Source: an optimization exercise on an open RTL-to-GDS flow (aim: small area). Production flows keep margins and buffers that such runs may drop.
Only simulation tests tie the RTL to the original design; equivalence was not proved.
The series may have gaps, and a smaller design here may also do less where the tests do not look.

==> config.mk <==
export PLATFORM = sky130hd
export DESIGN_NAME = MIPS_TopModule
export DESIGN_NICKNAME = MIPS_TopModule
export VERILOG_FILES = /design/flow/design.v
export SDC_FILE = /design/flow/constraint.sdc
export NUM_CORES = 4
export LEC_CHECK = 0
export CAP_MARGIN = 20
export CORE_MARGIN = 2
export CORE_UTILIZATION = 30
export SLEW_MARGIN = 20
==> constraint.sdc <==
create_clock -name core_clock -period 20.0 [get_ports {CLK_Top}]
set_input_delay 4.0000 -clock core_clock [delete_from_list [all_inputs] [get_ports {CLK_Top}]]
set_output_delay 4.0000 -clock core_clock [all_outputs]
set_load 0.01 [all_outputs]
==> design.v <==
module MIPS_ProgramCounter #(parameter width = 32)
(
input wire 			         CLK, 
input wire 					 RST,
input wire [width-1:0] 	 PC_old,
output reg [width-1:0] 	 PC_new
);
always @ (posedge CLK or negedge RST)
	begin
	  if(!RST)
      begin
        PC_new <= 0;
      end
    else
      begin
        PC_new <= PC_old;
      end
  end
endmodule
module MIPS_RegisterFile #(parameter width = 32 , depth = 32 , Address = 5)
(
	input wire [Address-1:0] 	A1,
	input wire [Address-1:0] 	A2,
	input wire [Address-1:0] 	A3,
	input wire 				CLK,
	input wire 				RST,
	input wire 			 	WE3,	
	input wire [width-1:0]	WD3,
	output reg [width-1:0]	RD1,
	output reg [width-1:0]	RD2
);
reg [width-1:0] RegFile [depth-1:0];
integer i;
always @ (posedge CLK or negedge RST)	 
	begin 
		if (!RST)
			begin
				for (i = 0 ; i < depth ; i = i + 1)
				begin
					RegFile[i] <= 32'b0;
				end
			end
		else if (WE3)
			begin
				RegFile[A3] <= WD3;
			end
	end
always @ (*)
	begin
		RD1 = RegFile[A1];
	end
always @ (*)
	begin
		RD2 = RegFile[A2];
	end
endmodule
module MIPS_ALU #(parameter width = 32)
(
input wire 	[width-1:0] 	SrcA,		 
input wire 	[width-1:0] 	SrcB,		 
input wire 	[2:0]  	       	ALUControl,
output reg 	[width-1:0]  ALUResult,
output wire 					           ZeroFlag   
);
always @ (*)
	begin
		case (ALUControl)
			3'b000: 
				begin
					ALUResult = SrcA && SrcB;	 
				end
			3'b001:
				begin
					ALUResult = SrcA || SrcB;	 
				end
			3'b010:
				begin
					ALUResult = SrcA + SrcB;
				end
			3'b100:
				begin
					ALUResult = SrcA - SrcB;
				end
			3'b101:
				begin
					ALUResult = SrcA * SrcB;
				end
			3'b110:
				begin
					if (SrcA < SrcB)
						ALUResult = 32'b1;
					else
						ALUResult = 32'b0;
				end
			default:
				begin
					ALUResult = 32'b0;			 
				end
		endcase
	end
assign ZeroFlag = (ALUResult == 32'b0);
endmodule 
module MIPS_SignExtend 
  (
  input wire [15:0] Inst,
  output reg [31:0] Signlmm
  );
  always @(*)
    begin 
      if (Inst[15] == 0)
        Signlmm = {16'b0 , Inst};
      else
        Signlmm = {~(16'b0) , Inst};
    end
  endmodule
module MIPS_MainDecoder 
(
input wire [5:0] 	Opcode,
output reg			Mem2Reg,
output wire			MemWrite,
output wire			Branch,
output reg			ALUSrc,
output wire			RegDst,
output reg			RegWrite,
output wire			Jump,
output reg	[1:0]	ALUOp
);
assign Jump 	= (Opcode == 6'b000010);
assign MemWrite = (Opcode == 6'b101011);
assign RegDst 	= (Opcode == 6'b000000);
assign Branch 	= (Opcode == 6'b000100);
always @(*)
  begin
	casex(Opcode)
		6'b10x011: 	begin	Mem2Reg = 1'b1;		end
		default:	begin	Mem2Reg = 1'b0;		end
	endcase
  end
always @(*)
  begin
	case(Opcode)
		6'b000000: 	begin	ALUOp = 2'b10;		end
		6'b000100: 	begin	ALUOp = 2'b01;		end
		default:	begin	ALUOp = 2'b00;		end
	endcase
  end 
always @(*)
  begin
	casex(Opcode)
		6'b100011: 	begin	RegWrite = 1'b1;	end
		6'b00x000: 	begin	RegWrite = 1'b1;	end
		default:	begin	RegWrite = 1'b0;	end
	endcase
  end
always @(*)
  begin
	casex(Opcode)
		6'b10x011: 	begin	ALUSrc = 1'b1;		end
		6'b001000: 	begin	ALUSrc = 1'b1;		end
		default:	begin	ALUSrc = 1'b0;		end
	endcase
  end
endmodule
module MIPS_ALUDecoder 
(
input wire	[1:0]	ALUOp,
input wire  [5:0] 	Funct,
output reg	[2:0]	ALUControl
);
always @(*)
  begin
	case(ALUOp)
		2'b00:	begin	ALUControl = 3'b010;	end
		2'b01:	begin	ALUControl = 3'b100;	end
		2'b10:	
		  begin	
			case(Funct)
				6'b100000: begin 	ALUControl = 3'b010;	end
				6'b100010: begin 	ALUControl = 3'b100;	end
				6'b101010: begin 	ALUControl = 3'b110;	end
				6'b011100: begin 	ALUControl = 3'b101;	end
				6'b100100: begin 	ALUControl = 3'b000;	end
				6'b100101: begin 	ALUControl = 3'b001;	end
				default:   begin	ALUControl = 3'b010;	end
			endcase
		  end
		 default: begin	ALUControl = 3'b010;	end
	endcase
  end
  endmodule
module MIPS_shift_left_twice #(parameter width = 32)
(
	input wire [width-3:0] IN ,
	output wire [width-1:0] OUT
);
assign OUT = IN << 2 ;
endmodule
module MIPS_Adder #(parameter width = 32)
(
input wire 	[width-1:0] A,		
input wire 	[width-1:0] B,		
output wire 	[width-1:0] C
 );
assign C = A + B;
endmodule
module MIPS_MUX #(parameter width =32)
(
input wire [width-1:0] 	IN1,
input wire [width-1:0] 	IN2,
input wire 			   	sel,
output reg [width-1:0] OUT
);
always @(*)
	begin
		if (sel)
			OUT = IN2;
		else
			OUT = IN1;
	end
endmodule
module MIPS_TopModule 
#( parameter 	Width32 = 32, Depth32 = 32, Address5 = 5,
				Depth100 = 100, Width28 = 28  )
(
input  wire			CLK_Top,			 
input  wire			RST_Top,			 
output wire [31:0]	imem_addr_Top,
input  wire [31:0]	imem_rdata_Top,
output wire [31:0]	dmem_addr_Top,
output wire [31:0]	dmem_wdata_Top,
output wire			dmem_we_Top,
input  wire [31:0]	dmem_rdata_Top
);
wire 				Jump_Top;			 
wire 				Mem2Reg_Top;		 
wire 				Memwrite_Top;		 
wire 				Branch_Top;			 
wire [2:0]			ALUControl_Top;		 
wire 				ALUSrc_Top;			 
wire 				RegDst_Top;			 
wire 				RegWrite_Top;		 
wire [1:0]			ALUOp_Top;			 
wire [Width32-1:0]	Instr_Top;			 
wire [Width32-1:0]	PC_old_Top;			 
wire [Width32-1:0]	PC_new_Top;			 
wire [Address5-1:0]	WrireAddress_Top;	 
wire [Width32-1:0]	ALUResult_Top;		 
wire [Width32-1:0]	SrcA_Top;			 
wire [Width32-1:0]	SrcB_Top;			 
wire 				Zeroflag_Top;		 
wire [Width32-1:0]	WriteData_Top;		 
wire [Width32-1:0]	ReadData_Top;		 
wire [Width32-1:0]	Result_Top;			 
wire [Width32-1:0]	Signlmm_Top;		 
wire [Width32-1:0]	ShiftedSignlmm_Top;	 
wire [Width32-1:0]	PCPlus4_Top;		 
wire [Width32-1:0]	PCBranch_Top;		 
wire [Width28-1:0]	PCJump_Top;			 
wire [Width32-1:0]	NOJump_Top;			 
 MIPS_ProgramCounter #(.width(Width32)) ProgramCounter_inst 
  (
    .CLK(CLK_Top),
    .RST(RST_Top),
    .PC_old(PC_old_Top),
    .PC_new(PC_new_Top)
  );
 MIPS_RegisterFile #(.width(Width32),.depth(Depth32),.Address(Address5)) RegisterFile_inst 
  (
    .A1(Instr_Top[25:21]),
    .A2(Instr_Top[20:16]),
    .A3(WrireAddress_Top),				
    .CLK(CLK_Top),
    .RST(RST_Top),				
    .WE3(RegWrite_Top),				
    .WD3(Result_Top),				
    .RD1(SrcA_Top),				
    .RD2(WriteData_Top)				
  );
 assign imem_addr_Top  = PC_new_Top;
 assign Instr_Top      = imem_rdata_Top;
 assign dmem_addr_Top  = ALUResult_Top;
 assign dmem_wdata_Top = WriteData_Top;
 assign dmem_we_Top    = Memwrite_Top;
 assign ReadData_Top   = dmem_rdata_Top;
 MIPS_ALU #(.width(Width32)) inst
  (
    .SrcA(SrcA_Top),
    .SrcB(SrcB_Top),
    .ALUControl(ALUControl_Top),
    .ALUResult(ALUResult_Top),
    .ZeroFlag(Zeroflag_Top)
  );
 MIPS_SignExtend  SignExtend_inst
  (
	.Inst(Instr_Top[15:0]),
	.Signlmm(Signlmm_Top)
	);
 MIPS_MainDecoder MainDecoder_inst
 (
	.Opcode(Instr_Top[31:26]), 
	.Mem2Reg(Mem2Reg_Top),
	.MemWrite(Memwrite_Top),
	.Branch(Branch_Top),
	.ALUSrc(ALUSrc_Top),
	.RegDst(RegDst_Top),
	.RegWrite(RegWrite_Top),
	.Jump(Jump_Top),
	.ALUOp(ALUOp_Top)		
);
 MIPS_ALUDecoder ALUDecoder_inst
 (
	.ALUOp(ALUOp_Top), 
	.Funct(Instr_Top[5:0]), 
	.ALUControl(ALUControl_Top)
 );
 MIPS_shift_left_twice #(.width(Width32)) shift_left_twice_inst1
 (
	.IN(Signlmm_Top), 
	.OUT(ShiftedSignlmm_Top)
 );
 MIPS_Adder #(.width(Width32)) Adder_inst1
 (
	.A(ShiftedSignlmm_Top), 
	.B(PCPlus4_Top), 
	.C(PCBranch_Top)
 );
 MIPS_Adder #(.width(Width32)) Adder_inst2
 (
	.A(PC_new_Top), 
	.B(32'd4), 
	.C(PCPlus4_Top)
 );
 MIPS_shift_left_twice #(.width(Width28)) shift_left_twice_inst2
 (
	.IN(Instr_Top[25:0]), 
	.OUT(PCJump_Top)
 );
 MIPS_MUX #(.width(Width32)) MUX_inst1
 (
	.IN1(NOJump_Top), 
	.IN2({PCPlus4_Top[31:28],PCJump_Top[27:0]}),
	.sel(Jump_Top),
	.OUT(PC_old_Top)
 );
 MIPS_MUX #(.width(Width32)) MUX_inst2
 (
	.IN1(PCPlus4_Top), 
	.IN2(PCBranch_Top),
	.sel(Branch_Top && Zeroflag_Top),
	.OUT(NOJump_Top)
 );
 MIPS_MUX #(.width(Width32)) MUX_inst3
 (
	.IN1(WriteData_Top),  
	.IN2(Signlmm_Top),
	.sel(ALUSrc_Top),
	.OUT(SrcB_Top)
 );
 MIPS_MUX #(.width(Width32)) MUX_inst4
 (
	.IN1(Instr_Top[20:16]), 
	.IN2(Instr_Top[15:11]),
	.sel(RegDst_Top),
	.OUT(WrireAddress_Top)
 );
 MIPS_MUX #(.width(Width32)) MUX_inst5
 (
	.IN1(ALUResult_Top), 
	.IN2(ReadData_Top),
	.sel(Mem2Reg_Top),
	.OUT(Result_Top)
 );
endmodule
==> run.sh <==
#!/bin/bash
# synth_recipe.tcl (not shown) runs the flow's synth.tcl, then flattens the netlist and writes it again
# the make line also repeats each setting of config.mk as NAME=value (left out here)
make -C /OpenROAD-flow-scripts/flow DESIGN_CONFIG=/design/flow/config.mk WORK_HOME=/design/flow/orfs CLKGATE_MAP_FILE= SYNTH_SCRIPT=/design/flow/synth_recipe.tcl finish
==> out/summary.txt, run 1 <==
====================================================================================================
Status                                                                      timing/DRC/antenna clean
Fmax                                                                                       50.63 MHz
CTS tree                                                                                       built
Nets                                                                                           9,594
Max capacitance violation total                                                                    0
Number of warnings issued by yosys                                                                12
Starting density of the core                                                                  30.14%
Worst slack at placement                                                                  -0.3634 ns
Maximum count of clock buffers along a single path                                                 3
Die Span X                                                                                  509.0 um
Ratio of routed vias to standard cells                                                         6.359
Number of antenna violations at the first check in global routing                                 72
Count of TritonRoute iterations in the first routing pass                                         10
Clock sink count                                                                               1,054
Largest net degree at the start of global routing                                                160
Cell count after synthesis                                                                     8,846
Placed inst area                                                                         0.08422 mm2
Maximum clock skew at final layout                                                         0.1434 ns
Worst Setup Slack, final                                                                   0.2491 ns
Final hold violations                                                                              0
DRC viols                                                                                          0
Buffer cell driving the clock tree root                                                 sky130_fd_sc_hd__clkbuf_16
Insertion delay to the later sink of the worst-skew pair                                     0.89 ns
Average routed wire per standard cell                                                       38.60 um
Portion of the post-synthesis area used by sequential elements                                34.47%
Required time of the critical path                                                          16.00 ns
Remaining Overflow, GRT                                                                            0
Type of the most critical hold path                                                     register to register
Portion of the clock cycle consumed by the worst path in the final layout                     98.75%
Max-slew violation total from the final report                                                     0
Yosys cell types                                                                                  92
TritonCTS buffer count                                                                           120
Vias in the first global route                                                                74,880
Buffers and inverters on the worst path                                                            8
Crit path max-delay cell type                                                           sky130_fd_sc_hd__nor2_1
Critical setup path kind                                                                input pin to output port
Crit path max fanout                                                                              18
Top cell type's share of synthesized area                                                     34.47%
Count of hold buffers inserted by post-cts repair                                                  0
Crit. End Element                                                                        output port
Vert. Die Dim                                                                               509.0 um
Top FF cell, synth                                                                      sky130_fd_sc_hd__dfrtp_1
Die footprint                                                                             0.2591 mm2
Worst-Margin Slew                                                                           1.360 ns
Top Ports                                                                                        163
Share of layout cells above drive strength 1                                                  13.47%
Most frequently used cell type in the post-synthesis netlist                            sky130_fd_sc_hd__nand2_1
Worst slew margin relative to its limit                                                       6.978%
Data arrival time of the critical path                                                      15.75 ns
Clock-pin slew reported for the worst setup and hold paths after clock tree synthesis        0.07 ns
Top cells by area, synth                                                                sky130_fd_sc_hd__dfrtp_1 (34%), sky130_fd_sc_hd__fa_1 (11%), sky130_fd_sc_hd__o21ai_0 (6.0%)
Post-synth ARST share                                                                         100.0%
Element type at the critical path start                                                    input pin
====================================================================================================
run 1: timing repair:
item                       4_1_cts  5_1_grt
gates cloned                     0        0
gates resized for setup          2        3
pin swaps                        0        0
buffers inserted                 0        0
setup endpoints to repair        3        3
run 1: routing by layer:
layer	global-route usage (%)	part of all wire, %
met1	47.56	39
met2	50.13	40
met3	13.32	13
met4	21.79	7.4
met5	0	0.061
run 1: per-stage QoR:
stage	hold WS, ns	TNS [ns]	instances
2_1_floorplan	0.4548	0	8847
6_report	0.5001	0	12410
5_1_grt	0.5263	0	12380
4_1_cts	0.4965	0	12370
3_3_place_gp	0.4739	-2.064	12140
3_5_place_dp	0.4812	-0.7287	12140
run 1: path summary, 6_finish.rpt:
| path | from | endpoint | slack (ns) | cells past startpoint |
|---|---|---|---|---|
| max | imem_rdata_Top[18] | dmem_addr_Top[31] | 0.25 | 35 |
| min | RegisterFile_inst.RegFile[6][18] | RegisterFile_inst.RegFile[6][18] | 0.50 | 2 |
| min in group asynchronous | RST_Top | RegisterFile_inst.RegFile[21][30] | 3.19 | 1 |
| max in group asynchronous | RST_Top | RegisterFile_inst.RegFile[13][1] | 12.62 | 5 |
| max reg2reg | RegisterFile_inst.RegFile[5][7] | ProgramCounter_inst.PC_new[7] | 7.81 | 39 |
| min reg2reg | RegisterFile_inst.RegFile[6][18] | RegisterFile_inst.RegFile[6][18] | 0.50 | 2 |
run 1: final cells by class:
class	instances	area (um2)	share of cell area, %
multi-input cells	6441	45600	51.34
flip-flops and latches	1054	26380	29.70
repair buffers	690	5866	6.605
well taps	3366	4212	4.742
clock buffers	162	3421	3.852
inverters	592	2222	2.502
clock inverters	64	1007	1.134
diodes	43	107.6	0.1212
run 1: registers in the layout (all words and copies together) (netlist names):
| register | count |
|---|---|
| ProgramCounter_inst.PC_new | 30 |
| RegisterFile_inst.RegFile | 1024 |
run 1: cell families after synthesis:
group,count (synthesis),synth area share (%)
DFF,1054,34.47
AOI/OAI and AO/OA,1890,15.73
muxes,289,4.186
xor gates and xnor gates,137,1.712
other,1,0.004901
adders and majority gates,629,14.32
buffers and inverters,1352,6.931
and+or+nand+nor,3494,22.65
### Where the registers sit, run 1

Other cells in gray.
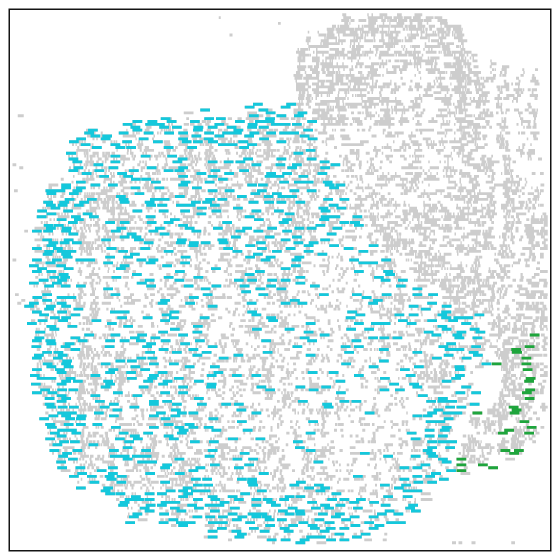
[`RegisterFile_inst.RegFile`] cyan | placed flops: 1,024 | where: spread over the die
[`ProgramCounter_inst.PC_new`] green | placed flops: 30 | where: lower right
utilization after layout: 34.97%
register cell area after layout: 0.02638 mm2
share of cell area taken by flip-flops and latches: 29.70%

### Pin map, run 1

The bar under the picture is 200 um long. Pins as bars across the die edge, other pins in gray.
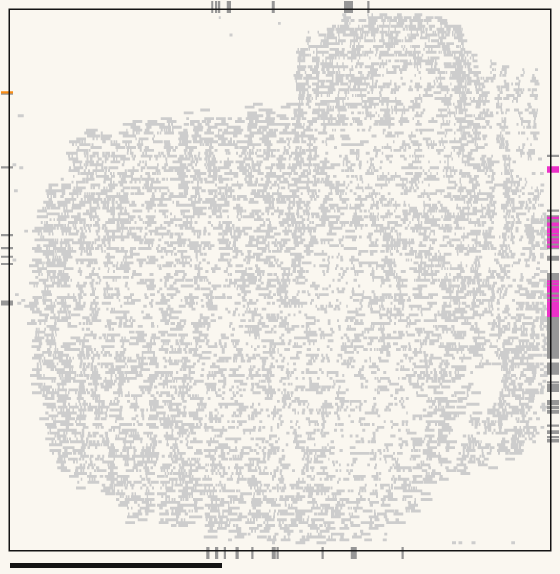
[`CLK_Top`] orange | pins: 1 | direction: input | edge: left
[`dmem_rdata_Top`] magenta | pins: 32 | direction: input | edge: right

### Routing congestion map, run 1

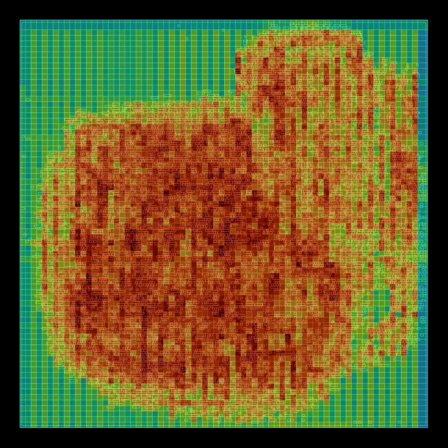
global routing's busiest layer: met2
Global Route met2 Usage: 50.13%
Total Routing Usage GR: 36.17%
GRT met1 Usage: 47.56%
fraction of met3 tracks used by global routing: 13.32%

### The metal 1 layer, run 1

The bar under the picture is 200 um long. Cells faint in the background.
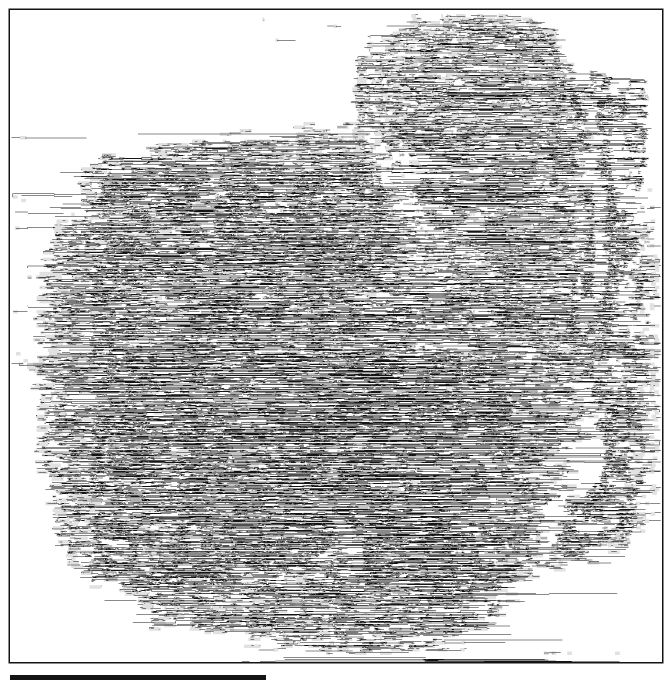
main direction: horizontal
nets with wire on the layer: 8,997
share of all routed wire: 39%
WL final: 479,100 um
via count: 78,920

--- run 2 (changed files replaced; the others as in run 1) ---
removed: run.sh
==> design.v <==
module MIPS_RegisterFile
(
	input  wire [31:0]   Sel,
	input  wire [1023:0] Q,
	output wire [31:0]   RD
);
wire [32*11-1:0] y;
genvar g;
generate for (g = 0; g < 10; g = g + 1) begin : ao3
	MIPS_AO222 u (
		.s0(Sel[3*g]), .s1(Sel[3*g+1]), .s2(Sel[3*g+2]),
		.d0(Q[32*(3*g)   +: 32]),
		.d1(Q[32*(3*g+1) +: 32]),
		.d2(Q[32*(3*g+2) +: 32]),
		.yn(y[32*g +: 32]));
end endgenerate
MIPS_AO22 ao2 (
	.s0(Sel[30]), .s1(Sel[31]),
	.d0(Q[32*30 +: 32]), .d1(Q[32*31 +: 32]),
	.yn(y[32*10 +: 32]));
genvar b;
generate for (b = 0; b < 32; b = b + 1) begin : comb
	assign RD[b] = ~(y[b] & y[32+b] & y[64+b] & y[96+b] & y[128+b] & y[160+b] &
	                 y[192+b] & y[224+b] & y[256+b] & y[288+b] & y[320+b]);
end endgenerate
endmodule
module MIPS_AO222
(
	input  wire        s0, s1, s2,
	input  wire [31:0] d0, d1, d2,
	output wire [31:0] yn
);
assign yn = ~(({32{s0}} & d0) | ({32{s1}} & d1) | ({32{s2}} & d2));
endmodule
module MIPS_AO22
(
	input  wire        s0, s1,
	input  wire [31:0] d0, d1,
	output wire [31:0] yn
);
assign yn = ~(({32{s0}} & d0) | ({32{s1}} & d1));
endmodule
module MIPS_ALU
(
input  wire [31:0] SrcA,      
input  wire [31:0] RegB,      
input  wire [31:0] Imm,       
input  wire        UseImm,
input  wire        Sub,
input  wire        SelMul,
input  wire        SelSlt,
input  wire        SelAnd,
input  wire        SelOr,
output wire [31:0] Sum,       
output wire        Zero,
output wire        Small,     
output wire        Bit0
);
wire [30:0] r0, r1;
wire        t;
MIPS_Multiplier mul (.A(SrcA), .B(RegB), .R0(r0), .R1(r1), .T(t));
wire [31:0] a;
MIPS_MUX amux (.we(SelMul), .wen(~SelMul), .d({t, r0}), .q(SrcA), .y(a));
wire [31:0] rx, bn;
MIPS_XNORRow #(.W(32)) bx (.a(RegB), .b(~Sub), .y(rx));
MIPS_AO222 bmux (.s0(SelMul), .s1(UseImm), .s2(~(SelMul | UseImm)),
	.d0({1'b0, r1}), .d1(Imm), .d2(rx), .yn(bn));
wire [31:0] b = ~bn;
wire [32:0] s;
MIPS_ADD32 add (.a(a), .b(b), .ci(Sub), .s(s));
assign Sum  = s[31:0];
assign Zero = ~|s[31:0];
wire ltu = ~s[32];
wire anz = |SrcA;
wire bnz = |RegB;
assign Bit0  = (SelSlt & ltu) | (SelAnd & anz & bnz) | (SelOr & (anz | bnz));
assign Small = SelSlt | SelAnd | SelOr;
endmodule
module MIPS_Multiplier (input wire [31:0] A, input wire [31:0] B, output wire [30:0] R0, output wire [30:0] R1, output wire T);
wire one0 = B[0];
wire two0 = B[1] & ~B[0];
wire neg0 = B[1];
wire [31:0] pp0;
wire pp0_0 = (one0 & A[0]) ^ neg0;
wire one1 = B[2] ^ B[1];
wire two1 = (B[3] & ~B[2] & ~B[1]) | (~B[3] & B[2] & B[1]);
wire neg1 = B[3];
wire [31:0] pp1;
wire pp1_0 = (one1 & A[0]) ^ neg1;
wire one2 = B[4] ^ B[3];
wire two2 = (B[5] & ~B[4] & ~B[3]) | (~B[5] & B[4] & B[3]);
wire neg2 = B[5];
wire [31:0] pp2;
wire pp2_0 = (one2 & A[0]) ^ neg2;
wire one3 = B[6] ^ B[5];
wire two3 = (B[7] & ~B[6] & ~B[5]) | (~B[7] & B[6] & B[5]);
wire neg3 = B[7];
wire [31:0] pp3;
wire pp3_0 = (one3 & A[0]) ^ neg3;
wire one4 = B[8] ^ B[7];
wire two4 = (B[9] & ~B[8] & ~B[7]) | (~B[9] & B[8] & B[7]);
wire neg4 = B[9];
wire [31:0] pp4;
wire pp4_0 = (one4 & A[0]) ^ neg4;
wire one5 = B[10] ^ B[9];
wire two5 = (B[11] & ~B[10] & ~B[9]) | (~B[11] & B[10] & B[9]);
wire neg5 = B[11];
wire [31:0] pp5;
wire pp5_0 = (one5 & A[0]) ^ neg5;
wire one6 = B[12] ^ B[11];
wire two6 = (B[13] & ~B[12] & ~B[11]) | (~B[13] & B[12] & B[11]);
wire neg6 = B[13];
wire [31:0] pp6;
wire pp6_0 = (one6 & A[0]) ^ neg6;
wire one7 = B[14] ^ B[13];
wire two7 = (B[15] & ~B[14] & ~B[13]) | (~B[15] & B[14] & B[13]);
wire neg7 = B[15];
wire [31:0] pp7;
wire pp7_0 = (one7 & A[0]) ^ neg7;
wire one8 = B[16] ^ B[15];
wire two8 = (B[17] & ~B[16] & ~B[15]) | (~B[17] & B[16] & B[15]);
wire neg8 = B[17];
wire [31:0] pp8;
wire pp8_0 = (one8 & A[0]) ^ neg8;
wire one9 = B[18] ^ B[17];
wire two9 = (B[19] & ~B[18] & ~B[17]) | (~B[19] & B[18] & B[17]);
wire neg9 = B[19];
wire [31:0] pp9;
wire pp9_0 = (one9 & A[0]) ^ neg9;
wire one10 = B[20] ^ B[19];
wire two10 = (B[21] & ~B[20] & ~B[19]) | (~B[21] & B[20] & B[19]);
wire neg10 = B[21];
wire [31:0] pp10;
wire pp10_0 = (one10 & A[0]) ^ neg10;
wire one11 = B[22] ^ B[21];
wire two11 = (B[23] & ~B[22] & ~B[21]) | (~B[23] & B[22] & B[21]);
wire neg11 = B[23];
wire [31:0] pp11;
wire pp11_0 = (one11 & A[0]) ^ neg11;
wire one12 = B[24] ^ B[23];
wire two12 = (B[25] & ~B[24] & ~B[23]) | (~B[25] & B[24] & B[23]);
wire neg12 = B[25];
wire [31:0] pp12;
wire pp12_0 = (one12 & A[0]) ^ neg12;
wire one13 = B[26] ^ B[25];
wire two13 = (B[27] & ~B[26] & ~B[25]) | (~B[27] & B[26] & B[25]);
wire neg13 = B[27];
wire [31:0] pp13;
wire pp13_0 = (one13 & A[0]) ^ neg13;
wire one14 = B[28] ^ B[27];
wire two14 = (B[29] & ~B[28] & ~B[27]) | (~B[29] & B[28] & B[27]);
wire neg14 = B[29];
wire [31:0] pp14;
wire pp14_0 = (one14 & A[0]) ^ neg14;
wire one15 = B[30] ^ B[29];
wire two15 = (B[31] & ~B[30] & ~B[29]) | (~B[31] & B[30] & B[29]);
wire neg15 = B[31];
wire [31:0] pp15;
wire pp15_0 = (one15 & A[0]) ^ neg15;
wire s1, c2;
wire s3, c4;
wire s5, c6;
wire s7, c8;
wire s9, c10;
wire s11, c12;
wire s13, c14;
wire s15, c16;
wire s17, c18;
wire s19, c20;
wire s21, c22;
wire s23, c24;
wire s25, c26;
wire s27, c28;
wire s29, c30;
wire s31, c32;
wire s33, c34;
wire s35, c36;
wire s37, c38;
wire s39, c40;
wire s41, c42;
wire s43, c44;
wire s45, c46;
wire s47, c48;
wire s49, c50;
wire s51, c52;
wire s53, c54;
wire s55, c56;
wire s57, c58;
wire s59, c60;
wire s61, c62;
wire s63, c64;
wire s65, c66;
wire s67, c68;
wire s69, c70;
wire s71, c72;
wire s73, c74;
wire s75, c76;
wire s77, c78;
wire s79, c80;
wire s81, c82;
wire s83, c84;
wire s85, c86;
wire s87, c88;
wire s89, c90;
wire s91, c92;
wire s93, c94;
wire s95, c96;
wire s97, c98;
wire s99, c100;
wire s101, c102;
wire s103, c104;
wire s105, c106;
wire s107, c108;
wire s109, c110;
wire s111, c112;
wire s113, c114;
wire s115, c116;
wire s117, c118;
wire s119, c120;
wire s121, c122;
wire s123, c124;
wire s125, c126;
wire s127, c128;
wire s129, c130;
wire s131, c132;
wire s133, c134;
wire s135, c136;
wire s137, c138;
wire s139, c140;
wire s141, c142;
wire s143, c144;
wire s145, c146;
wire s147, c148;
wire s149, c150;
wire s151, c152;
wire s153, c154;
wire s155, c156;
wire s157, c158;
wire s159, c160;
wire s161, c162;
wire s163, c164;
wire s165, c166;
wire s167, c168;
wire s169, c170;
wire s171, c172;
wire s173, c174;
wire s175, c176;
wire s177, c178;
wire s179, c180;
wire s181, c182;
wire s183, c184;
wire s185, c186;
wire s187, c188;
wire s189, c190;
wire s191, c192;
wire s193, c194;
wire s195, c196;
wire s197, c198;
wire s199, c200;
wire s201, c202;
wire s203, c204;
wire s205, c206;
wire s207, c208;
wire s209, c210;
wire s211, c212;
wire s213, c214;
wire s215, c216;
wire s217, c218;
wire s219, c220;
wire s221, c222;
wire s223, c224;
wire s225, c226;
wire s227, c228;
wire s229, c230;
wire s231, c232;
wire s233, c234;
wire s235, c236;
wire s237, c238;
wire s239, c240;
wire s241, c242;
wire s243, c244;
wire s245, c246;
wire s247, c248;
wire s249, c250;
wire s251, c252;
wire s253, c254;
wire s255, c256;
wire s257, c258;
wire s259, c260;
wire s261, c262;
wire s263, c264;
wire s265, c266;
wire s267, c268;
wire s269, c270;
wire s271, c272;
wire s273, c274;
wire s275, c276;
wire s277, c278;
wire s279, c280;
wire s281, c282;
wire s283, c284;
wire s285, c286;
wire s287, c288;
wire s289, c290;
wire s291, c292;
wire s293, c294;
wire s295, c296;
wire s297, c298;
wire s299, c300;
wire s301, c302;
wire s303, c304;
wire s305, c306;
wire s307, c308;
wire s309, c310;
wire s311, c312;
wire s313, c314;
wire s315, c316;
wire s317, c318;
wire s319, c320;
wire s321, c322;
wire s323, c324;
wire s325, c326;
wire s327, c328;
wire s329, c330;
wire s331, c332;
wire s333, c334;
wire s335, c336;
wire s337, c338;
wire s339, c340;
wire s341, c342;
wire s343, c344;
wire s345, c346;
wire s347, c348;
wire s349, c350;
wire s351, c352;
wire s353, c354;
wire s355, c356;
wire s357, c358;
wire s359, c360;
wire s361, c362;
wire s363, c364;
wire s365, c366;
wire s367, c368;
wire s369, c370;
wire s371, c372;
wire s373, c374;
wire s375, c376;
wire s377, c378;
wire s379, c380;
wire s381, c382;
wire s383, c384;
wire s385, c386;
wire s387, c388;
wire s389, c390;
wire s391, c392;
wire s393, c394;
wire s395, c396;
wire s397, c398;
wire s399, c400;
wire s401, c402;
wire s403, c404;
wire s405, c406;
wire s407, c408;
wire s409, c410;
wire s411, c412;
wire s413, c414;
wire s415, c416;
wire s417, c418;
wire s419, c420;
wire s421, c422;
wire s423, c424;
wire s425, c426;
wire s427, c428;
wire s429, c430;
wire s431, c432;
wire s433, c434;
wire s435, c436;
wire s437, c438;
wire s439, c440;
wire s441, c442;
wire s443, c444;
wire s445, c446;
wire s447, c448;
wire s449, c450;
MIPS_BoothRow row0 (.one(one0), .two(two0), .neg(neg0), .a(A), .am1({A[30:0], A[31]}), .x(pp0));
MIPS_BoothRow row1 (.one(one1), .two(two1), .neg(neg1), .a(A), .am1({A[30:0], A[31]}), .x(pp1));
MIPS_BoothRow row2 (.one(one2), .two(two2), .neg(neg2), .a(A), .am1({A[30:0], A[31]}), .x(pp2));
MIPS_BoothRow row3 (.one(one3), .two(two3), .neg(neg3), .a(A), .am1({A[30:0], A[31]}), .x(pp3));
MIPS_BoothRow row4 (.one(one4), .two(two4), .neg(neg4), .a(A), .am1({A[30:0], A[31]}), .x(pp4));
MIPS_BoothRow row5 (.one(one5), .two(two5), .neg(neg5), .a(A), .am1({A[30:0], A[31]}), .x(pp5));
MIPS_BoothRow row6 (.one(one6), .two(two6), .neg(neg6), .a(A), .am1({A[30:0], A[31]}), .x(pp6));
MIPS_BoothRow row7 (.one(one7), .two(two7), .neg(neg7), .a(A), .am1({A[30:0], A[31]}), .x(pp7));
MIPS_BoothRow row8 (.one(one8), .two(two8), .neg(neg8), .a(A), .am1({A[30:0], A[31]}), .x(pp8));
MIPS_BoothRow row9 (.one(one9), .two(two9), .neg(neg9), .a(A), .am1({A[30:0], A[31]}), .x(pp9));
MIPS_BoothRow row10 (.one(one10), .two(two10), .neg(neg10), .a(A), .am1({A[30:0], A[31]}), .x(pp10));
MIPS_BoothRow row11 (.one(one11), .two(two11), .neg(neg11), .a(A), .am1({A[30:0], A[31]}), .x(pp11));
MIPS_BoothRow row12 (.one(one12), .two(two12), .neg(neg12), .a(A), .am1({A[30:0], A[31]}), .x(pp12));
MIPS_BoothRow row13 (.one(one13), .two(two13), .neg(neg13), .a(A), .am1({A[30:0], A[31]}), .x(pp13));
MIPS_BoothRow row14 (.one(one14), .two(two14), .neg(neg14), .a(A), .am1({A[30:0], A[31]}), .x(pp14));
MIPS_BoothRow row15 (.one(one15), .two(two15), .neg(neg15), .a(A), .am1({A[30:0], A[31]}), .x(pp15));
MIPS_HA ha2 (.a(pp0[24]), .b(pp1[22]), .s(s1), .co(c2));
MIPS_HA ha4 (.a(pp0[25]), .b(pp1[23]), .s(s3), .co(c4));
MIPS_FA fa6 (.a(pp0[26]), .b(pp1[24]), .c(pp2[22]), .s(s5), .co(c6));
MIPS_HA ha8 (.a(pp3[20]), .b(pp4[18]), .s(s7), .co(c8));
MIPS_FA fa10 (.a(pp0[27]), .b(pp1[25]), .c(pp2[23]), .s(s9), .co(c10));
MIPS_HA ha12 (.a(pp3[21]), .b(pp4[19]), .s(s11), .co(c12));
MIPS_FA fa14 (.a(pp0[28]), .b(pp1[26]), .c(pp2[24]), .s(s13), .co(c14));
MIPS_FA fa16 (.a(pp3[22]), .b(pp4[20]), .c(pp5[18]), .s(s15), .co(c16));
MIPS_HA ha18 (.a(pp6[16]), .b(pp7[14]), .s(s17), .co(c18));
MIPS_FA fa20 (.a(pp0[29]), .b(pp1[27]), .c(pp2[25]), .s(s19), .co(c20));
MIPS_FA fa22 (.a(pp3[23]), .b(pp4[21]), .c(pp5[19]), .s(s21), .co(c22));
MIPS_HA ha24 (.a(pp6[17]), .b(pp7[15]), .s(s23), .co(c24));
MIPS_FA fa26 (.a(pp0[30]), .b(pp1[28]), .c(pp2[26]), .s(s25), .co(c26));
MIPS_FA fa28 (.a(pp3[24]), .b(pp4[22]), .c(pp5[20]), .s(s27), .co(c28));
MIPS_FA fa30 (.a(pp6[18]), .b(pp7[16]), .c(pp8[14]), .s(s29), .co(c30));
MIPS_HA ha32 (.a(pp9[12]), .b(pp10[10]), .s(s31), .co(c32));
MIPS_HA ha34 (.a(pp0[16]), .b(pp1[14]), .s(s33), .co(c34));
MIPS_HA ha36 (.a(pp0[17]), .b(pp1[15]), .s(s35), .co(c36));
MIPS_FA fa38 (.a(pp0[18]), .b(pp1[16]), .c(pp2[14]), .s(s37), .co(c38));
MIPS_HA ha40 (.a(pp3[12]), .b(pp4[10]), .s(s39), .co(c40));
MIPS_FA fa42 (.a(pp0[19]), .b(pp1[17]), .c(pp2[15]), .s(s41), .co(c42));
MIPS_HA ha44 (.a(pp3[13]), .b(pp4[11]), .s(s43), .co(c44));
MIPS_FA fa46 (.a(pp0[20]), .b(pp1[18]), .c(pp2[16]), .s(s45), .co(c46));
MIPS_FA fa48 (.a(pp3[14]), .b(pp4[12]), .c(pp5[10]), .s(s47), .co(c48));
MIPS_HA ha50 (.a(pp6[8]), .b(pp7[6]), .s(s49), .co(c50));
MIPS_FA fa52 (.a(pp0[21]), .b(pp1[19]), .c(pp2[17]), .s(s51), .co(c52));
MIPS_FA fa54 (.a(pp3[15]), .b(pp4[13]), .c(pp5[11]), .s(s53), .co(c54));
MIPS_HA ha56 (.a(pp6[9]), .b(pp7[7]), .s(s55), .co(c56));
MIPS_FA fa58 (.a(pp0[22]), .b(pp1[20]), .c(pp2[18]), .s(s57), .co(c58));
MIPS_FA fa60 (.a(pp3[16]), .b(pp4[14]), .c(pp5[12]), .s(s59), .co(c60));
MIPS_FA fa62 (.a(pp6[10]), .b(pp7[8]), .c(pp8[6]), .s(s61), .co(c62));
MIPS_HA ha64 (.a(pp9[4]), .b(pp10[2]), .s(s63), .co(c64));
MIPS_FA fa66 (.a(pp0[23]), .b(pp1[21]), .c(pp2[19]), .s(s65), .co(c66));
MIPS_FA fa68 (.a(pp3[17]), .b(pp4[15]), .c(pp5[13]), .s(s67), .co(c68));
MIPS_FA fa70 (.a(pp6[11]), .b(pp7[9]), .c(pp8[7]), .s(s69), .co(c70));
MIPS_HA ha72 (.a(pp9[5]), .b(pp10[3]), .s(s71), .co(c72));
MIPS_FA fa74 (.a(s1), .b(pp2[20]), .c(pp3[18]), .s(s73), .co(c74));
MIPS_FA fa76 (.a(pp4[16]), .b(pp5[14]), .c(pp6[12]), .s(s75), .co(c76));
MIPS_FA fa78 (.a(pp7[10]), .b(pp8[8]), .c(pp9[6]), .s(s77), .co(c78));
MIPS_FA fa80 (.a(pp10[4]), .b(pp11[2]), .c(pp12_0), .s(s79), .co(c80));
MIPS_FA fa82 (.a(s3), .b(pp2[21]), .c(pp3[19]), .s(s81), .co(c82));
MIPS_FA fa84 (.a(pp4[17]), .b(pp5[15]), .c(pp6[13]), .s(s83), .co(c84));
MIPS_FA fa86 (.a(pp7[11]), .b(pp8[9]), .c(pp9[7]), .s(s85), .co(c86));
MIPS_FA fa88 (.a(pp10[5]), .b(pp11[3]), .c(pp12[1]), .s(s87), .co(c88));
MIPS_FA fa90 (.a(s5), .b(s7), .c(pp5[16]), .s(s89), .co(c90));
MIPS_FA fa92 (.a(pp6[14]), .b(pp7[12]), .c(pp8[10]), .s(s91), .co(c92));
MIPS_FA fa94 (.a(pp9[8]), .b(pp10[6]), .c(pp11[4]), .s(s93), .co(c94));
MIPS_FA fa96 (.a(pp12[2]), .b(pp13_0), .c(neg13), .s(s95), .co(c96));
MIPS_FA fa98 (.a(s9), .b(s11), .c(pp5[17]), .s(s97), .co(c98));
MIPS_FA fa100 (.a(pp6[15]), .b(pp7[13]), .c(pp8[11]), .s(s99), .co(c100));
MIPS_FA fa102 (.a(pp9[9]), .b(pp10[7]), .c(pp11[5]), .s(s101), .co(c102));
MIPS_FA fa104 (.a(pp12[3]), .b(pp13[1]), .c(c6), .s(s103), .co(c104));
MIPS_FA fa106 (.a(s13), .b(s15), .c(s17), .s(s105), .co(c106));
MIPS_FA fa108 (.a(pp8[12]), .b(pp9[10]), .c(pp10[8]), .s(s107), .co(c108));
MIPS_FA fa110 (.a(pp11[6]), .b(pp12[4]), .c(pp13[2]), .s(s109), .co(c110));
MIPS_FA fa112 (.a(pp14_0), .b(neg14), .c(c10), .s(s111), .co(c112));
MIPS_FA fa114 (.a(s19), .b(s21), .c(s23), .s(s113), .co(c114));
MIPS_FA fa116 (.a(pp8[13]), .b(pp9[11]), .c(pp10[9]), .s(s115), .co(c116));
MIPS_FA fa118 (.a(pp11[7]), .b(pp12[5]), .c(pp13[3]), .s(s117), .co(c118));
MIPS_FA fa120 (.a(pp14[1]), .b(c14), .c(c16), .s(s119), .co(c120));
MIPS_FA fa122 (.a(s25), .b(s27), .c(s29), .s(s121), .co(c122));
MIPS_FA fa124 (.a(s31), .b(pp11[8]), .c(pp12[6]), .s(s123), .co(c124));
MIPS_FA fa126 (.a(pp13[4]), .b(pp14[2]), .c(pp15_0), .s(s125), .co(c126));
MIPS_FA fa128 (.a(neg15), .b(c20), .c(c22), .s(s127), .co(c128));
MIPS_HA ha130 (.a(pp0[10]), .b(pp1[8]), .s(s129), .co(c130));
MIPS_HA ha132 (.a(pp0[11]), .b(pp1[9]), .s(s131), .co(c132));
MIPS_FA fa134 (.a(pp0[12]), .b(pp1[10]), .c(pp2[8]), .s(s133), .co(c134));
MIPS_HA ha136 (.a(pp3[6]), .b(pp4[4]), .s(s135), .co(c136));
MIPS_FA fa138 (.a(pp0[13]), .b(pp1[11]), .c(pp2[9]), .s(s137), .co(c138));
MIPS_HA ha140 (.a(pp3[7]), .b(pp4[5]), .s(s139), .co(c140));
MIPS_FA fa142 (.a(pp0[14]), .b(pp1[12]), .c(pp2[10]), .s(s141), .co(c142));
MIPS_FA fa144 (.a(pp3[8]), .b(pp4[6]), .c(pp5[4]), .s(s143), .co(c144));
MIPS_HA ha146 (.a(pp6[2]), .b(pp7_0), .s(s145), .co(c146));
MIPS_FA fa148 (.a(pp0[15]), .b(pp1[13]), .c(pp2[11]), .s(s147), .co(c148));
MIPS_FA fa150 (.a(pp3[9]), .b(pp4[7]), .c(pp5[5]), .s(s149), .co(c150));
MIPS_HA ha152 (.a(pp6[3]), .b(pp7[1]), .s(s151), .co(c152));
MIPS_FA fa154 (.a(s33), .b(pp2[12]), .c(pp3[10]), .s(s153), .co(c154));
MIPS_FA fa156 (.a(pp4[8]), .b(pp5[6]), .c(pp6[4]), .s(s155), .co(c156));
MIPS_FA fa158 (.a(pp7[2]), .b(pp8_0), .c(neg8), .s(s157), .co(c158));
MIPS_FA fa160 (.a(s35), .b(pp2[13]), .c(pp3[11]), .s(s159), .co(c160));
MIPS_FA fa162 (.a(pp4[9]), .b(pp5[7]), .c(pp6[5]), .s(s161), .co(c162));
MIPS_FA fa164 (.a(pp7[3]), .b(pp8[1]), .c(c34), .s(s163), .co(c164));
MIPS_FA fa166 (.a(s37), .b(s39), .c(pp5[8]), .s(s165), .co(c166));
MIPS_FA fa168 (.a(pp6[6]), .b(pp7[4]), .c(pp8[2]), .s(s167), .co(c168));
MIPS_FA fa170 (.a(pp9_0), .b(neg9), .c(c36), .s(s169), .co(c170));
MIPS_FA fa172 (.a(s41), .b(s43), .c(pp5[9]), .s(s171), .co(c172));
MIPS_FA fa174 (.a(pp6[7]), .b(pp7[5]), .c(pp8[3]), .s(s173), .co(c174));
MIPS_FA fa176 (.a(pp9[1]), .b(c38), .c(c40), .s(s175), .co(c176));
MIPS_FA fa178 (.a(s45), .b(s47), .c(s49), .s(s177), .co(c178));
MIPS_FA fa180 (.a(pp8[4]), .b(pp9[2]), .c(pp10_0), .s(s179), .co(c180));
MIPS_FA fa182 (.a(neg10), .b(c42), .c(c44), .s(s181), .co(c182));
MIPS_FA fa184 (.a(s51), .b(s53), .c(s55), .s(s183), .co(c184));
MIPS_FA fa186 (.a(pp8[5]), .b(pp9[3]), .c(pp10[1]), .s(s185), .co(c186));
MIPS_FA fa188 (.a(c46), .b(c48), .c(c50), .s(s187), .co(c188));
MIPS_FA fa190 (.a(s57), .b(s59), .c(s61), .s(s189), .co(c190));
MIPS_FA fa192 (.a(s63), .b(pp11_0), .c(neg11), .s(s191), .co(c192));
MIPS_FA fa194 (.a(c52), .b(c54), .c(c56), .s(s193), .co(c194));
MIPS_FA fa196 (.a(s65), .b(s67), .c(s69), .s(s195), .co(c196));
MIPS_FA fa198 (.a(s71), .b(pp11[1]), .c(c58), .s(s197), .co(c198));
MIPS_FA fa200 (.a(c60), .b(c62), .c(c64), .s(s199), .co(c200));
MIPS_FA fa202 (.a(s73), .b(s75), .c(s77), .s(s201), .co(c202));
MIPS_FA fa204 (.a(s79), .b(neg12), .c(c66), .s(s203), .co(c204));
MIPS_FA fa206 (.a(c68), .b(c70), .c(c72), .s(s205), .co(c206));
MIPS_FA fa208 (.a(s81), .b(s83), .c(s85), .s(s207), .co(c208));
MIPS_FA fa210 (.a(s87), .b(c2), .c(c74), .s(s209), .co(c210));
MIPS_FA fa212 (.a(c76), .b(c78), .c(c80), .s(s211), .co(c212));
MIPS_FA fa214 (.a(s89), .b(s91), .c(s93), .s(s213), .co(c214));
MIPS_FA fa216 (.a(s95), .b(c4), .c(c82), .s(s215), .co(c216));
MIPS_FA fa218 (.a(c84), .b(c86), .c(c88), .s(s217), .co(c218));
MIPS_FA fa220 (.a(s97), .b(s99), .c(s101), .s(s219), .co(c220));
MIPS_FA fa222 (.a(s103), .b(c8), .c(c90), .s(s221), .co(c222));
MIPS_FA fa224 (.a(c92), .b(c94), .c(c96), .s(s223), .co(c224));
MIPS_FA fa226 (.a(s105), .b(s107), .c(s109), .s(s225), .co(c226));
MIPS_FA fa228 (.a(s111), .b(c12), .c(c98), .s(s227), .co(c228));
MIPS_FA fa230 (.a(c100), .b(c102), .c(c104), .s(s229), .co(c230));
MIPS_FA fa232 (.a(s113), .b(s115), .c(s117), .s(s231), .co(c232));
MIPS_FA fa234 (.a(s119), .b(c18), .c(c106), .s(s233), .co(c234));
MIPS_FA fa236 (.a(c108), .b(c110), .c(c112), .s(s235), .co(c236));
MIPS_FA fa238 (.a(s121), .b(s123), .c(s125), .s(s237), .co(c238));
MIPS_FA fa240 (.a(s127), .b(c24), .c(c114), .s(s239), .co(c240));
MIPS_FA fa242 (.a(c116), .b(c118), .c(c120), .s(s241), .co(c242));
MIPS_HA ha244 (.a(pp0[6]), .b(pp1[4]), .s(s243), .co(c244));
MIPS_HA ha246 (.a(pp0[7]), .b(pp1[5]), .s(s245), .co(c246));
MIPS_FA fa248 (.a(pp0[8]), .b(pp1[6]), .c(pp2[4]), .s(s247), .co(c248));
MIPS_HA ha250 (.a(pp3[2]), .b(pp4_0), .s(s249), .co(c250));
MIPS_FA fa252 (.a(pp0[9]), .b(pp1[7]), .c(pp2[5]), .s(s251), .co(c252));
MIPS_HA ha254 (.a(pp3[3]), .b(pp4[1]), .s(s253), .co(c254));
MIPS_FA fa256 (.a(s129), .b(pp2[6]), .c(pp3[4]), .s(s255), .co(c256));
MIPS_FA fa258 (.a(pp4[2]), .b(pp5_0), .c(neg5), .s(s257), .co(c258));
MIPS_FA fa260 (.a(s131), .b(pp2[7]), .c(pp3[5]), .s(s259), .co(c260));
MIPS_FA fa262 (.a(pp4[3]), .b(pp5[1]), .c(c130), .s(s261), .co(c262));
MIPS_FA fa264 (.a(s133), .b(s135), .c(pp5[2]), .s(s263), .co(c264));
MIPS_FA fa266 (.a(pp6_0), .b(neg6), .c(c132), .s(s265), .co(c266));
MIPS_FA fa268 (.a(s137), .b(s139), .c(pp5[3]), .s(s267), .co(c268));
MIPS_FA fa270 (.a(pp6[1]), .b(c134), .c(c136), .s(s269), .co(c270));
MIPS_FA fa272 (.a(s141), .b(s143), .c(s145), .s(s271), .co(c272));
MIPS_FA fa274 (.a(neg7), .b(c138), .c(c140), .s(s273), .co(c274));
MIPS_FA fa276 (.a(s147), .b(s149), .c(s151), .s(s275), .co(c276));
MIPS_FA fa278 (.a(c142), .b(c144), .c(c146), .s(s277), .co(c278));
MIPS_FA fa280 (.a(s153), .b(s155), .c(s157), .s(s279), .co(c280));
MIPS_FA fa282 (.a(c148), .b(c150), .c(c152), .s(s281), .co(c282));
MIPS_FA fa284 (.a(s159), .b(s161), .c(s163), .s(s283), .co(c284));
MIPS_FA fa286 (.a(c154), .b(c156), .c(c158), .s(s285), .co(c286));
MIPS_FA fa288 (.a(s165), .b(s167), .c(s169), .s(s287), .co(c288));
MIPS_FA fa290 (.a(c160), .b(c162), .c(c164), .s(s289), .co(c290));
MIPS_FA fa292 (.a(s171), .b(s173), .c(s175), .s(s291), .co(c292));
MIPS_FA fa294 (.a(c166), .b(c168), .c(c170), .s(s293), .co(c294));
MIPS_FA fa296 (.a(s177), .b(s179), .c(s181), .s(s295), .co(c296));
MIPS_FA fa298 (.a(c172), .b(c174), .c(c176), .s(s297), .co(c298));
MIPS_FA fa300 (.a(s183), .b(s185), .c(s187), .s(s299), .co(c300));
MIPS_FA fa302 (.a(c178), .b(c180), .c(c182), .s(s301), .co(c302));
MIPS_FA fa304 (.a(s189), .b(s191), .c(s193), .s(s303), .co(c304));
MIPS_FA fa306 (.a(c184), .b(c186), .c(c188), .s(s305), .co(c306));
MIPS_FA fa308 (.a(s195), .b(s197), .c(s199), .s(s307), .co(c308));
MIPS_FA fa310 (.a(c190), .b(c192), .c(c194), .s(s309), .co(c310));
MIPS_FA fa312 (.a(s201), .b(s203), .c(s205), .s(s311), .co(c312));
MIPS_FA fa314 (.a(c196), .b(c198), .c(c200), .s(s313), .co(c314));
MIPS_FA fa316 (.a(s207), .b(s209), .c(s211), .s(s315), .co(c316));
MIPS_FA fa318 (.a(c202), .b(c204), .c(c206), .s(s317), .co(c318));
MIPS_FA fa320 (.a(s213), .b(s215), .c(s217), .s(s319), .co(c320));
MIPS_FA fa322 (.a(c208), .b(c210), .c(c212), .s(s321), .co(c322));
MIPS_FA fa324 (.a(s219), .b(s221), .c(s223), .s(s323), .co(c324));
MIPS_FA fa326 (.a(c214), .b(c216), .c(c218), .s(s325), .co(c326));
MIPS_FA fa328 (.a(s225), .b(s227), .c(s229), .s(s327), .co(c328));
MIPS_FA fa330 (.a(c220), .b(c222), .c(c224), .s(s329), .co(c330));
MIPS_FA fa332 (.a(s231), .b(s233), .c(s235), .s(s331), .co(c332));
MIPS_FA fa334 (.a(c226), .b(c228), .c(c230), .s(s333), .co(c334));
MIPS_FA fa336 (.a(s237), .b(s239), .c(s241), .s(s335), .co(c336));
MIPS_FA fa338 (.a(c232), .b(c234), .c(c236), .s(s337), .co(c338));
MIPS_HA ha340 (.a(pp0[4]), .b(pp1[2]), .s(s339), .co(c340));
MIPS_HA ha342 (.a(pp0[5]), .b(pp1[3]), .s(s341), .co(c342));
MIPS_FA fa344 (.a(s243), .b(pp2[2]), .c(pp3_0), .s(s343), .co(c344));
MIPS_FA fa346 (.a(s245), .b(pp2[3]), .c(pp3[1]), .s(s345), .co(c346));
MIPS_FA fa348 (.a(s247), .b(s249), .c(neg4), .s(s347), .co(c348));
MIPS_FA fa350 (.a(s251), .b(s253), .c(c248), .s(s349), .co(c350));
MIPS_FA fa352 (.a(s255), .b(s257), .c(c252), .s(s351), .co(c352));
MIPS_FA fa354 (.a(s259), .b(s261), .c(c256), .s(s353), .co(c354));
MIPS_FA fa356 (.a(s263), .b(s265), .c(c260), .s(s355), .co(c356));
MIPS_FA fa358 (.a(s267), .b(s269), .c(c264), .s(s357), .co(c358));
MIPS_FA fa360 (.a(s271), .b(s273), .c(c268), .s(s359), .co(c360));
MIPS_FA fa362 (.a(s275), .b(s277), .c(c272), .s(s361), .co(c362));
MIPS_FA fa364 (.a(s279), .b(s281), .c(c276), .s(s363), .co(c364));
MIPS_FA fa366 (.a(s283), .b(s285), .c(c280), .s(s365), .co(c366));
MIPS_FA fa368 (.a(s287), .b(s289), .c(c284), .s(s367), .co(c368));
MIPS_FA fa370 (.a(s291), .b(s293), .c(c288), .s(s369), .co(c370));
MIPS_FA fa372 (.a(s295), .b(s297), .c(c292), .s(s371), .co(c372));
MIPS_FA fa374 (.a(s299), .b(s301), .c(c296), .s(s373), .co(c374));
MIPS_FA fa376 (.a(s303), .b(s305), .c(c300), .s(s375), .co(c376));
MIPS_FA fa378 (.a(s307), .b(s309), .c(c304), .s(s377), .co(c378));
MIPS_FA fa380 (.a(s311), .b(s313), .c(c308), .s(s379), .co(c380));
MIPS_FA fa382 (.a(s315), .b(s317), .c(c312), .s(s381), .co(c382));
MIPS_FA fa384 (.a(s319), .b(s321), .c(c316), .s(s383), .co(c384));
MIPS_FA fa386 (.a(s323), .b(s325), .c(c320), .s(s385), .co(c386));
MIPS_FA fa388 (.a(s327), .b(s329), .c(c324), .s(s387), .co(c388));
MIPS_FA fa390 (.a(s331), .b(s333), .c(c328), .s(s389), .co(c390));
MIPS_FA fa392 (.a(s335), .b(s337), .c(c332), .s(s391), .co(c392));
MIPS_HA ha394 (.a(pp0[2]), .b(pp1_0), .s(s393), .co(c394));
MIPS_HA ha396 (.a(pp0[3]), .b(pp1[1]), .s(s395), .co(c396));
MIPS_FA fa398 (.a(s339), .b(pp2_0), .c(neg2), .s(s397), .co(c398));
MIPS_FA fa400 (.a(s341), .b(pp2[1]), .c(c340), .s(s399), .co(c400));
MIPS_FA fa402 (.a(s343), .b(neg3), .c(c342), .s(s401), .co(c402));
MIPS_FA fa404 (.a(s345), .b(c244), .c(c344), .s(s403), .co(c404));
MIPS_FA fa406 (.a(s347), .b(c246), .c(c346), .s(s405), .co(c406));
MIPS_FA fa408 (.a(s349), .b(c250), .c(c348), .s(s407), .co(c408));
MIPS_FA fa410 (.a(s351), .b(c254), .c(c350), .s(s409), .co(c410));
MIPS_FA fa412 (.a(s353), .b(c258), .c(c352), .s(s411), .co(c412));
MIPS_FA fa414 (.a(s355), .b(c262), .c(c354), .s(s413), .co(c414));
MIPS_FA fa416 (.a(s357), .b(c266), .c(c356), .s(s415), .co(c416));
MIPS_FA fa418 (.a(s359), .b(c270), .c(c358), .s(s417), .co(c418));
MIPS_FA fa420 (.a(s361), .b(c274), .c(c360), .s(s419), .co(c420));
MIPS_FA fa422 (.a(s363), .b(c278), .c(c362), .s(s421), .co(c422));
MIPS_FA fa424 (.a(s365), .b(c282), .c(c364), .s(s423), .co(c424));
MIPS_FA fa426 (.a(s367), .b(c286), .c(c366), .s(s425), .co(c426));
MIPS_FA fa428 (.a(s369), .b(c290), .c(c368), .s(s427), .co(c428));
MIPS_FA fa430 (.a(s371), .b(c294), .c(c370), .s(s429), .co(c430));
MIPS_FA fa432 (.a(s373), .b(c298), .c(c372), .s(s431), .co(c432));
MIPS_FA fa434 (.a(s375), .b(c302), .c(c374), .s(s433), .co(c434));
MIPS_FA fa436 (.a(s377), .b(c306), .c(c376), .s(s435), .co(c436));
MIPS_FA fa438 (.a(s379), .b(c310), .c(c378), .s(s437), .co(c438));
MIPS_FA fa440 (.a(s381), .b(c314), .c(c380), .s(s439), .co(c440));
MIPS_FA fa442 (.a(s383), .b(c318), .c(c382), .s(s441), .co(c442));
MIPS_FA fa444 (.a(s385), .b(c322), .c(c384), .s(s443), .co(c444));
MIPS_FA fa446 (.a(s387), .b(c326), .c(c386), .s(s445), .co(c446));
MIPS_FA fa448 (.a(s389), .b(c330), .c(c388), .s(s447), .co(c448));
MIPS_FA fa450 (.a(s391), .b(c334), .c(c390), .s(s449), .co(c450));
assign R0 = {s449, s447, s445, s443, s441, s439, s437, s435, s433, s431, s429, s427, s425, s423, s421, s419, s417, s415, s413, s411, s409, s407, s405, s403, s401, s399, s397, s395, s393, pp0[1], pp0_0};
assign R1 = {c448, c446, c444, c442, c440, c438, c436, c434, c432, c430, c428, c426, c424, c422, c420, c418, c416, c414, c412, c410, c408, c406, c404, c402, c400, c398, c396, c394, neg1, 1'b0, neg0};
assign T = ^{pp0[31], pp1[29], pp2[27], pp3[25], pp4[23], pp5[21], pp6[19], pp7[17], pp8[15], pp9[13], pp10[11], pp11[9], pp12[7], pp13[5], pp14[3], pp15[1], c26, c28, c30, c32, c122, c124, c126, c128, c238, c240, c242, c336, c338, c392, c450};
endmodule
module MIPS_ADD32 (input wire [31:0] a, input wire [31:0] b, input wire ci, output wire [32:0] s);
wire [31:0] g = a & b;
wire [31:0] p = a ^ b;
wire g0c = g[0] | (p[0] & ci);
wire bk_g1 = g[1] | (p[1] & g0c);
wire bk_p1 = p[1] & p[0];
wire bk_g2 = g[3] | (p[3] & g[2]);
wire bk_p2 = p[3] & p[2];
wire bk_g3 = g[5] | (p[5] & g[4]);
wire bk_p3 = p[5] & p[4];
wire bk_g4 = g[7] | (p[7] & g[6]);
wire bk_p4 = p[7] & p[6];
wire bk_g5 = g[9] | (p[9] & g[8]);
wire bk_p5 = p[9] & p[8];
wire bk_g6 = g[11] | (p[11] & g[10]);
wire bk_p6 = p[11] & p[10];
wire bk_g7 = g[13] | (p[13] & g[12]);
wire bk_p7 = p[13] & p[12];
wire bk_g8 = g[15] | (p[15] & g[14]);
wire bk_p8 = p[15] & p[14];
wire bk_g9 = g[17] | (p[17] & g[16]);
wire bk_p9 = p[17] & p[16];
wire bk_g10 = g[19] | (p[19] & g[18]);
wire bk_p10 = p[19] & p[18];
wire bk_g11 = g[21] | (p[21] & g[20]);
wire bk_p11 = p[21] & p[20];
wire bk_g12 = g[23] | (p[23] & g[22]);
wire bk_p12 = p[23] & p[22];
wire bk_g13 = g[25] | (p[25] & g[24]);
wire bk_p13 = p[25] & p[24];
wire bk_g14 = g[27] | (p[27] & g[26]);
wire bk_p14 = p[27] & p[26];
wire bk_g15 = g[29] | (p[29] & g[28]);
wire bk_p15 = p[29] & p[28];
wire bk_g16 = g[31] | (p[31] & g[30]);
wire bk_p16 = p[31] & p[30];
wire bk_g17 = bk_g2 | (bk_p2 & bk_g1);
wire bk_p17 = bk_p2 & bk_p1;
wire bk_g18 = bk_g4 | (bk_p4 & bk_g3);
wire bk_p18 = bk_p4 & bk_p3;
wire bk_g19 = bk_g6 | (bk_p6 & bk_g5);
wire bk_p19 = bk_p6 & bk_p5;
wire bk_g20 = bk_g8 | (bk_p8 & bk_g7);
wire bk_p20 = bk_p8 & bk_p7;
wire bk_g21 = bk_g10 | (bk_p10 & bk_g9);
wire bk_p21 = bk_p10 & bk_p9;
wire bk_g22 = bk_g12 | (bk_p12 & bk_g11);
wire bk_p22 = bk_p12 & bk_p11;
wire bk_g23 = bk_g14 | (bk_p14 & bk_g13);
wire bk_p23 = bk_p14 & bk_p13;
wire bk_g24 = bk_g16 | (bk_p16 & bk_g15);
wire bk_p24 = bk_p16 & bk_p15;
wire bk_g25 = bk_g18 | (bk_p18 & bk_g17);
wire bk_p25 = bk_p18 & bk_p17;
wire bk_g26 = bk_g20 | (bk_p20 & bk_g19);
wire bk_p26 = bk_p20 & bk_p19;
wire bk_g27 = bk_g22 | (bk_p22 & bk_g21);
wire bk_p27 = bk_p22 & bk_p21;
wire bk_g28 = bk_g24 | (bk_p24 & bk_g23);
wire bk_p28 = bk_p24 & bk_p23;
wire bk_g29 = bk_g26 | (bk_p26 & bk_g25);
wire bk_p29 = bk_p26 & bk_p25;
wire bk_g30 = bk_g28 | (bk_p28 & bk_g27);
wire bk_p30 = bk_p28 & bk_p27;
wire bk_g31 = bk_g30 | (bk_p30 & bk_g29);
wire bk_p31 = bk_p30 & bk_p29;
wire bk_g32 = bk_g27 | (bk_p27 & bk_g29);
wire bk_g33 = bk_g19 | (bk_p19 & bk_g25);
wire bk_g34 = bk_g21 | (bk_p21 & bk_g29);
wire bk_g35 = bk_g23 | (bk_p23 & bk_g32);
wire bk_g36 = bk_g3 | (bk_p3 & bk_g17);
wire bk_g37 = bk_g5 | (bk_p5 & bk_g25);
wire bk_g38 = bk_g7 | (bk_p7 & bk_g33);
wire bk_g39 = bk_g9 | (bk_p9 & bk_g29);
wire bk_g40 = bk_g11 | (bk_p11 & bk_g34);
wire bk_g41 = bk_g13 | (bk_p13 & bk_g32);
wire bk_g42 = bk_g15 | (bk_p15 & bk_g35);
wire bk_g43 = g[2] | (p[2] & bk_g1);
wire bk_g44 = g[4] | (p[4] & bk_g17);
wire bk_g45 = g[6] | (p[6] & bk_g36);
wire bk_g46 = g[8] | (p[8] & bk_g25);
wire bk_g47 = g[10] | (p[10] & bk_g37);
wire bk_g48 = g[12] | (p[12] & bk_g33);
wire bk_g49 = g[14] | (p[14] & bk_g38);
wire bk_g50 = g[16] | (p[16] & bk_g29);
wire bk_g51 = g[18] | (p[18] & bk_g39);
wire bk_g52 = g[20] | (p[20] & bk_g34);
wire bk_g53 = g[22] | (p[22] & bk_g40);
wire bk_g54 = g[24] | (p[24] & bk_g32);
wire bk_g55 = g[26] | (p[26] & bk_g41);
wire bk_g56 = g[28] | (p[28] & bk_g35);
wire bk_g57 = g[30] | (p[30] & bk_g42);
assign s[0] = p[0] ^ ci;
assign s[1] = p[1] ^ g0c;
assign s[2] = p[2] ^ bk_g1;
assign s[3] = p[3] ^ bk_g43;
assign s[4] = p[4] ^ bk_g17;
assign s[5] = p[5] ^ bk_g44;
assign s[6] = p[6] ^ bk_g36;
assign s[7] = p[7] ^ bk_g45;
assign s[8] = p[8] ^ bk_g25;
assign s[9] = p[9] ^ bk_g46;
assign s[10] = p[10] ^ bk_g37;
assign s[11] = p[11] ^ bk_g47;
assign s[12] = p[12] ^ bk_g33;
assign s[13] = p[13] ^ bk_g48;
assign s[14] = p[14] ^ bk_g38;
assign s[15] = p[15] ^ bk_g49;
assign s[16] = p[16] ^ bk_g29;
assign s[17] = p[17] ^ bk_g50;
assign s[18] = p[18] ^ bk_g39;
assign s[19] = p[19] ^ bk_g51;
assign s[20] = p[20] ^ bk_g34;
assign s[21] = p[21] ^ bk_g52;
assign s[22] = p[22] ^ bk_g40;
assign s[23] = p[23] ^ bk_g53;
assign s[24] = p[24] ^ bk_g32;
assign s[25] = p[25] ^ bk_g54;
assign s[26] = p[26] ^ bk_g41;
assign s[27] = p[27] ^ bk_g55;
assign s[28] = p[28] ^ bk_g35;
assign s[29] = p[29] ^ bk_g56;
assign s[30] = p[30] ^ bk_g42;
assign s[31] = p[31] ^ bk_g57;
assign s[32] = bk_g31;
endmodule
module MIPS_BoothRow #(parameter W = 32) (input wire one, input wire two, input wire neg, input wire [W-1:0] a, input wire [W-1:0] am1, output wire [W-1:0] x);
wire [W-1:0] mn;
MIPS_AOI22Row #(.W(W)) sel (.s0(one), .s1(two), .d0(a), .d1(am1), .yn(mn));
MIPS_XNORRow #(.W(W)) fix (.a(mn), .b(neg), .y(x));
endmodule
module MIPS_AOI22Row #(parameter W = 32) (input wire s0, input wire s1, input wire [W-1:0] d0, input wire [W-1:0] d1, output wire [W-1:0] yn);
assign yn = ~(({W{s0}} & d0) | ({W{s1}} & d1));
endmodule
module MIPS_XNORRow #(parameter W = 32) (input wire [W-1:0] a, input wire b, output wire [W-1:0] y);
assign y = ~(a ^ {W{b}});
endmodule
module MIPS_FA (input wire a, input wire b, input wire c, output wire s, output wire co);
assign s  = a ^ b ^ c;
assign co = (a & b) | (a & c) | (b & c);
endmodule
module MIPS_HA (input wire a, input wire b, output wire s, output wire co);
assign s  = a ^ b;
assign co = a & b;
endmodule
module MIPS_Inc30 (input wire [29:0] a, output wire [29:0] s);
wire [30:0] c;
assign c[0] = 1'b1;
genvar i;
generate for (i = 0; i < 30; i = i + 1) begin : h
	MIPS_HA u (.a(a[i]), .b(c[i]), .s(s[i]), .co(c[i+1]));
end endgenerate
endmodule
module MIPS_Add30c (input wire [29:0] a, input wire [29:0] b, output wire [29:0] s);
wire [30:0] c;
assign c[0] = 1'b1;
genvar i;
generate for (i = 0; i < 30; i = i + 1) begin : f
	MIPS_FA u (.a(a[i]), .b(b[i]), .c(c[i]), .s(s[i]), .co(c[i+1]));
end endgenerate
endmodule
module MIPS_MUX
(
	input  wire        we,
	input  wire        wen,
	input  wire [31:0] d,
	input  wire [31:0] q,
	output wire [31:0] y
);
assign y = ({32{we}} & d) | ({32{wen}} & q);
endmodule
module MIPS_DecM
(
	input  wire [4:0]  a,
	input  wire [31:0] m,
	output wire [31:0] y
);
wire [3:0] lo = {a[1] & a[0], a[1] & ~a[0], ~a[1] & a[0], ~a[1] & ~a[0]};
wire [7:0] hi;
genvar i;
generate for (i = 0; i < 8; i = i + 1) begin : h
	assign hi[i] = (a[4:2] == i);
end endgenerate
generate for (i = 0; i < 32; i = i + 1) begin : o
	assign y[i] = m[i] & hi[i/4] & lo[i%4];
end endgenerate
endmodule
module MIPS_DecW
(
	input  wire [4:0]  a,
	input  wire        en,
	output wire [31:0] y,
	output wire [31:0] yn
);
wire [3:0] lo = {a[1] & a[0], a[1] & ~a[0], ~a[1] & a[0], ~a[1] & ~a[0]};
wire [7:0] hi;
genvar i;
generate for (i = 0; i < 8; i = i + 1) begin : h
	assign hi[i] = en & (a[4:2] == i);
end endgenerate
generate for (i = 0; i < 32; i = i + 1) begin : o
	assign y[i]  = hi[i/4] & lo[i%4];
	assign yn[i] = ~(hi[i/4] & lo[i%4]);
end endgenerate
endmodule
module MIPS_TopModule
(
input  wire			CLK_Top,
input  wire			RST_Top,
output wire [31:0]	imem_addr_Top,
input  wire [31:0]	imem_rdata_Top,
output wire [31:0]	dmem_addr_Top,
output wire [31:0]	dmem_wdata_Top,
output wire			dmem_we_Top,
input  wire [31:0]	dmem_rdata_Top
);
wire [31:0] instr = imem_rdata_Top;
wire [5:0]  op    = instr[31:26];
wire [5:0]  funct = instr[5:0];
wire [4:0]  rs    = instr[25:21];
wire [4:0]  rt    = instr[20:16];
wire rtype = (op == 6'b000000);
wire addi  = (op == 6'b001000);
wire lw    = (op == 6'b100011);
wire sw    = (op == 6'b101011);
wire beq   = (op == 6'b000100);
wire jmp   = (op == 6'b000010);
wire f_sub = rtype & (funct == 6'b100010);
wire f_slt = rtype & (funct == 6'b101010);
wire f_mul = rtype & (funct == 6'b011100);
wire f_and = rtype & (funct == 6'b100100);
wire f_or  = rtype & (funct == 6'b100101);
wire        regwrite = rtype | addi | lw;
wire [4:0]  dst      = rtype ? instr[15:11] : rt;
wire [31:0] sext     = {{16{instr[15]}}, instr[15:0]};
wire [31:0] rd1, rd2, sum;
wire        zero, smallop, bit0;
wire [31:0] wd, wd_hi;
MIPS_MUX wbsel (.we(lw), .wen(~(lw | smallop)), .d(dmem_rdata_Top), .q(sum), .y(wd_hi));
assign wd = {wd_hi[31:1], lw ? dmem_rdata_Top[0] : smallop ? bit0 : sum[0]};
reg  [31:0]   valid;
wire [1023:0] q;
wire [31:0]   we, wen, sel1, sel2;
MIPS_DecW dw  (.a(dst), .en(regwrite), .y(we), .yn(wen));
MIPS_DecM ds1 (.a(rs), .m(valid), .y(sel1));
MIPS_DecM ds2 (.a(rt), .m(valid), .y(sel2));
always @(posedge CLK_Top or negedge RST_Top)
	if (!RST_Top) valid <= 32'b0;
	else          valid <= valid | we;
genvar g;
generate for (g = 0; g < 32; g = g + 1) begin : regs
	reg  [31:0] r;
	wire [31:0] r_next;
	MIPS_MUX wsel (.we(we[g]), .wen(wen[g]), .d(wd), .q(r), .y(r_next));
	always @(posedge CLK_Top)
		r <= r_next;
	assign q[32*g +: 32] = r;
end endgenerate
MIPS_RegisterFile rp1 (.Sel(sel1), .Q(q), .RD(rd1));
MIPS_RegisterFile rp2 (.Sel(sel2), .Q(q), .RD(rd2));
MIPS_ALU alu (
	.SrcA(rd1), .RegB(rd2), .Imm(sext), .UseImm(~(rtype | beq)),
	.Sub(beq | f_sub | f_slt),
	.SelMul(f_mul), .SelSlt(f_slt), .SelAnd(f_and), .SelOr(f_or),
	.Sum(sum), .Zero(zero), .Small(smallop), .Bit0(bit0)
);
reg  [29:0] pc;
wire [29:0] pc1, pcb;
MIPS_Inc30   inc (.a(pc), .s(pc1));
MIPS_Add30c  bra (.a(pc), .b(sext[29:0]), .s(pcb));    
wire        take = beq & zero;
wire [31:0] pcn_n;
MIPS_AO222 pcsel (.s0(jmp), .s1(~jmp & take), .s2(~jmp & ~take),
	.d0({2'b00, pc1[29:26], instr[25:0]}), .d1({2'b00, pcb}), .d2({2'b00, pc1}), .yn(pcn_n));
wire [29:0] pcn = ~pcn_n[29:0];
always @(posedge CLK_Top or negedge RST_Top)
	if (!RST_Top) pc <= 30'b0;
	else          pc <= pcn;
assign imem_addr_Top  = {pc, 2'b00};
assign dmem_addr_Top  = sum;
assign dmem_wdata_Top = rd2;
assign dmem_we_Top    = sw;
endmodule
==> flow/run.sh <==
#!/bin/bash
# Own layout flow: the standard ORFS flow (standard.sh, with its synthesis
# unchanged) with three ORFS settings changed:
#  - each port gets a sky130_fd_sc_hd__buf_1 buffer (instead of the
#    resizer's default pick, clkdlybuf4s50_1);
#  - clock tree: no dummy loads, clkbuf_4 buffers, leaf clusters of at most
#    8 flip-flops within 40 um;
#  - power recovery (downsizing gates that have slack) after global routing.
# The full make output goes to standard.log here; ORFS's per-step logs are
# under orfs/logs.
set -euo pipefail
bash standard.sh \
  "BUFFER_PORTS_ARGS=-buffer_cell sky130_fd_sc_hd__buf_1" \
  "CTS_ARGS=-sink_clustering_enable -repair_clock_nets -dont_use_dummy_load -buf_list sky130_fd_sc_hd__clkbuf_4 -sink_clustering_size 8 -sink_clustering_max_diameter 40" \
  RECOVER_POWER=100 \
  finish > standard.log 2>&1
==> standard.sh <==
#!/bin/bash
# synth_recipe.tcl (not shown) runs the flow's synth.tcl, then flattens the netlist and writes it again
# the make line also repeats each setting of config.mk as NAME=value (left out here)
make -C /OpenROAD-flow-scripts/flow DESIGN_CONFIG=/design/flow/config.mk WORK_HOME=/design/flow/orfs CLKGATE_MAP_FILE= SYNTH_SCRIPT=/design/flow/synth_recipe.tcl "${@:-finish}"
==> config.mk <==
export PLATFORM = sky130hd
export DESIGN_NAME = MIPS_TopModule
export DESIGN_NICKNAME = MIPS_TopModule
export VERILOG_FILES = /design/flow/design.v
export SDC_FILE = /design/flow/constraint.sdc
export NUM_CORES = 4
export LEC_CHECK = 0
export CAP_MARGIN = 20
export CORE_MARGIN = 2
export CORE_UTILIZATION = 50
export SLEW_MARGIN = 20
export SYNTH_HIERARCHICAL = 1
==> out/summary.txt, run 2 <==
====================================================================================================
Status                                                                                  complete, but fails checks
Violated checks                                                                         max-capacitance violations, max-slew violations
Max capacitance violation total                                                                   63
Number of buffers inserted to repair setup after CTS                                               0
Crit path max-delay cell type                                                           sky130_fd_sc_hd__clkbuf_1
Crit. End Element                                                                        output port
Share of layout cells above drive strength 1                                                  10.49%
Element type at the critical path start                                                    input pin
Fmax                                                                                       51.29 MHz
Worst Setup Slack, final                                                                   0.5042 ns
Number of warnings issued by yosys                                                                 7
Die Span X                                                                                  353.5 um
Insertion delay to the later sink of the worst-skew pair                                     1.26 ns
Max-slew violation total from the final report                                                 2,095
Top Ports                                                                                        163
Cell count after synthesis                                                                     5,286
Worst slack at placement                                                                    1.675 ns
Clock-pin slew reported for the worst setup and hold paths after clock tree synthesis        0.08 ns
Global routing's busiest layer                                                                  met2
Ratio of routed vias to standard cells                                                         7.847
Placed inst area                                                                         0.05948 mm2
Average routed wire per standard cell                                                       38.33 um
Crit path max fanout                                                                              26
Startpoint of the lowest-slack register-to-register path                                    valid[6]
Final hold violations                                                                              0
Remaining Overflow, GRT                                                                            0
Origin of the worst setup path                                                          imem_rdata_Top[22]
Fin cells                                                                                      6,843
GRT met1 Usage                                                                                50.77%
Portion of the clock cycle consumed by the worst path in the final layout                     97.48%
Type of the most critical hold path                                                     register to register
Fraction of met3 tracks used by global routing                                                15.30%
Maximum count of clock buffers along a single path                                                 3
Register with the most flip-flops                                                             regs.r
DRC viols                                                                                          0
Required time of the critical path                                                          16.00 ns
====================================================================================================
-- run 2: through the flow --
step / util [%] / hold slack (ns)
3_3_place_gp: 48.93 / 0.4596
4_1_cts: 49.97 / 0.4812
5_1_grt: 49.73 / 0.4990
6_report: 49.74 / 0.4816
2_1_floorplan: - / 0.4427
3_5_place_dp: 48.93 / 0.4587
-- run 2: final cells by class --
class,count,area share [%]
multi-input combinational,3501,54.16
sequential,1086,36.47
tap,1625,3.363
timing repair buffer,362,3.315
clock buffer,169,2.098
inverter,89,0.5525
antenna,11,0.04553
-- run 2: final timing paths --
path                       cells past startpoint  slack [ns]           endpoint
hold / removal                                 1        0.48          valid[20]
max in group asynchronous                      2       13.47             pc[19]
min in group asynchronous                      2        4.26             pc[13]
hold reg to reg                                1        0.48          valid[20]
setup / recovery                              25        0.50  dmem_addr_Top[27]
setup reg to reg                              28        6.63             pc[28]
-- run 2: worst register-to-register path: cells and delay by family, from the launching register on --
kind / cells / cell delay, ns
AO/OA/AOI/OAI: 7 / 3.00
XOR/XNOR: 1 / 0.24
adder cells (fa/ha/maj): 6 / 2.70
buffers and inverters: 4 / 2.21
flip-flops: 1 / 0.35
multiplexers: 1 / 0.14
AND/OR/NAND/NOR: 9 / 4.53
-- run 2: metal layers --
| metal | up-vias | part of all wire [%] |
|---|---|---|
| met5 | - | 0.10 |
| met4 | 26 | 7.5 |
| met3 | 1010 | 15 |
| met2 | 4783 | 41 |
| met1 | 26340 | 36 |
| li1 | 21530 | - |
### The metal 1 layer, run 2

The bar under the picture is 100 um long. Cells faint in the background.
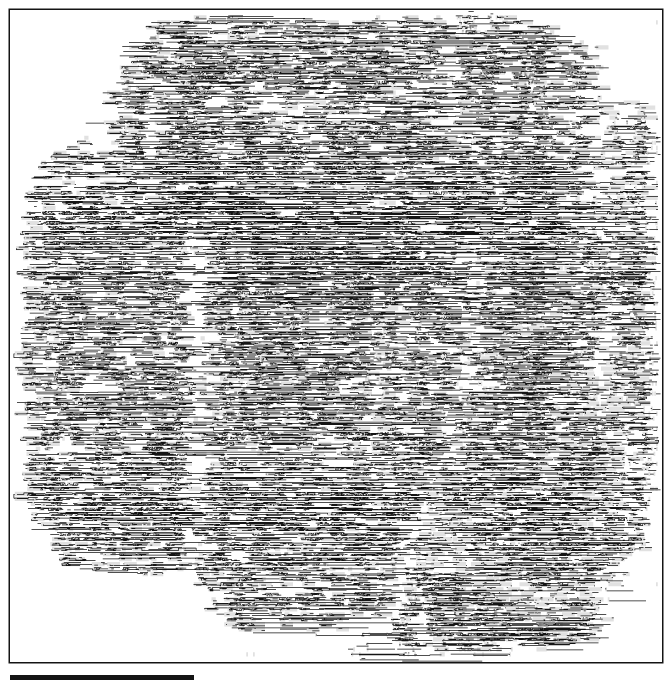
main direction: horizontal
share of all routed wire: 36%
wire length on this layer: 95.6 mm
longest straight run: 115 um
nets with wire on the layer: 5,299

### Routing congestion map, run 2

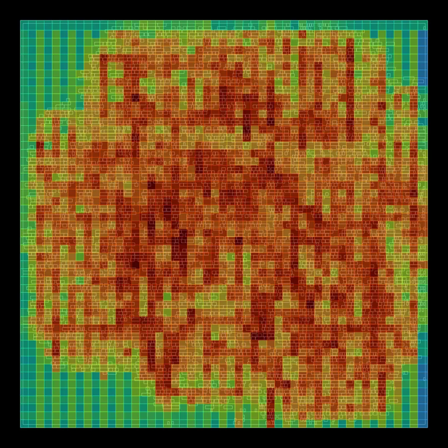
Total Routing Usage GR: 40.13%
Global Route met2 Usage: 57.73%

==> inputs of run 3 (changes only) <==
==> flow/run.sh (replaced) <==
#!/bin/bash
# Own layout flow: the standard ORFS flow (standard.sh, with its synthesis
# unchanged) with two ORFS settings changed:
#  - each port gets a sky130_fd_sc_hd__buf_1 buffer (instead of the
#    resizer's default pick, clkdlybuf4s50_1);
#  - clock tree: no dummy loads, clkbuf_4 buffers, leaf clusters of at most
#    8 flip-flops within 40 um.
# The full make output goes to standard.log here; ORFS's per-step logs are
# under orfs/logs.
set -euo pipefail
bash standard.sh \
  "BUFFER_PORTS_ARGS=-buffer_cell sky130_fd_sc_hd__buf_1" \
  "CTS_ARGS=-sink_clustering_enable -repair_clock_nets -dont_use_dummy_load -buf_list sky130_fd_sc_hd__clkbuf_4 -sink_clustering_size 8 -sink_clustering_max_diameter 40" \
  finish > standard.log 2>&1
==> out/summary.txt, run 3 <==
====================================================================================================
Max-slew violation total from the final report                                                     0
Top Ports                                                                                        163
Worst hold path depth                                                                              1
Cells resized by post-CTS repair                                                                   0
Startpoint of the lowest-slack register-to-register path                                       pc[0]
Minimum setup slack among reg-to-reg paths                                                   6.97 ns
Nets                                                                                           5,607
Worst-Margin Slew                                                                           1.242 ns
Count of TritonRoute iterations in the first routing pass                                         17
Number of buffers inserted to repair setup after CTS                                               0
Ratio of routed vias to standard cells                                                         7.846
Count of hold buffers inserted by post-cts repair                                                  0
Worst slack at placement                                                                    1.675 ns
Crit. End Element                                                                        output port
Status                                                                      timing/DRC/antenna clean
Total Routing Usage GR                                                                        40.13%
Worst slew margin relative to its limit                                                       17.01%
Maximum count of clock buffers along a single path                                                 3
Fmax                                                                                       53.11 MHz
Largest register FFs                                                                           1,024
Die Span X                                                                                  353.5 um
Insertion delay to the later sink of the worst-skew pair                                     1.26 ns
Final hold violations                                                                              0
Clock sink count                                                                               1,086
Multi-input gate area                                                                    0.03296 mm2
Register cell area after layout                                                          0.02205 mm2
Top Registers                                                                           regs.r (1024), valid (32), pc (30)
Type of the most critical hold path                                                     register to register
CTS tree                                                                                       built
Vias in the first global route                                                                50,650
Die footprint                                                                             0.1250 mm2
Buffers and inverters on the worst path                                                            4
Required time of the critical path                                                          16.00 ns
Via count                                                                                     53,690
Crit path max-delay cell type                                                           sky130_fd_sc_hd__or3_1
TritonCTS buffer count                                                                           169
Remaining Overflow, GRT                                                                            0
Register with the most flip-flops                                                             regs.r
Starting density of the core                                                                  50.24%
Buffer cell driving the clock tree root                                                 sky130_fd_sc_hd__clkbuf_4
Startpoint of the worst hold path                                                          valid[22]
Clock-pin slew reported for the worst setup and hold paths after clock tree synthesis        0.08 ns
Endpoint of the worst hold path                                                            valid[22]
====================================================================================================
==> run 3: worst max-delay path by stage <==
stage	end	slack, ns	cells after the start	startpoint
detailed placement	dmem_addr_Top[31]	1.67	26	imem_rdata_Top[17]
finish	dmem_addr_Top[31]	1.17	26	imem_rdata_Top[17]
CTS	dmem_addr_Top[31]	1.65	26	imem_rdata_Top[17]
floorplan	pc[29]	4.11	32	imem_rdata_Top[0]
global placement	dmem_addr_Top[31]	1.79	27	imem_rdata_Top[19]
global route	dmem_addr_Top[31]	1.09	26	imem_rdata_Top[17]
==> run 3: layer usage <==
metal / global-route usage, % / routed length [um]
met1: 50.77 / 95480
met2: 57.73 / 107300
met3: 15.30 / 39930
met4: 24.49 / 19110
met5: 0 / 238
==> run 3: worst reg2reg max path, delay by kind of cell (launching register included) <==
family / cells / cell delay (ns)
AO/OA/AOI/OAI: 1 / 0.29
adder cells (fa/ha/maj): 30 / 12.10
buffers and inverters: 1 / 0.07
flip-flops: 1 / 0.43
==> run 3: area by class of cell <==
| type | count | share of cell area [%] |
|---|---|---|
| inverters | 89 | 0.5490 |
| clock buffers | 169 | 2.085 |
| multi-input cells | 3501 | 54.16 |
| well taps | 1625 | 3.341 |
| repair buffers | 362 | 3.578 |
| flip-flops and latches | 1086 | 36.24 |
| diodes | 11 | 0.04524 |
==> run 3: per-stage QoR <==
stage | utilization, % | instances | hold slack (ns) | cell area, um2
final | 50.06 | 6843 | 0.4818 | 60850
after global routing | 50.04 | 6836 | 0.4990 | 60830
after CTS | 49.97 | 6828 | 0.4812 | 60750
after detailed placement | 48.93 | 6659 | 0.4587 | 59480
after global placement | 48.93 | 6659 | 0.4596 | 59480
after floorplan | - | 5287 | 0.4427 | 61080
### Power grid, run 3

Pins as bars on the die edge.
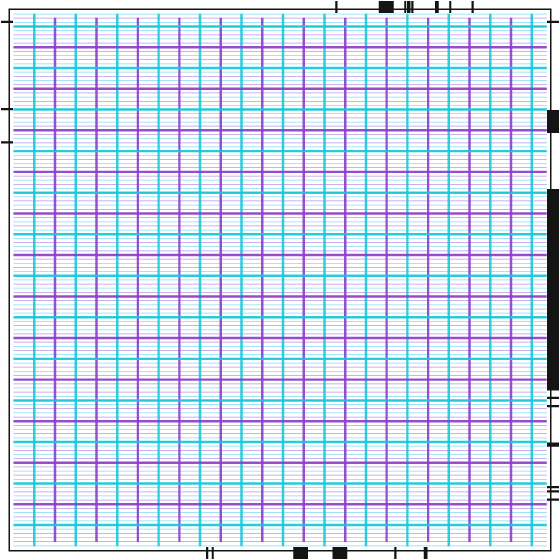
[VSS] cyan
[VDD] purple
signal pins: 163
met5 straps: 25
met4 straps: 25
met1 rails: 129
rows: 128

### Routing congestion map, run 3

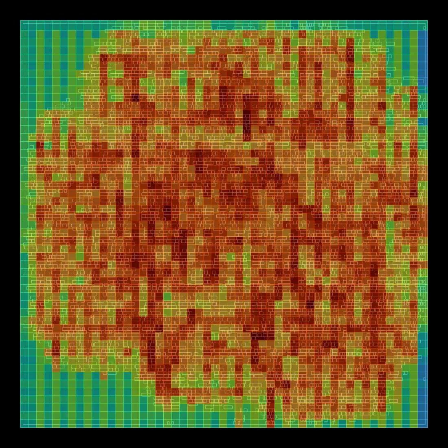
average routed wire per standard cell: 38.30 um
fraction of met3 tracks used by global routing: 15.30%
GRT met1 Usage: 50.77%
utilization after layout: 50.06%

==> inputs of run 4 (changes only) <==
--- a/config.mk
+++ b/config.mk
@@ -7,6 +7,6 @@
 export LEC_CHECK = 0
 export CAP_MARGIN = 20
 export CORE_MARGIN = 2
-export CORE_UTILIZATION = 50
+export CORE_UTILIZATION = 60
 export SLEW_MARGIN = 20
 export SYNTH_HIERARCHICAL = 1
==> out/summary.txt, run 4 <==
========================================================================================
Status                                                          timing/DRC/antenna clean
Number of placed cells counting well taps                                          6,413
DRC viols                                                                              0
Top Registers                                                               regs.r (1024), valid (32), pc (30)
Element type at the critical path start                                        input pin
Count of TritonRoute iterations in the first routing pass                             14
Final Instance Area                                                          0.06078 mm2
Startpoint of the lowest-slack register-to-register path                           pc[0]
Largest register FFs                                                               1,024
Nets                                                                               5,621
Minimum setup slack among reg-to-reg paths                                       6.98 ns
Portion of the clock cycle consumed by the worst path in the final layout         92.19%
Wire length the detailed router placed on met1                                 91,420 um
Maximum count of clock buffers along a single path                                     3
Vias in the first global route                                                    50,410
Average routed wire per standard cell                                           38.81 um
Multi-input gate area                                                        0.03296 mm2
Worst-Margin Slew                                                               1.263 ns
Origin of the worst setup path                                              imem_rdata_Top[20]
Fin cells                                                                          6,605
Number of antenna violations at the first check in global routing                     12
Max-slew violation total from the final report                                         0
Setup_tns                                                                           0 ns
Count of hold buffers inserted by post-cts repair                                      0
Type of the most critical hold path                                         register to register
Endpoint of the worst setup timing path                                     dmem_addr_Top[31]
Register-to-Register Path Depth                                                       32
Final hold violations                                                                  0
Number of buffers inserted to repair setup after CTS                                   0
Data arrival time of the critical path                                          14.44 ns
Ratio of routed vias to standard cells                                             8.204
Crit path max fanout                                                                  39
Buffer cell driving the clock tree root                                     sky130_fd_sc_hd__clkbuf_4
Cell count after synthesis                                                         5,286
CTS tree                                                                           built
Met3 wirelength from detailed routing                                          39,980 um
Insertion delay to the later sink of the worst-skew pair                         1.17 ns
Register cell area after layout                                              0.02205 mm2
Vert. Die Dim                                                                   323.1 um
========================================================================================
[run 4: metrics by stage]
step           utilization [%]  hold WS (ns)  worst slack, ns
6_report                 60.00        0.4775            1.561
5_1_grt                  59.98        0.4995            1.402
3_5_place_dp             58.52        0.4586            1.843
3_3_place_gp             58.43        0.4573            1.898
4_1_cts                  59.76        0.4804            1.841
2_1_floorplan                -        0.4427            4.110
[run 4: critical path, delay by kind of cell]
family,cells,cell delay [ns]
AND/OR/NAND/NOR,6,2.06
XOR/XNOR,2,0.84
AO/OA/AOI/OAI,8,1.49
buffers and inverters,6,2.50
adder cells (fa/ha/maj),8,3.49
[run 4: final cells by class]
class / count / share of cell area [%]
antenna: 16 / 0.06587
clock buffer: 167 / 2.063
inverter: 89 / 0.5496
multi-input combinational: 3501 / 54.23
sequential: 1086 / 36.28
tap: 1368 / 2.816
timing repair buffer: 378 / 3.998
[run 4: metal layers]
layer	up-vias	track usage, %
li1	21590	-
met2	5004	67.34
met3	1039	16.87
met4	2	31.29
met1	26560	59.98
met5	-	0
[run 4: how the worst min path moves through the flow]
stage,end,slack [ns],depth (start not counted)
6_report,valid[28],0.48,1
5_1_grt,valid[21],0.50,1
4_1_cts,valid[25],0.48,1
3_5_place_dp,valid[25],0.46,1
3_3_place_gp,valid[17],0.46,1
2_1_floorplan,valid[0],0.44,1
### The metal 1 layer, run 4

The bar under the picture is 100 um long. Cells faint in the background.
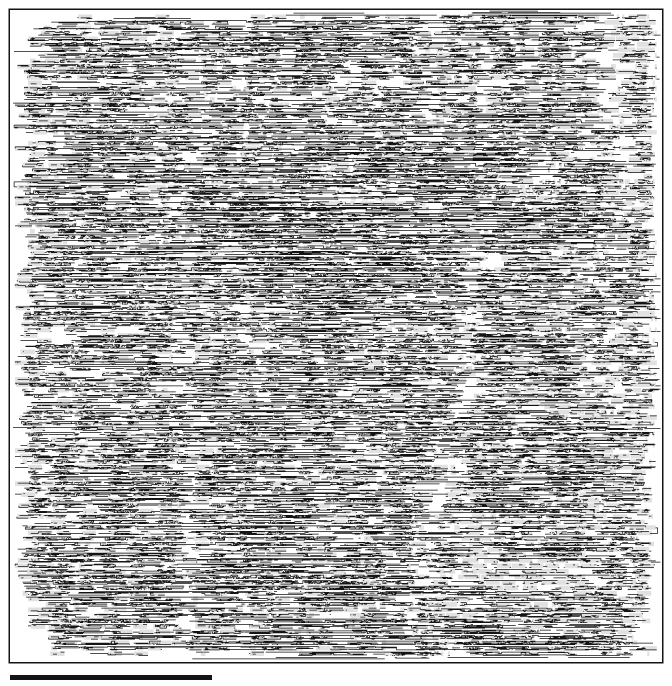
nets with wire on the layer: 5,300
longest straight run: 105 um
main direction: horizontal
share of all routed wire: 36%

### Power grid, run 4

Pins as bars on the die edge.
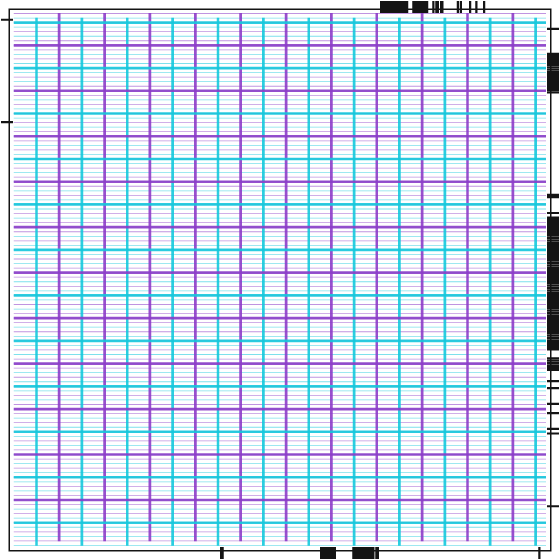
[VSS] cyan
[VDD] purple
met4 straps: 23
signal pins: 163

==> inputs of run 5 (changes only) <==
==> run.sh (new file) <==
#!/bin/bash
# synth_recipe.tcl (not shown) runs the flow's synth.tcl, then flattens the netlist and writes it again
# the make line also repeats each setting of config.mk as NAME=value (left out here)
make -C /OpenROAD-flow-scripts/flow DESIGN_CONFIG=/design/flow/config.mk WORK_HOME=/design/flow/orfs CLKGATE_MAP_FILE= SYNTH_SCRIPT=/design/flow/synth_recipe.tcl finish
--- a/config.mk
+++ b/config.mk
@@ -7,6 +7,9 @@
 export LEC_CHECK = 0
 export CAP_MARGIN = 20
 export CORE_MARGIN = 2
-export CORE_UTILIZATION = 60
+export CORE_UTILIZATION = 50
+export CTS_BUF_LIST = sky130_fd_sc_hd__clkbuf_4
+export CTS_CLUSTER_DIAMETER = 40
+export CTS_CLUSTER_SIZE = 8
 export SLEW_MARGIN = 20
 export SYNTH_HIERARCHICAL = 1
removed: flow/run.sh
removed: standard.sh
==> out/summary.txt, run 5 <==
=======================================================================
Status                                         timing/DRC/antenna clean
Crit. End Element                                           output port
Number of warnings issued by yosys                                    7
Startpoint of the worst hold path                             valid[19]
Worst slack at placement                                       1.537 ns
Inserted tap cell count                                           1,625
Count of hold buffers inserted by post-cts repair                     0
Endpoint of the worst hold path                               valid[19]
Non-clk buf share                                                5.862%
Largest register FFs                                              1,024
Number of diodes added for antenna fixing                            17
Fmax                                                          52.58 MHz
Startpoint of the lowest-slack register-to-register path          pc[0]
Minimum setup slack among reg-to-reg paths                      6.96 ns
Total Routing Usage GR                                           41.25%
Origin of the worst setup path                             imem_rdata_Top[22]
Maximum clock skew at final layout                            0.1068 ns
Worst hold path depth                                                 1
Non-CTS buffers                                                     426
Sequential cell count of the final layout                         1,086
Ratio of routed vias to standard cells                            7.820
Required time of the critical path                             16.00 ns
Element type at the critical path start                       input pin
Cell count after synthesis                                        5,286
Share of layout cells above drive strength 1                     14.16%
Max-slew violation total from the final report                        0
CTS tree                                                          built
Nets                                                              5,673
Multi-input gates                                                 3,501
Maximum count of clock buffers along a single path                    3
Non-clock inverter count in the final layout                         89
Worst slew margin relative to its limit                          14.07%
Average routed wire per standard cell                          38.33 um
Max capacitance violation total                                       0
Fraction of area in clock buffers and inverters                  3.462%
=======================================================================
-- run 5: changes by cell type in the layout (fill, tap and decap cells not counted), sizes merged --
cell	change
inv	+5
diode	+1
buf	-109
bufinv	+16
clkinv	+23
clkinvlp	+6
clkdlybuf4s50	+158
clkbuf	+34
-- run 5: layer usage --
| layer | global-route usage, % | vias up | wire, um |
|---|---|---|---|
| met4 | 27.84 | 28 | 21360 |
| met5 | 0.7170 | - | 298 |
| met1 | 51.36 | 27060 | 95760 |
| li1 | - | 21780 | - |
| met3 | 16.06 | 1036 | 40770 |
| met2 | 58.76 | 4799 | 110000 |
-- run 5: per-stage QoR --
| stage | instance area, um2 | utilization, % | instances | hold slack (ns) |
|---|---|---|---|---|
| after CTS | 63220 | 52.01 | 6977 | 0.4829 |
| final | 63310 | 52.08 | 6996 | 0.4847 |
| after global placement | 60910 | 50.11 | 6720 | 0.4584 |
| after detailed placement | 61030 | 50.21 | 6725 | 0.4609 |
| after global routing | 63280 | 52.06 | 6984 | 0.5052 |
| after floorplan | 61080 | - | 5287 | 0.4427 |
-- run 5: critical path: stages --
cell and delay (ns):
sky130_fd_sc_hd__clkdlybuf4s50_1 0.72, sky130_fd_sc_hd__and2_0 0.95, sky130_fd_sc_hd__and3_1 0.92, sky130_fd_sc_hd__buf_4 0.43, sky130_fd_sc_hd__a222oi_1 0.14, sky130_fd_sc_hd__nand4_1 0.54, sky130_fd_sc_hd__or3_1 0.68, sky130_fd_sc_hd__a22oi_1 0.23
sky130_fd_sc_hd__xnor2_1 0.31, sky130_fd_sc_hd__fa_1 0.48, sky130_fd_sc_hd__fa_1 0.57, sky130_fd_sc_hd__fa_1 0.53, sky130_fd_sc_hd__fa_1 0.53, sky130_fd_sc_hd__fa_1 0.53, sky130_fd_sc_hd__fa_1 0.43, sky130_fd_sc_hd__a222oi_1 0.34
sky130_fd_sc_hd__inv_1 0.08, sky130_fd_sc_hd__ha_1 0.35, sky130_fd_sc_hd__a21oi_1 0.16, sky130_fd_sc_hd__o21a_1 0.20, sky130_fd_sc_hd__o211ai_1 0.14, sky130_fd_sc_hd__nand2_1 0.13, sky130_fd_sc_hd__a31oi_1 0.13, sky130_fd_sc_hd__fa_1 0.40
sky130_fd_sc_hd__xor2_1 0.44, sky130_fd_sc_hd__clkdlybuf4s50_1 0.64
### The metal 1 layer, run 5

The bar under the picture is 100 um long. Cells faint in the background.
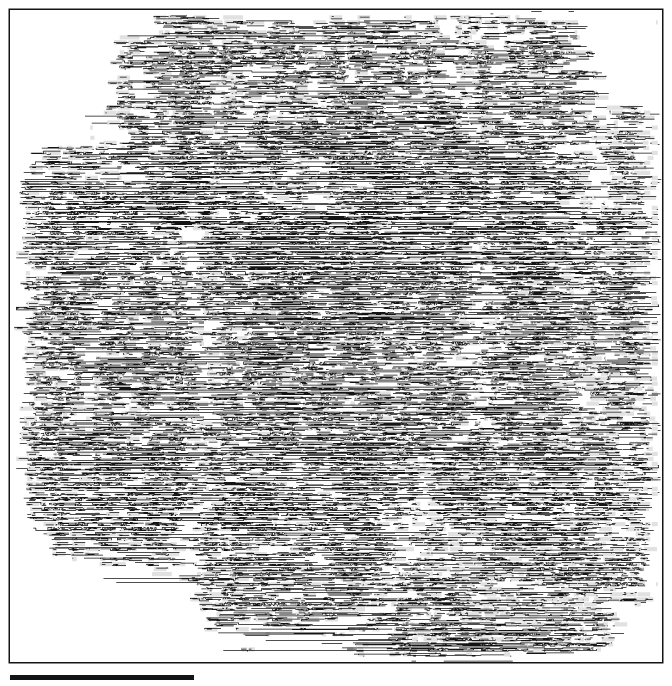
longest straight run: 112 um
main direction: horizontal
GRT met1 Usage: 51.36%
WL final: 268,200 um
via count: 54,710

### Where the registers sit, run 5

Other cells in gray.
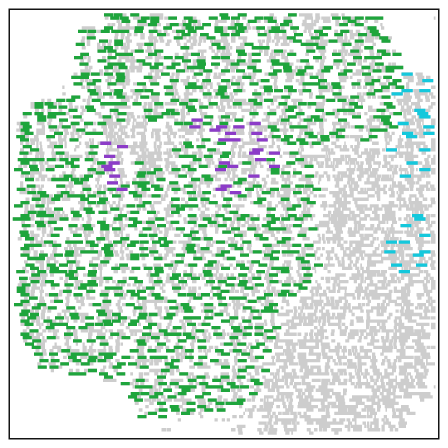
[`pc`] cyan | placed flops: 30
[`regs.r`] green | placed flops: 1,024 | where: spread over the die
[`valid`] purple | placed flops: 32
utilization after layout: 52.08%
register cell area after layout: 0.02205 mm2

--- run 6: outline of the changes from run 5 ---
design.v: 912 -> 976 lines; modules unchanged: 16
  MIPS_Multiplier: edited, 551 -> 496 lines
  MIPS_ADD31: new, 113 lines
  MIPS_HXN: new, 3 lines
  MIPS_OR2: new, 3 lines
==> module MIPS_ADD31 as of run 6 <==
module MIPS_ADD31 (input wire [30:0] a, input wire [30:0] b, output wire [30:0] s);
wire [30:0] g = a & b;
wire [30:0] p = a ^ b;
wire bk_g1 = g[1] | (p[1] & g[0]);
wire bk_p1 = p[1] & p[0];
wire bk_g2 = g[3] | (p[3] & g[2]);
wire bk_p2 = p[3] & p[2];
wire bk_g3 = g[5] | (p[5] & g[4]);
wire bk_p3 = p[5] & p[4];
wire bk_g4 = g[7] | (p[7] & g[6]);
wire bk_p4 = p[7] & p[6];
wire bk_g5 = g[9] | (p[9] & g[8]);
wire bk_p5 = p[9] & p[8];
wire bk_g6 = g[11] | (p[11] & g[10]);
wire bk_p6 = p[11] & p[10];
wire bk_g7 = g[13] | (p[13] & g[12]);
wire bk_p7 = p[13] & p[12];
wire bk_g8 = g[15] | (p[15] & g[14]);
wire bk_p8 = p[15] & p[14];
wire bk_g9 = g[17] | (p[17] & g[16]);
wire bk_p9 = p[17] & p[16];
wire bk_g10 = g[19] | (p[19] & g[18]);
wire bk_p10 = p[19] & p[18];
wire bk_g11 = g[21] | (p[21] & g[20]);
wire bk_p11 = p[21] & p[20];
wire bk_g12 = g[23] | (p[23] & g[22]);
wire bk_p12 = p[23] & p[22];
wire bk_g13 = g[25] | (p[25] & g[24]);
wire bk_p13 = p[25] & p[24];
wire bk_g14 = g[27] | (p[27] & g[26]);
wire bk_p14 = p[27] & p[26];
wire bk_g15 = g[29] | (p[29] & g[28]);
wire bk_p15 = p[29] & p[28];
wire bk_g16 = bk_g2 | (bk_p2 & bk_g1);
wire bk_p16 = bk_p2 & bk_p1;
wire bk_g17 = bk_g4 | (bk_p4 & bk_g3);
wire bk_p17 = bk_p4 & bk_p3;
wire bk_g18 = bk_g6 | (bk_p6 & bk_g5);
wire bk_p18 = bk_p6 & bk_p5;
wire bk_g19 = bk_g8 | (bk_p8 & bk_g7);
wire bk_p19 = bk_p8 & bk_p7;
wire bk_g20 = bk_g10 | (bk_p10 & bk_g9);
wire bk_p20 = bk_p10 & bk_p9;
wire bk_g21 = bk_g12 | (bk_p12 & bk_g11);
wire bk_p21 = bk_p12 & bk_p11;
wire bk_g22 = bk_g14 | (bk_p14 & bk_g13);
wire bk_p22 = bk_p14 & bk_p13;
wire bk_g23 = bk_g17 | (bk_p17 & bk_g16);
wire bk_p23 = bk_p17 & bk_p16;
wire bk_g24 = bk_g19 | (bk_p19 & bk_g18);
wire bk_p24 = bk_p19 & bk_p18;
wire bk_g25 = bk_g21 | (bk_p21 & bk_g20);
wire bk_p25 = bk_p21 & bk_p20;
wire bk_g26 = bk_g24 | (bk_p24 & bk_g23);
wire bk_p26 = bk_p24 & bk_p23;
wire bk_g27 = bk_g25 | (bk_p25 & bk_g26);
wire bk_g28 = bk_g18 | (bk_p18 & bk_g23);
wire bk_g29 = bk_g20 | (bk_p20 & bk_g26);
wire bk_g30 = bk_g22 | (bk_p22 & bk_g27);
wire bk_g31 = bk_g3 | (bk_p3 & bk_g16);
wire bk_g32 = bk_g5 | (bk_p5 & bk_g23);
wire bk_g33 = bk_g7 | (bk_p7 & bk_g28);
wire bk_g34 = bk_g9 | (bk_p9 & bk_g26);
wire bk_g35 = bk_g11 | (bk_p11 & bk_g29);
wire bk_g36 = bk_g13 | (bk_p13 & bk_g27);
wire bk_g37 = bk_g15 | (bk_p15 & bk_g30);
wire bk_g38 = g[2] | (p[2] & bk_g1);
wire bk_g39 = g[4] | (p[4] & bk_g16);
wire bk_g40 = g[6] | (p[6] & bk_g31);
wire bk_g41 = g[8] | (p[8] & bk_g23);
wire bk_g42 = g[10] | (p[10] & bk_g32);
wire bk_g43 = g[12] | (p[12] & bk_g28);
wire bk_g44 = g[14] | (p[14] & bk_g33);
wire bk_g45 = g[16] | (p[16] & bk_g26);
wire bk_g46 = g[18] | (p[18] & bk_g34);
wire bk_g47 = g[20] | (p[20] & bk_g29);
wire bk_g48 = g[22] | (p[22] & bk_g35);
wire bk_g49 = g[24] | (p[24] & bk_g27);
wire bk_g50 = g[26] | (p[26] & bk_g36);
wire bk_g51 = g[28] | (p[28] & bk_g30);
wire bk_g52 = g[30] | (p[30] & bk_g37);
assign s[0] = p[0];
assign s[1] = p[1] ^ g[0];
assign s[2] = p[2] ^ bk_g1;
assign s[3] = p[3] ^ bk_g38;
assign s[4] = p[4] ^ bk_g16;
assign s[5] = p[5] ^ bk_g39;
assign s[6] = p[6] ^ bk_g31;
assign s[7] = p[7] ^ bk_g40;
assign s[8] = p[8] ^ bk_g23;
assign s[9] = p[9] ^ bk_g41;
assign s[10] = p[10] ^ bk_g32;
assign s[11] = p[11] ^ bk_g42;
assign s[12] = p[12] ^ bk_g28;
assign s[13] = p[13] ^ bk_g43;
assign s[14] = p[14] ^ bk_g33;
assign s[15] = p[15] ^ bk_g44;
assign s[16] = p[16] ^ bk_g26;
assign s[17] = p[17] ^ bk_g45;
assign s[18] = p[18] ^ bk_g34;
assign s[19] = p[19] ^ bk_g46;
assign s[20] = p[20] ^ bk_g29;
assign s[21] = p[21] ^ bk_g47;
assign s[22] = p[22] ^ bk_g35;
assign s[23] = p[23] ^ bk_g48;
assign s[24] = p[24] ^ bk_g27;
assign s[25] = p[25] ^ bk_g49;
assign s[26] = p[26] ^ bk_g36;
assign s[27] = p[27] ^ bk_g50;
assign s[28] = p[28] ^ bk_g30;
assign s[29] = p[29] ^ bk_g51;
assign s[30] = p[30] ^ bk_g37;
endmodule
==> module MIPS_OR2 as of run 6 <==
module MIPS_OR2 (input wire a, input wire b, output wire y);
assign y = a | b;
endmodule
==> module MIPS_HXN as of run 6 <==
module MIPS_HXN (input wire a, input wire b, output wire y);
assign y = ~(a ^ b);
endmodule
==> flow/run.sh (new file) <==
#!/bin/bash
# Own layout flow: the standard ORFS flow (standard.sh, with its synthesis
# unchanged) with two ORFS settings changed:
#  - each port gets a sky130_fd_sc_hd__buf_1 buffer (instead of the
#    resizer's default pick, clkdlybuf4s50_1);
#  - clock tree: no dummy loads, clkbuf_4 buffers, leaf clusters of at most
#    8 flip-flops within 40 um.
# The full make output goes to standard.log here; ORFS's per-step logs are
# under orfs/logs.
set -euo pipefail
bash standard.sh \
  "BUFFER_PORTS_ARGS=-buffer_cell sky130_fd_sc_hd__buf_1" \
  "CTS_ARGS=-sink_clustering_enable -repair_clock_nets -dont_use_dummy_load -buf_list sky130_fd_sc_hd__clkbuf_4 -sink_clustering_size 8 -sink_clustering_max_diameter 40" \
  finish > standard.log 2>&1
==> standard.sh (new file) <==
#!/bin/bash
# synth_recipe.tcl (not shown) runs the flow's synth.tcl, then flattens the netlist and writes it again
# the make line also repeats each setting of config.mk as NAME=value (left out here)
make -C /OpenROAD-flow-scripts/flow DESIGN_CONFIG=/design/flow/config.mk WORK_HOME=/design/flow/orfs CLKGATE_MAP_FILE= SYNTH_SCRIPT=/design/flow/synth_recipe.tcl "${@:-finish}"
--- a/config.mk
+++ b/config.mk
@@ -9,7 +9,4 @@
 export CORE_MARGIN = 2
 export CORE_UTILIZATION = 50
-export CTS_BUF_LIST = sky130_fd_sc_hd__clkbuf_4
-export CTS_CLUSTER_DIAMETER = 40
-export CTS_CLUSTER_SIZE = 8
 export SLEW_MARGIN = 20
 export SYNTH_HIERARCHICAL = 1
removed: run.sh
==> out/summary.txt, run 6 <==
====================================================================================================
Share of layout cells above drive strength 1                                                  12.56%
Worst Setup Slack, final                                                                   0.4699 ns
Cell count after synthesis                                                                     5,100
Worst hold path depth                                                                              1
Register cell area after layout                                                          0.02205 mm2
Total Routing Usage GR                                                                        43.41%
Top Ports                                                                                        163
Worst slew margin relative to its limit                                                       11.97%
Setup_tns                                                                                       0 ns
Register-to-Register Path Depth                                                                   37
Count of hold buffers inserted by post-cts repair                                                  0
Minimum setup slack among reg-to-reg paths                                                   7.03 ns
Delay of the slowest critical-path stage                                                     0.64 ns
Data arrival time of the critical path                                                      15.53 ns
Worst hold margin                                                                          0.4772 ns
Cell repeated most along the worst path                                                 sky130_fd_sc_hd__fa_1
Status                                                                      timing/DRC/antenna clean
Insertion delay to the later sink of the worst-skew pair                                     1.20 ns
DRC viols                                                                                          0
Clock-pin slew reported for the worst setup and hold paths after clock tree synthesis        0.08 ns
Cells resized by post-CTS repair                                                                   0
Worst slack at placement                                                                   0.9048 ns
Crit Reg-Reg Endpoint                                                                   regs[10].r[0]
Worst-Margin Slew                                                                           1.321 ns
TritonCTS buffer count                                                                           173
Element type at the critical path start                                                    input pin
Max-slew violation total from the final report                                                     0
Largest net degree at the start of global routing                                                 63
Buffer cell driving the clock tree root                                                 sky130_fd_sc_hd__clkbuf_4
Vias in the first global route                                                                52,250
Crit. End Element                                                                        output port
Crit path max fanout                                                                              19
Startpoint of the lowest-slack register-to-register path                                    valid[9]
Starting density of the core                                                                  50.33%
Max capacitance violation total                                                                    0
Multi-input gate area                                                                    0.03165 mm2
CTS tree                                                                                       built
Startpoint of the worst hold path                                                          valid[29]
Crit path max-delay cell type                                                           sky130_fd_sc_hd__buf_1
Ratio of routed vias to standard cells                                                         8.296
Type of the most critical hold path                                                     register to register
Endpoint of the worst hold path                                                            valid[29]
Die footprint                                                                             0.1213 mm2
Number of antenna violations at the first check in global routing                                 22
WL final                                                                                  275,500 um
Nets                                                                                           5,559
====================================================================================================
==> run 6: changes by cell type in the layout (fill, tap and decap cells not counted), sizes merged, moves of 32 or more <==
cell           delta
a22oi           -256
a222oi          +256
xnor2           -251
inv              +74
buf             +149
clkdlybuf4s50   -158
nor2b            +32
==> run 6: how the worst max path moves through the flow <==
stage | from | end | slack (ns) | depth (start not counted)
after detailed placement | imem_rdata_Top[22] | dmem_addr_Top[31] | 0.90 | 36
after global placement | imem_rdata_Top[22] | dmem_addr_Top[21] | 0.92 | 37
after global routing | imem_rdata_Top[25] | dmem_addr_Top[21] | 0.16 | 35
after floorplan | imem_rdata_Top[21] | dmem_addr_Top[31] | 2.77 | 35
final | imem_rdata_Top[25] | dmem_addr_Top[21] | 0.47 | 35
after CTS | imem_rdata_Top[22] | dmem_addr_Top[31] | 0.90 | 36
==> run 6: stage by stage <==
step / utilization (%) / instance area (um2) / instances
3_3_place_gp: 49.87 / 58740 / 6515
2_1_floorplan: - / 59280 / 5102
3_5_place_dp: 49.96 / 58840 / 6519
6_report: 51.15 / 60240 / 6714
5_1_grt: 51.12 / 60200 / 6699
4_1_cts: 51.07 / 60140 / 6692
==> run 6: final cells by class <==
class	instances	area share [%]
flip-flops and latches	1086	36.61
well taps	1536	3.190
clock buffers	173	2.156
inverters	168	1.047
multi-input cells	3313	52.54
repair buffers	418	4.378
diodes	20	0.08308
==> run 6: per-layer routing <==
metal  share of wire [%]  wire length, um  up-vias  global-route usage (%)
li1                    -                -    21850                       -
met1                  35            97130    27180                   53.69
met2                  39           108500     5385                   59.42
met3                  17            45690     1253                   19.15
met4                 8.7            23910       23                   31.07
met5                0.11              292        -                   2.841
==> run 6: critical path, delay by kind of cell <==
family / cells / cell delay [ns]
XOR/XNOR: 2 / 0.78
AND/OR/NAND/NOR: 10 / 2.99
adder cells (fa/ha/maj): 8 / 3.52
AO/OA/AOI/OAI: 10 / 2.58
buffers and inverters: 5 / 1.61
### Pin map, run 6

The bar under the picture is 100 um long. Pins as bars across the die edge, other pins in gray.
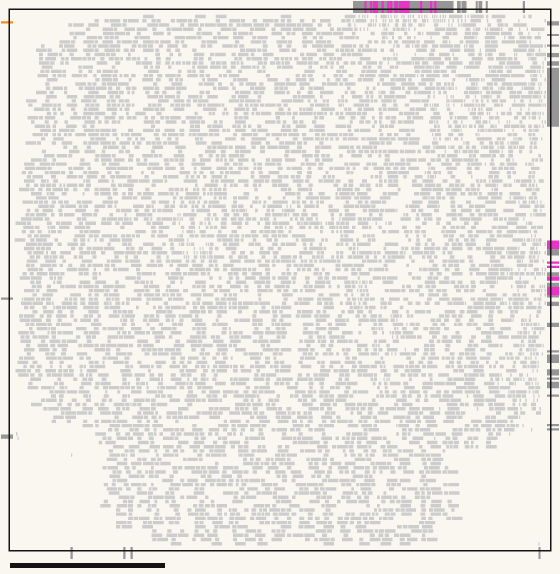
[`dmem_rdata_Top`] magenta | pins: 32 | direction: input | edge: 20 top, 12 right
[`CLK_Top`] orange | pins: 1 | direction: input | edge: left
all pins by edge: 80 top, 75 right, 4 left, 4 bottom
count of buffers inserted at the top-level ports: 160
Die Span X: 348.3 um
Vert. Die Dim: 348.3 um

### Power grid, run 6

Pins as bars on the die edge.
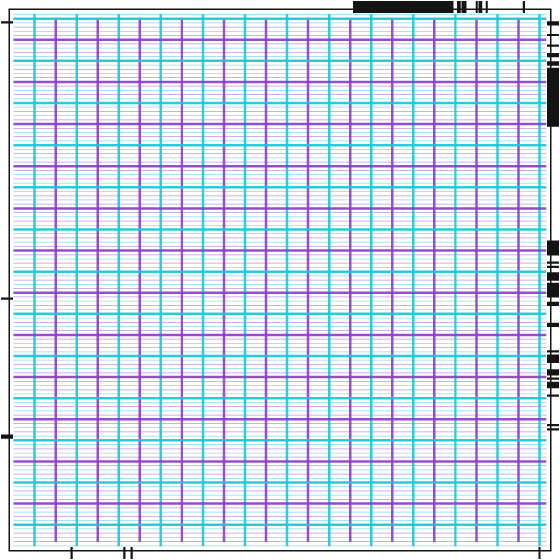
[VDD] purple
[VSS] cyan
rows: 126
met1 rails: 127
met4 straps: 25
met5 straps: 25
core region area: 0.1178 mm2

==> inputs of run 7 (changes only) <==
--- a/config.mk
+++ b/config.mk
@@ -7,6 +7,6 @@
 export LEC_CHECK = 0
 export CAP_MARGIN = 20
 export CORE_MARGIN = 2
-export CORE_UTILIZATION = 50
+export CORE_UTILIZATION = 60
 export SLEW_MARGIN = 20
 export SYNTH_HIERARCHICAL = 1
==> out/summary.txt, run 7 <==
========================================================================================
Top Registers                                                               regs.r (1024), valid (32), pc (30)
Clock sink count                                                                   1,086
Buffer cell driving the clock tree root                                     sky130_fd_sc_hd__clkbuf_4
Nets                                                                               5,538
Via count                                                                         55,740
Required time of the critical path                                              16.00 ns
Startpoint of the worst hold path                                              valid[23]
Multi-input gate area                                                        0.03165 mm2
Maximum count of clock buffers along a single path                                     3
Wire length the detailed router placed on met1                                 89,750 um
Die Span X                                                                      318.3 um
Portion of the clock cycle consumed by the worst path in the final layout         98.19%
Worst-Margin Slew                                                               1.306 ns
Core region area                                                             0.09813 mm2
Crit path max fanout                                                                  18
Starting density of the core                                                      60.40%
Status                                                          timing/DRC/antenna clean
Delay of the slowest critical-path stage                                         1.02 ns
Number of buffers inserted to repair setup after CTS                                   0
Register with the most flip-flops                                                 regs.r
Insertion delay to the later sink of the worst-skew pair                         1.15 ns
Count of buffers inserted at the top-level ports                                     160
Number of antenna violations at the first check in global routing                     25
Met3 wirelength from detailed routing                                          47,470 um
========================================================================================
run 7: worst max-delay path: cells and delay by family:
family	cells	cell delay, ns
and+or+nand+nor	7	2.88
xor gates and xnor gates	1	0.26
AOI/OAI and AO/OA	13	2.43
buffers and inverters	5	0.99
adders and majority gates	11	5.02
run 7: area by class of cell:
class / instances / share of cell area, %
clock buffer: 166 / 2.080
timing repair buffer: 404 / 4.482
tap: 1287 / 2.688
inverter: 168 / 1.053
antenna: 14 / 0.05848
sequential: 1086 / 36.81
multi-input combinational: 3313 / 52.83
run 7: how the worst max path moves through the flow:
| stage | cells past startpoint | endpoint | slack [ns] |
|---|---|---|---|
| 2_1_floorplan | 35 | dmem_addr_Top[31] | 2.77 |
| 6_report | 37 | dmem_addr_Top[29] | 0.36 |
| 4_1_cts | 35 | dmem_addr_Top[29] | 0.78 |
| 3_3_place_gp | 35 | dmem_addr_Top[31] | 0.86 |
| 3_5_place_dp | 35 | dmem_addr_Top[29] | 0.77 |
| 5_1_grt | 37 | dmem_addr_Top[29] | 0.15 |
run 7: metrics by stage:
step | cells | hold WS (ns) | util [%] | worst slack, ns | area [um2]
after global placement | 6246 | 0.4570 | 59.41 | 0.8592 | 58300
after detailed placement | 6251 | 0.4579 | 59.54 | 0.7741 | 58430
final | 6438 | 0.4838 | 61.04 | 0.3613 | 59900
after floorplan | 5102 | 0.4427 | - | 2.769 | 59280
after CTS | 6417 | 0.4827 | 60.81 | 0.7806 | 59670
after global routing | 6430 | 0.4966 | 61.02 | 0.1505 | 59880
run 7: routing by layer:
metal  up-vias  global-route usage (%)
met5         -                   1.277
li1      21790                       -
met2      5700                   68.95
met3      1277                   23.30
met4        20                   35.20
met1     26950                   61.78
### The metal 1 layer, run 7

The bar under the picture is 100 um long. Cells faint in the background.
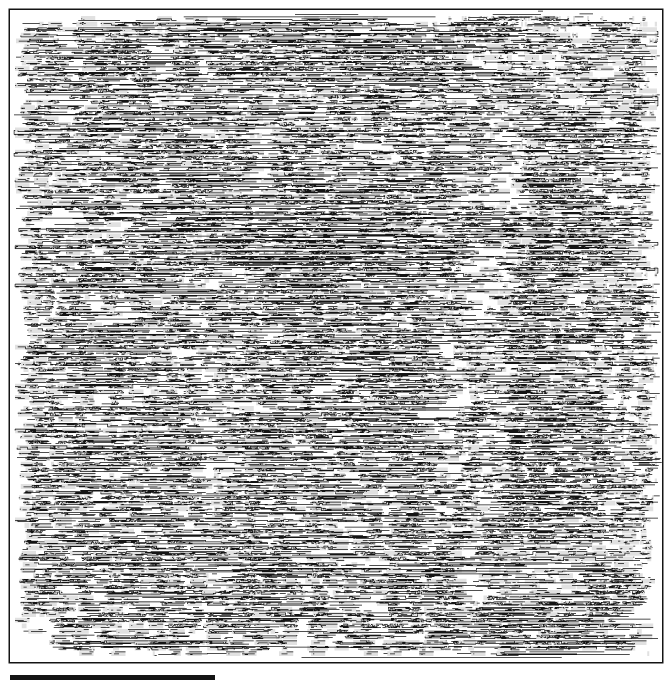
longest straight run: 127 um
nets with wire on the layer: 5,284

### Routing congestion map, run 7

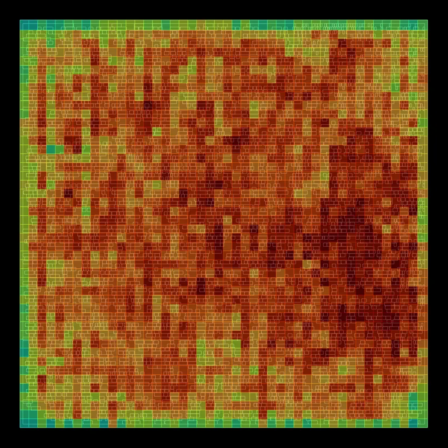
Global Route met2 Usage: 68.95%
Total Routing Usage GR: 50.19%
average routed wire per standard cell: 41.18 um
utilization after layout: 61.04%
GRT met1 Usage: 61.78%

port drivers added, routing unchanged:
Ports are ideal in the flow. The routed layouts listed here were re-timed in OpenROAD.
Step 1 sets driving cells, clkbuf_16 on the clock port and buf_2 on the other inputs (assumed; they add their load-dependent delay and slew).
Step 2 times the ports against the registers' clock, not the clock port: input delays grow and output delays shrink by t, the midpoint of the rising clock arrivals with the driver on.
a / b / c = no drivers / after step 1 / after step 2; a / b = the first two.
| run | t, ns | setup WS [ns] | worst setup path after step 2 | worst register clock-pin slew, ns | worst slew at a driven data input, ns |
|---|---|---|---|---|---|
| run 1 | 0.911 | 0.249 / 0.129 / 0.129 | input to output | 0.07 / 0.07 | 0.26 |
| run 2 | 1.258 | 0.504 / 0.477 / 0.477 | input to output | 0.10 / 0.10 | 0.07 |
| run 3 | 1.262 | 1.170 / 1.135 / 1.135 | input to output | 0.11 / 0.11 | 0.06 |
| run 4 | 1.175 | 1.561 / 1.510 / 1.510 | input to output | 0.11 / 0.11 | 0.09 |
| run 5 | 1.256 | 0.981 / 0.955 / 0.955 | input to output | 0.10 / 0.10 | 0.07 |
| run 6 | 1.208 | 0.470 / 0.426 / 0.426 | input to output | 0.10 / 0.10 | 0.05 |
| run 7 | 1.138 | 0.361 / 0.334 / 0.334 | input to output | 0.10 / 0.10 | 0.07 |
For run 1, which loses most, drivers alone change the setup slack by -0.120 ns; drivers and shift together by -0.120 ns.
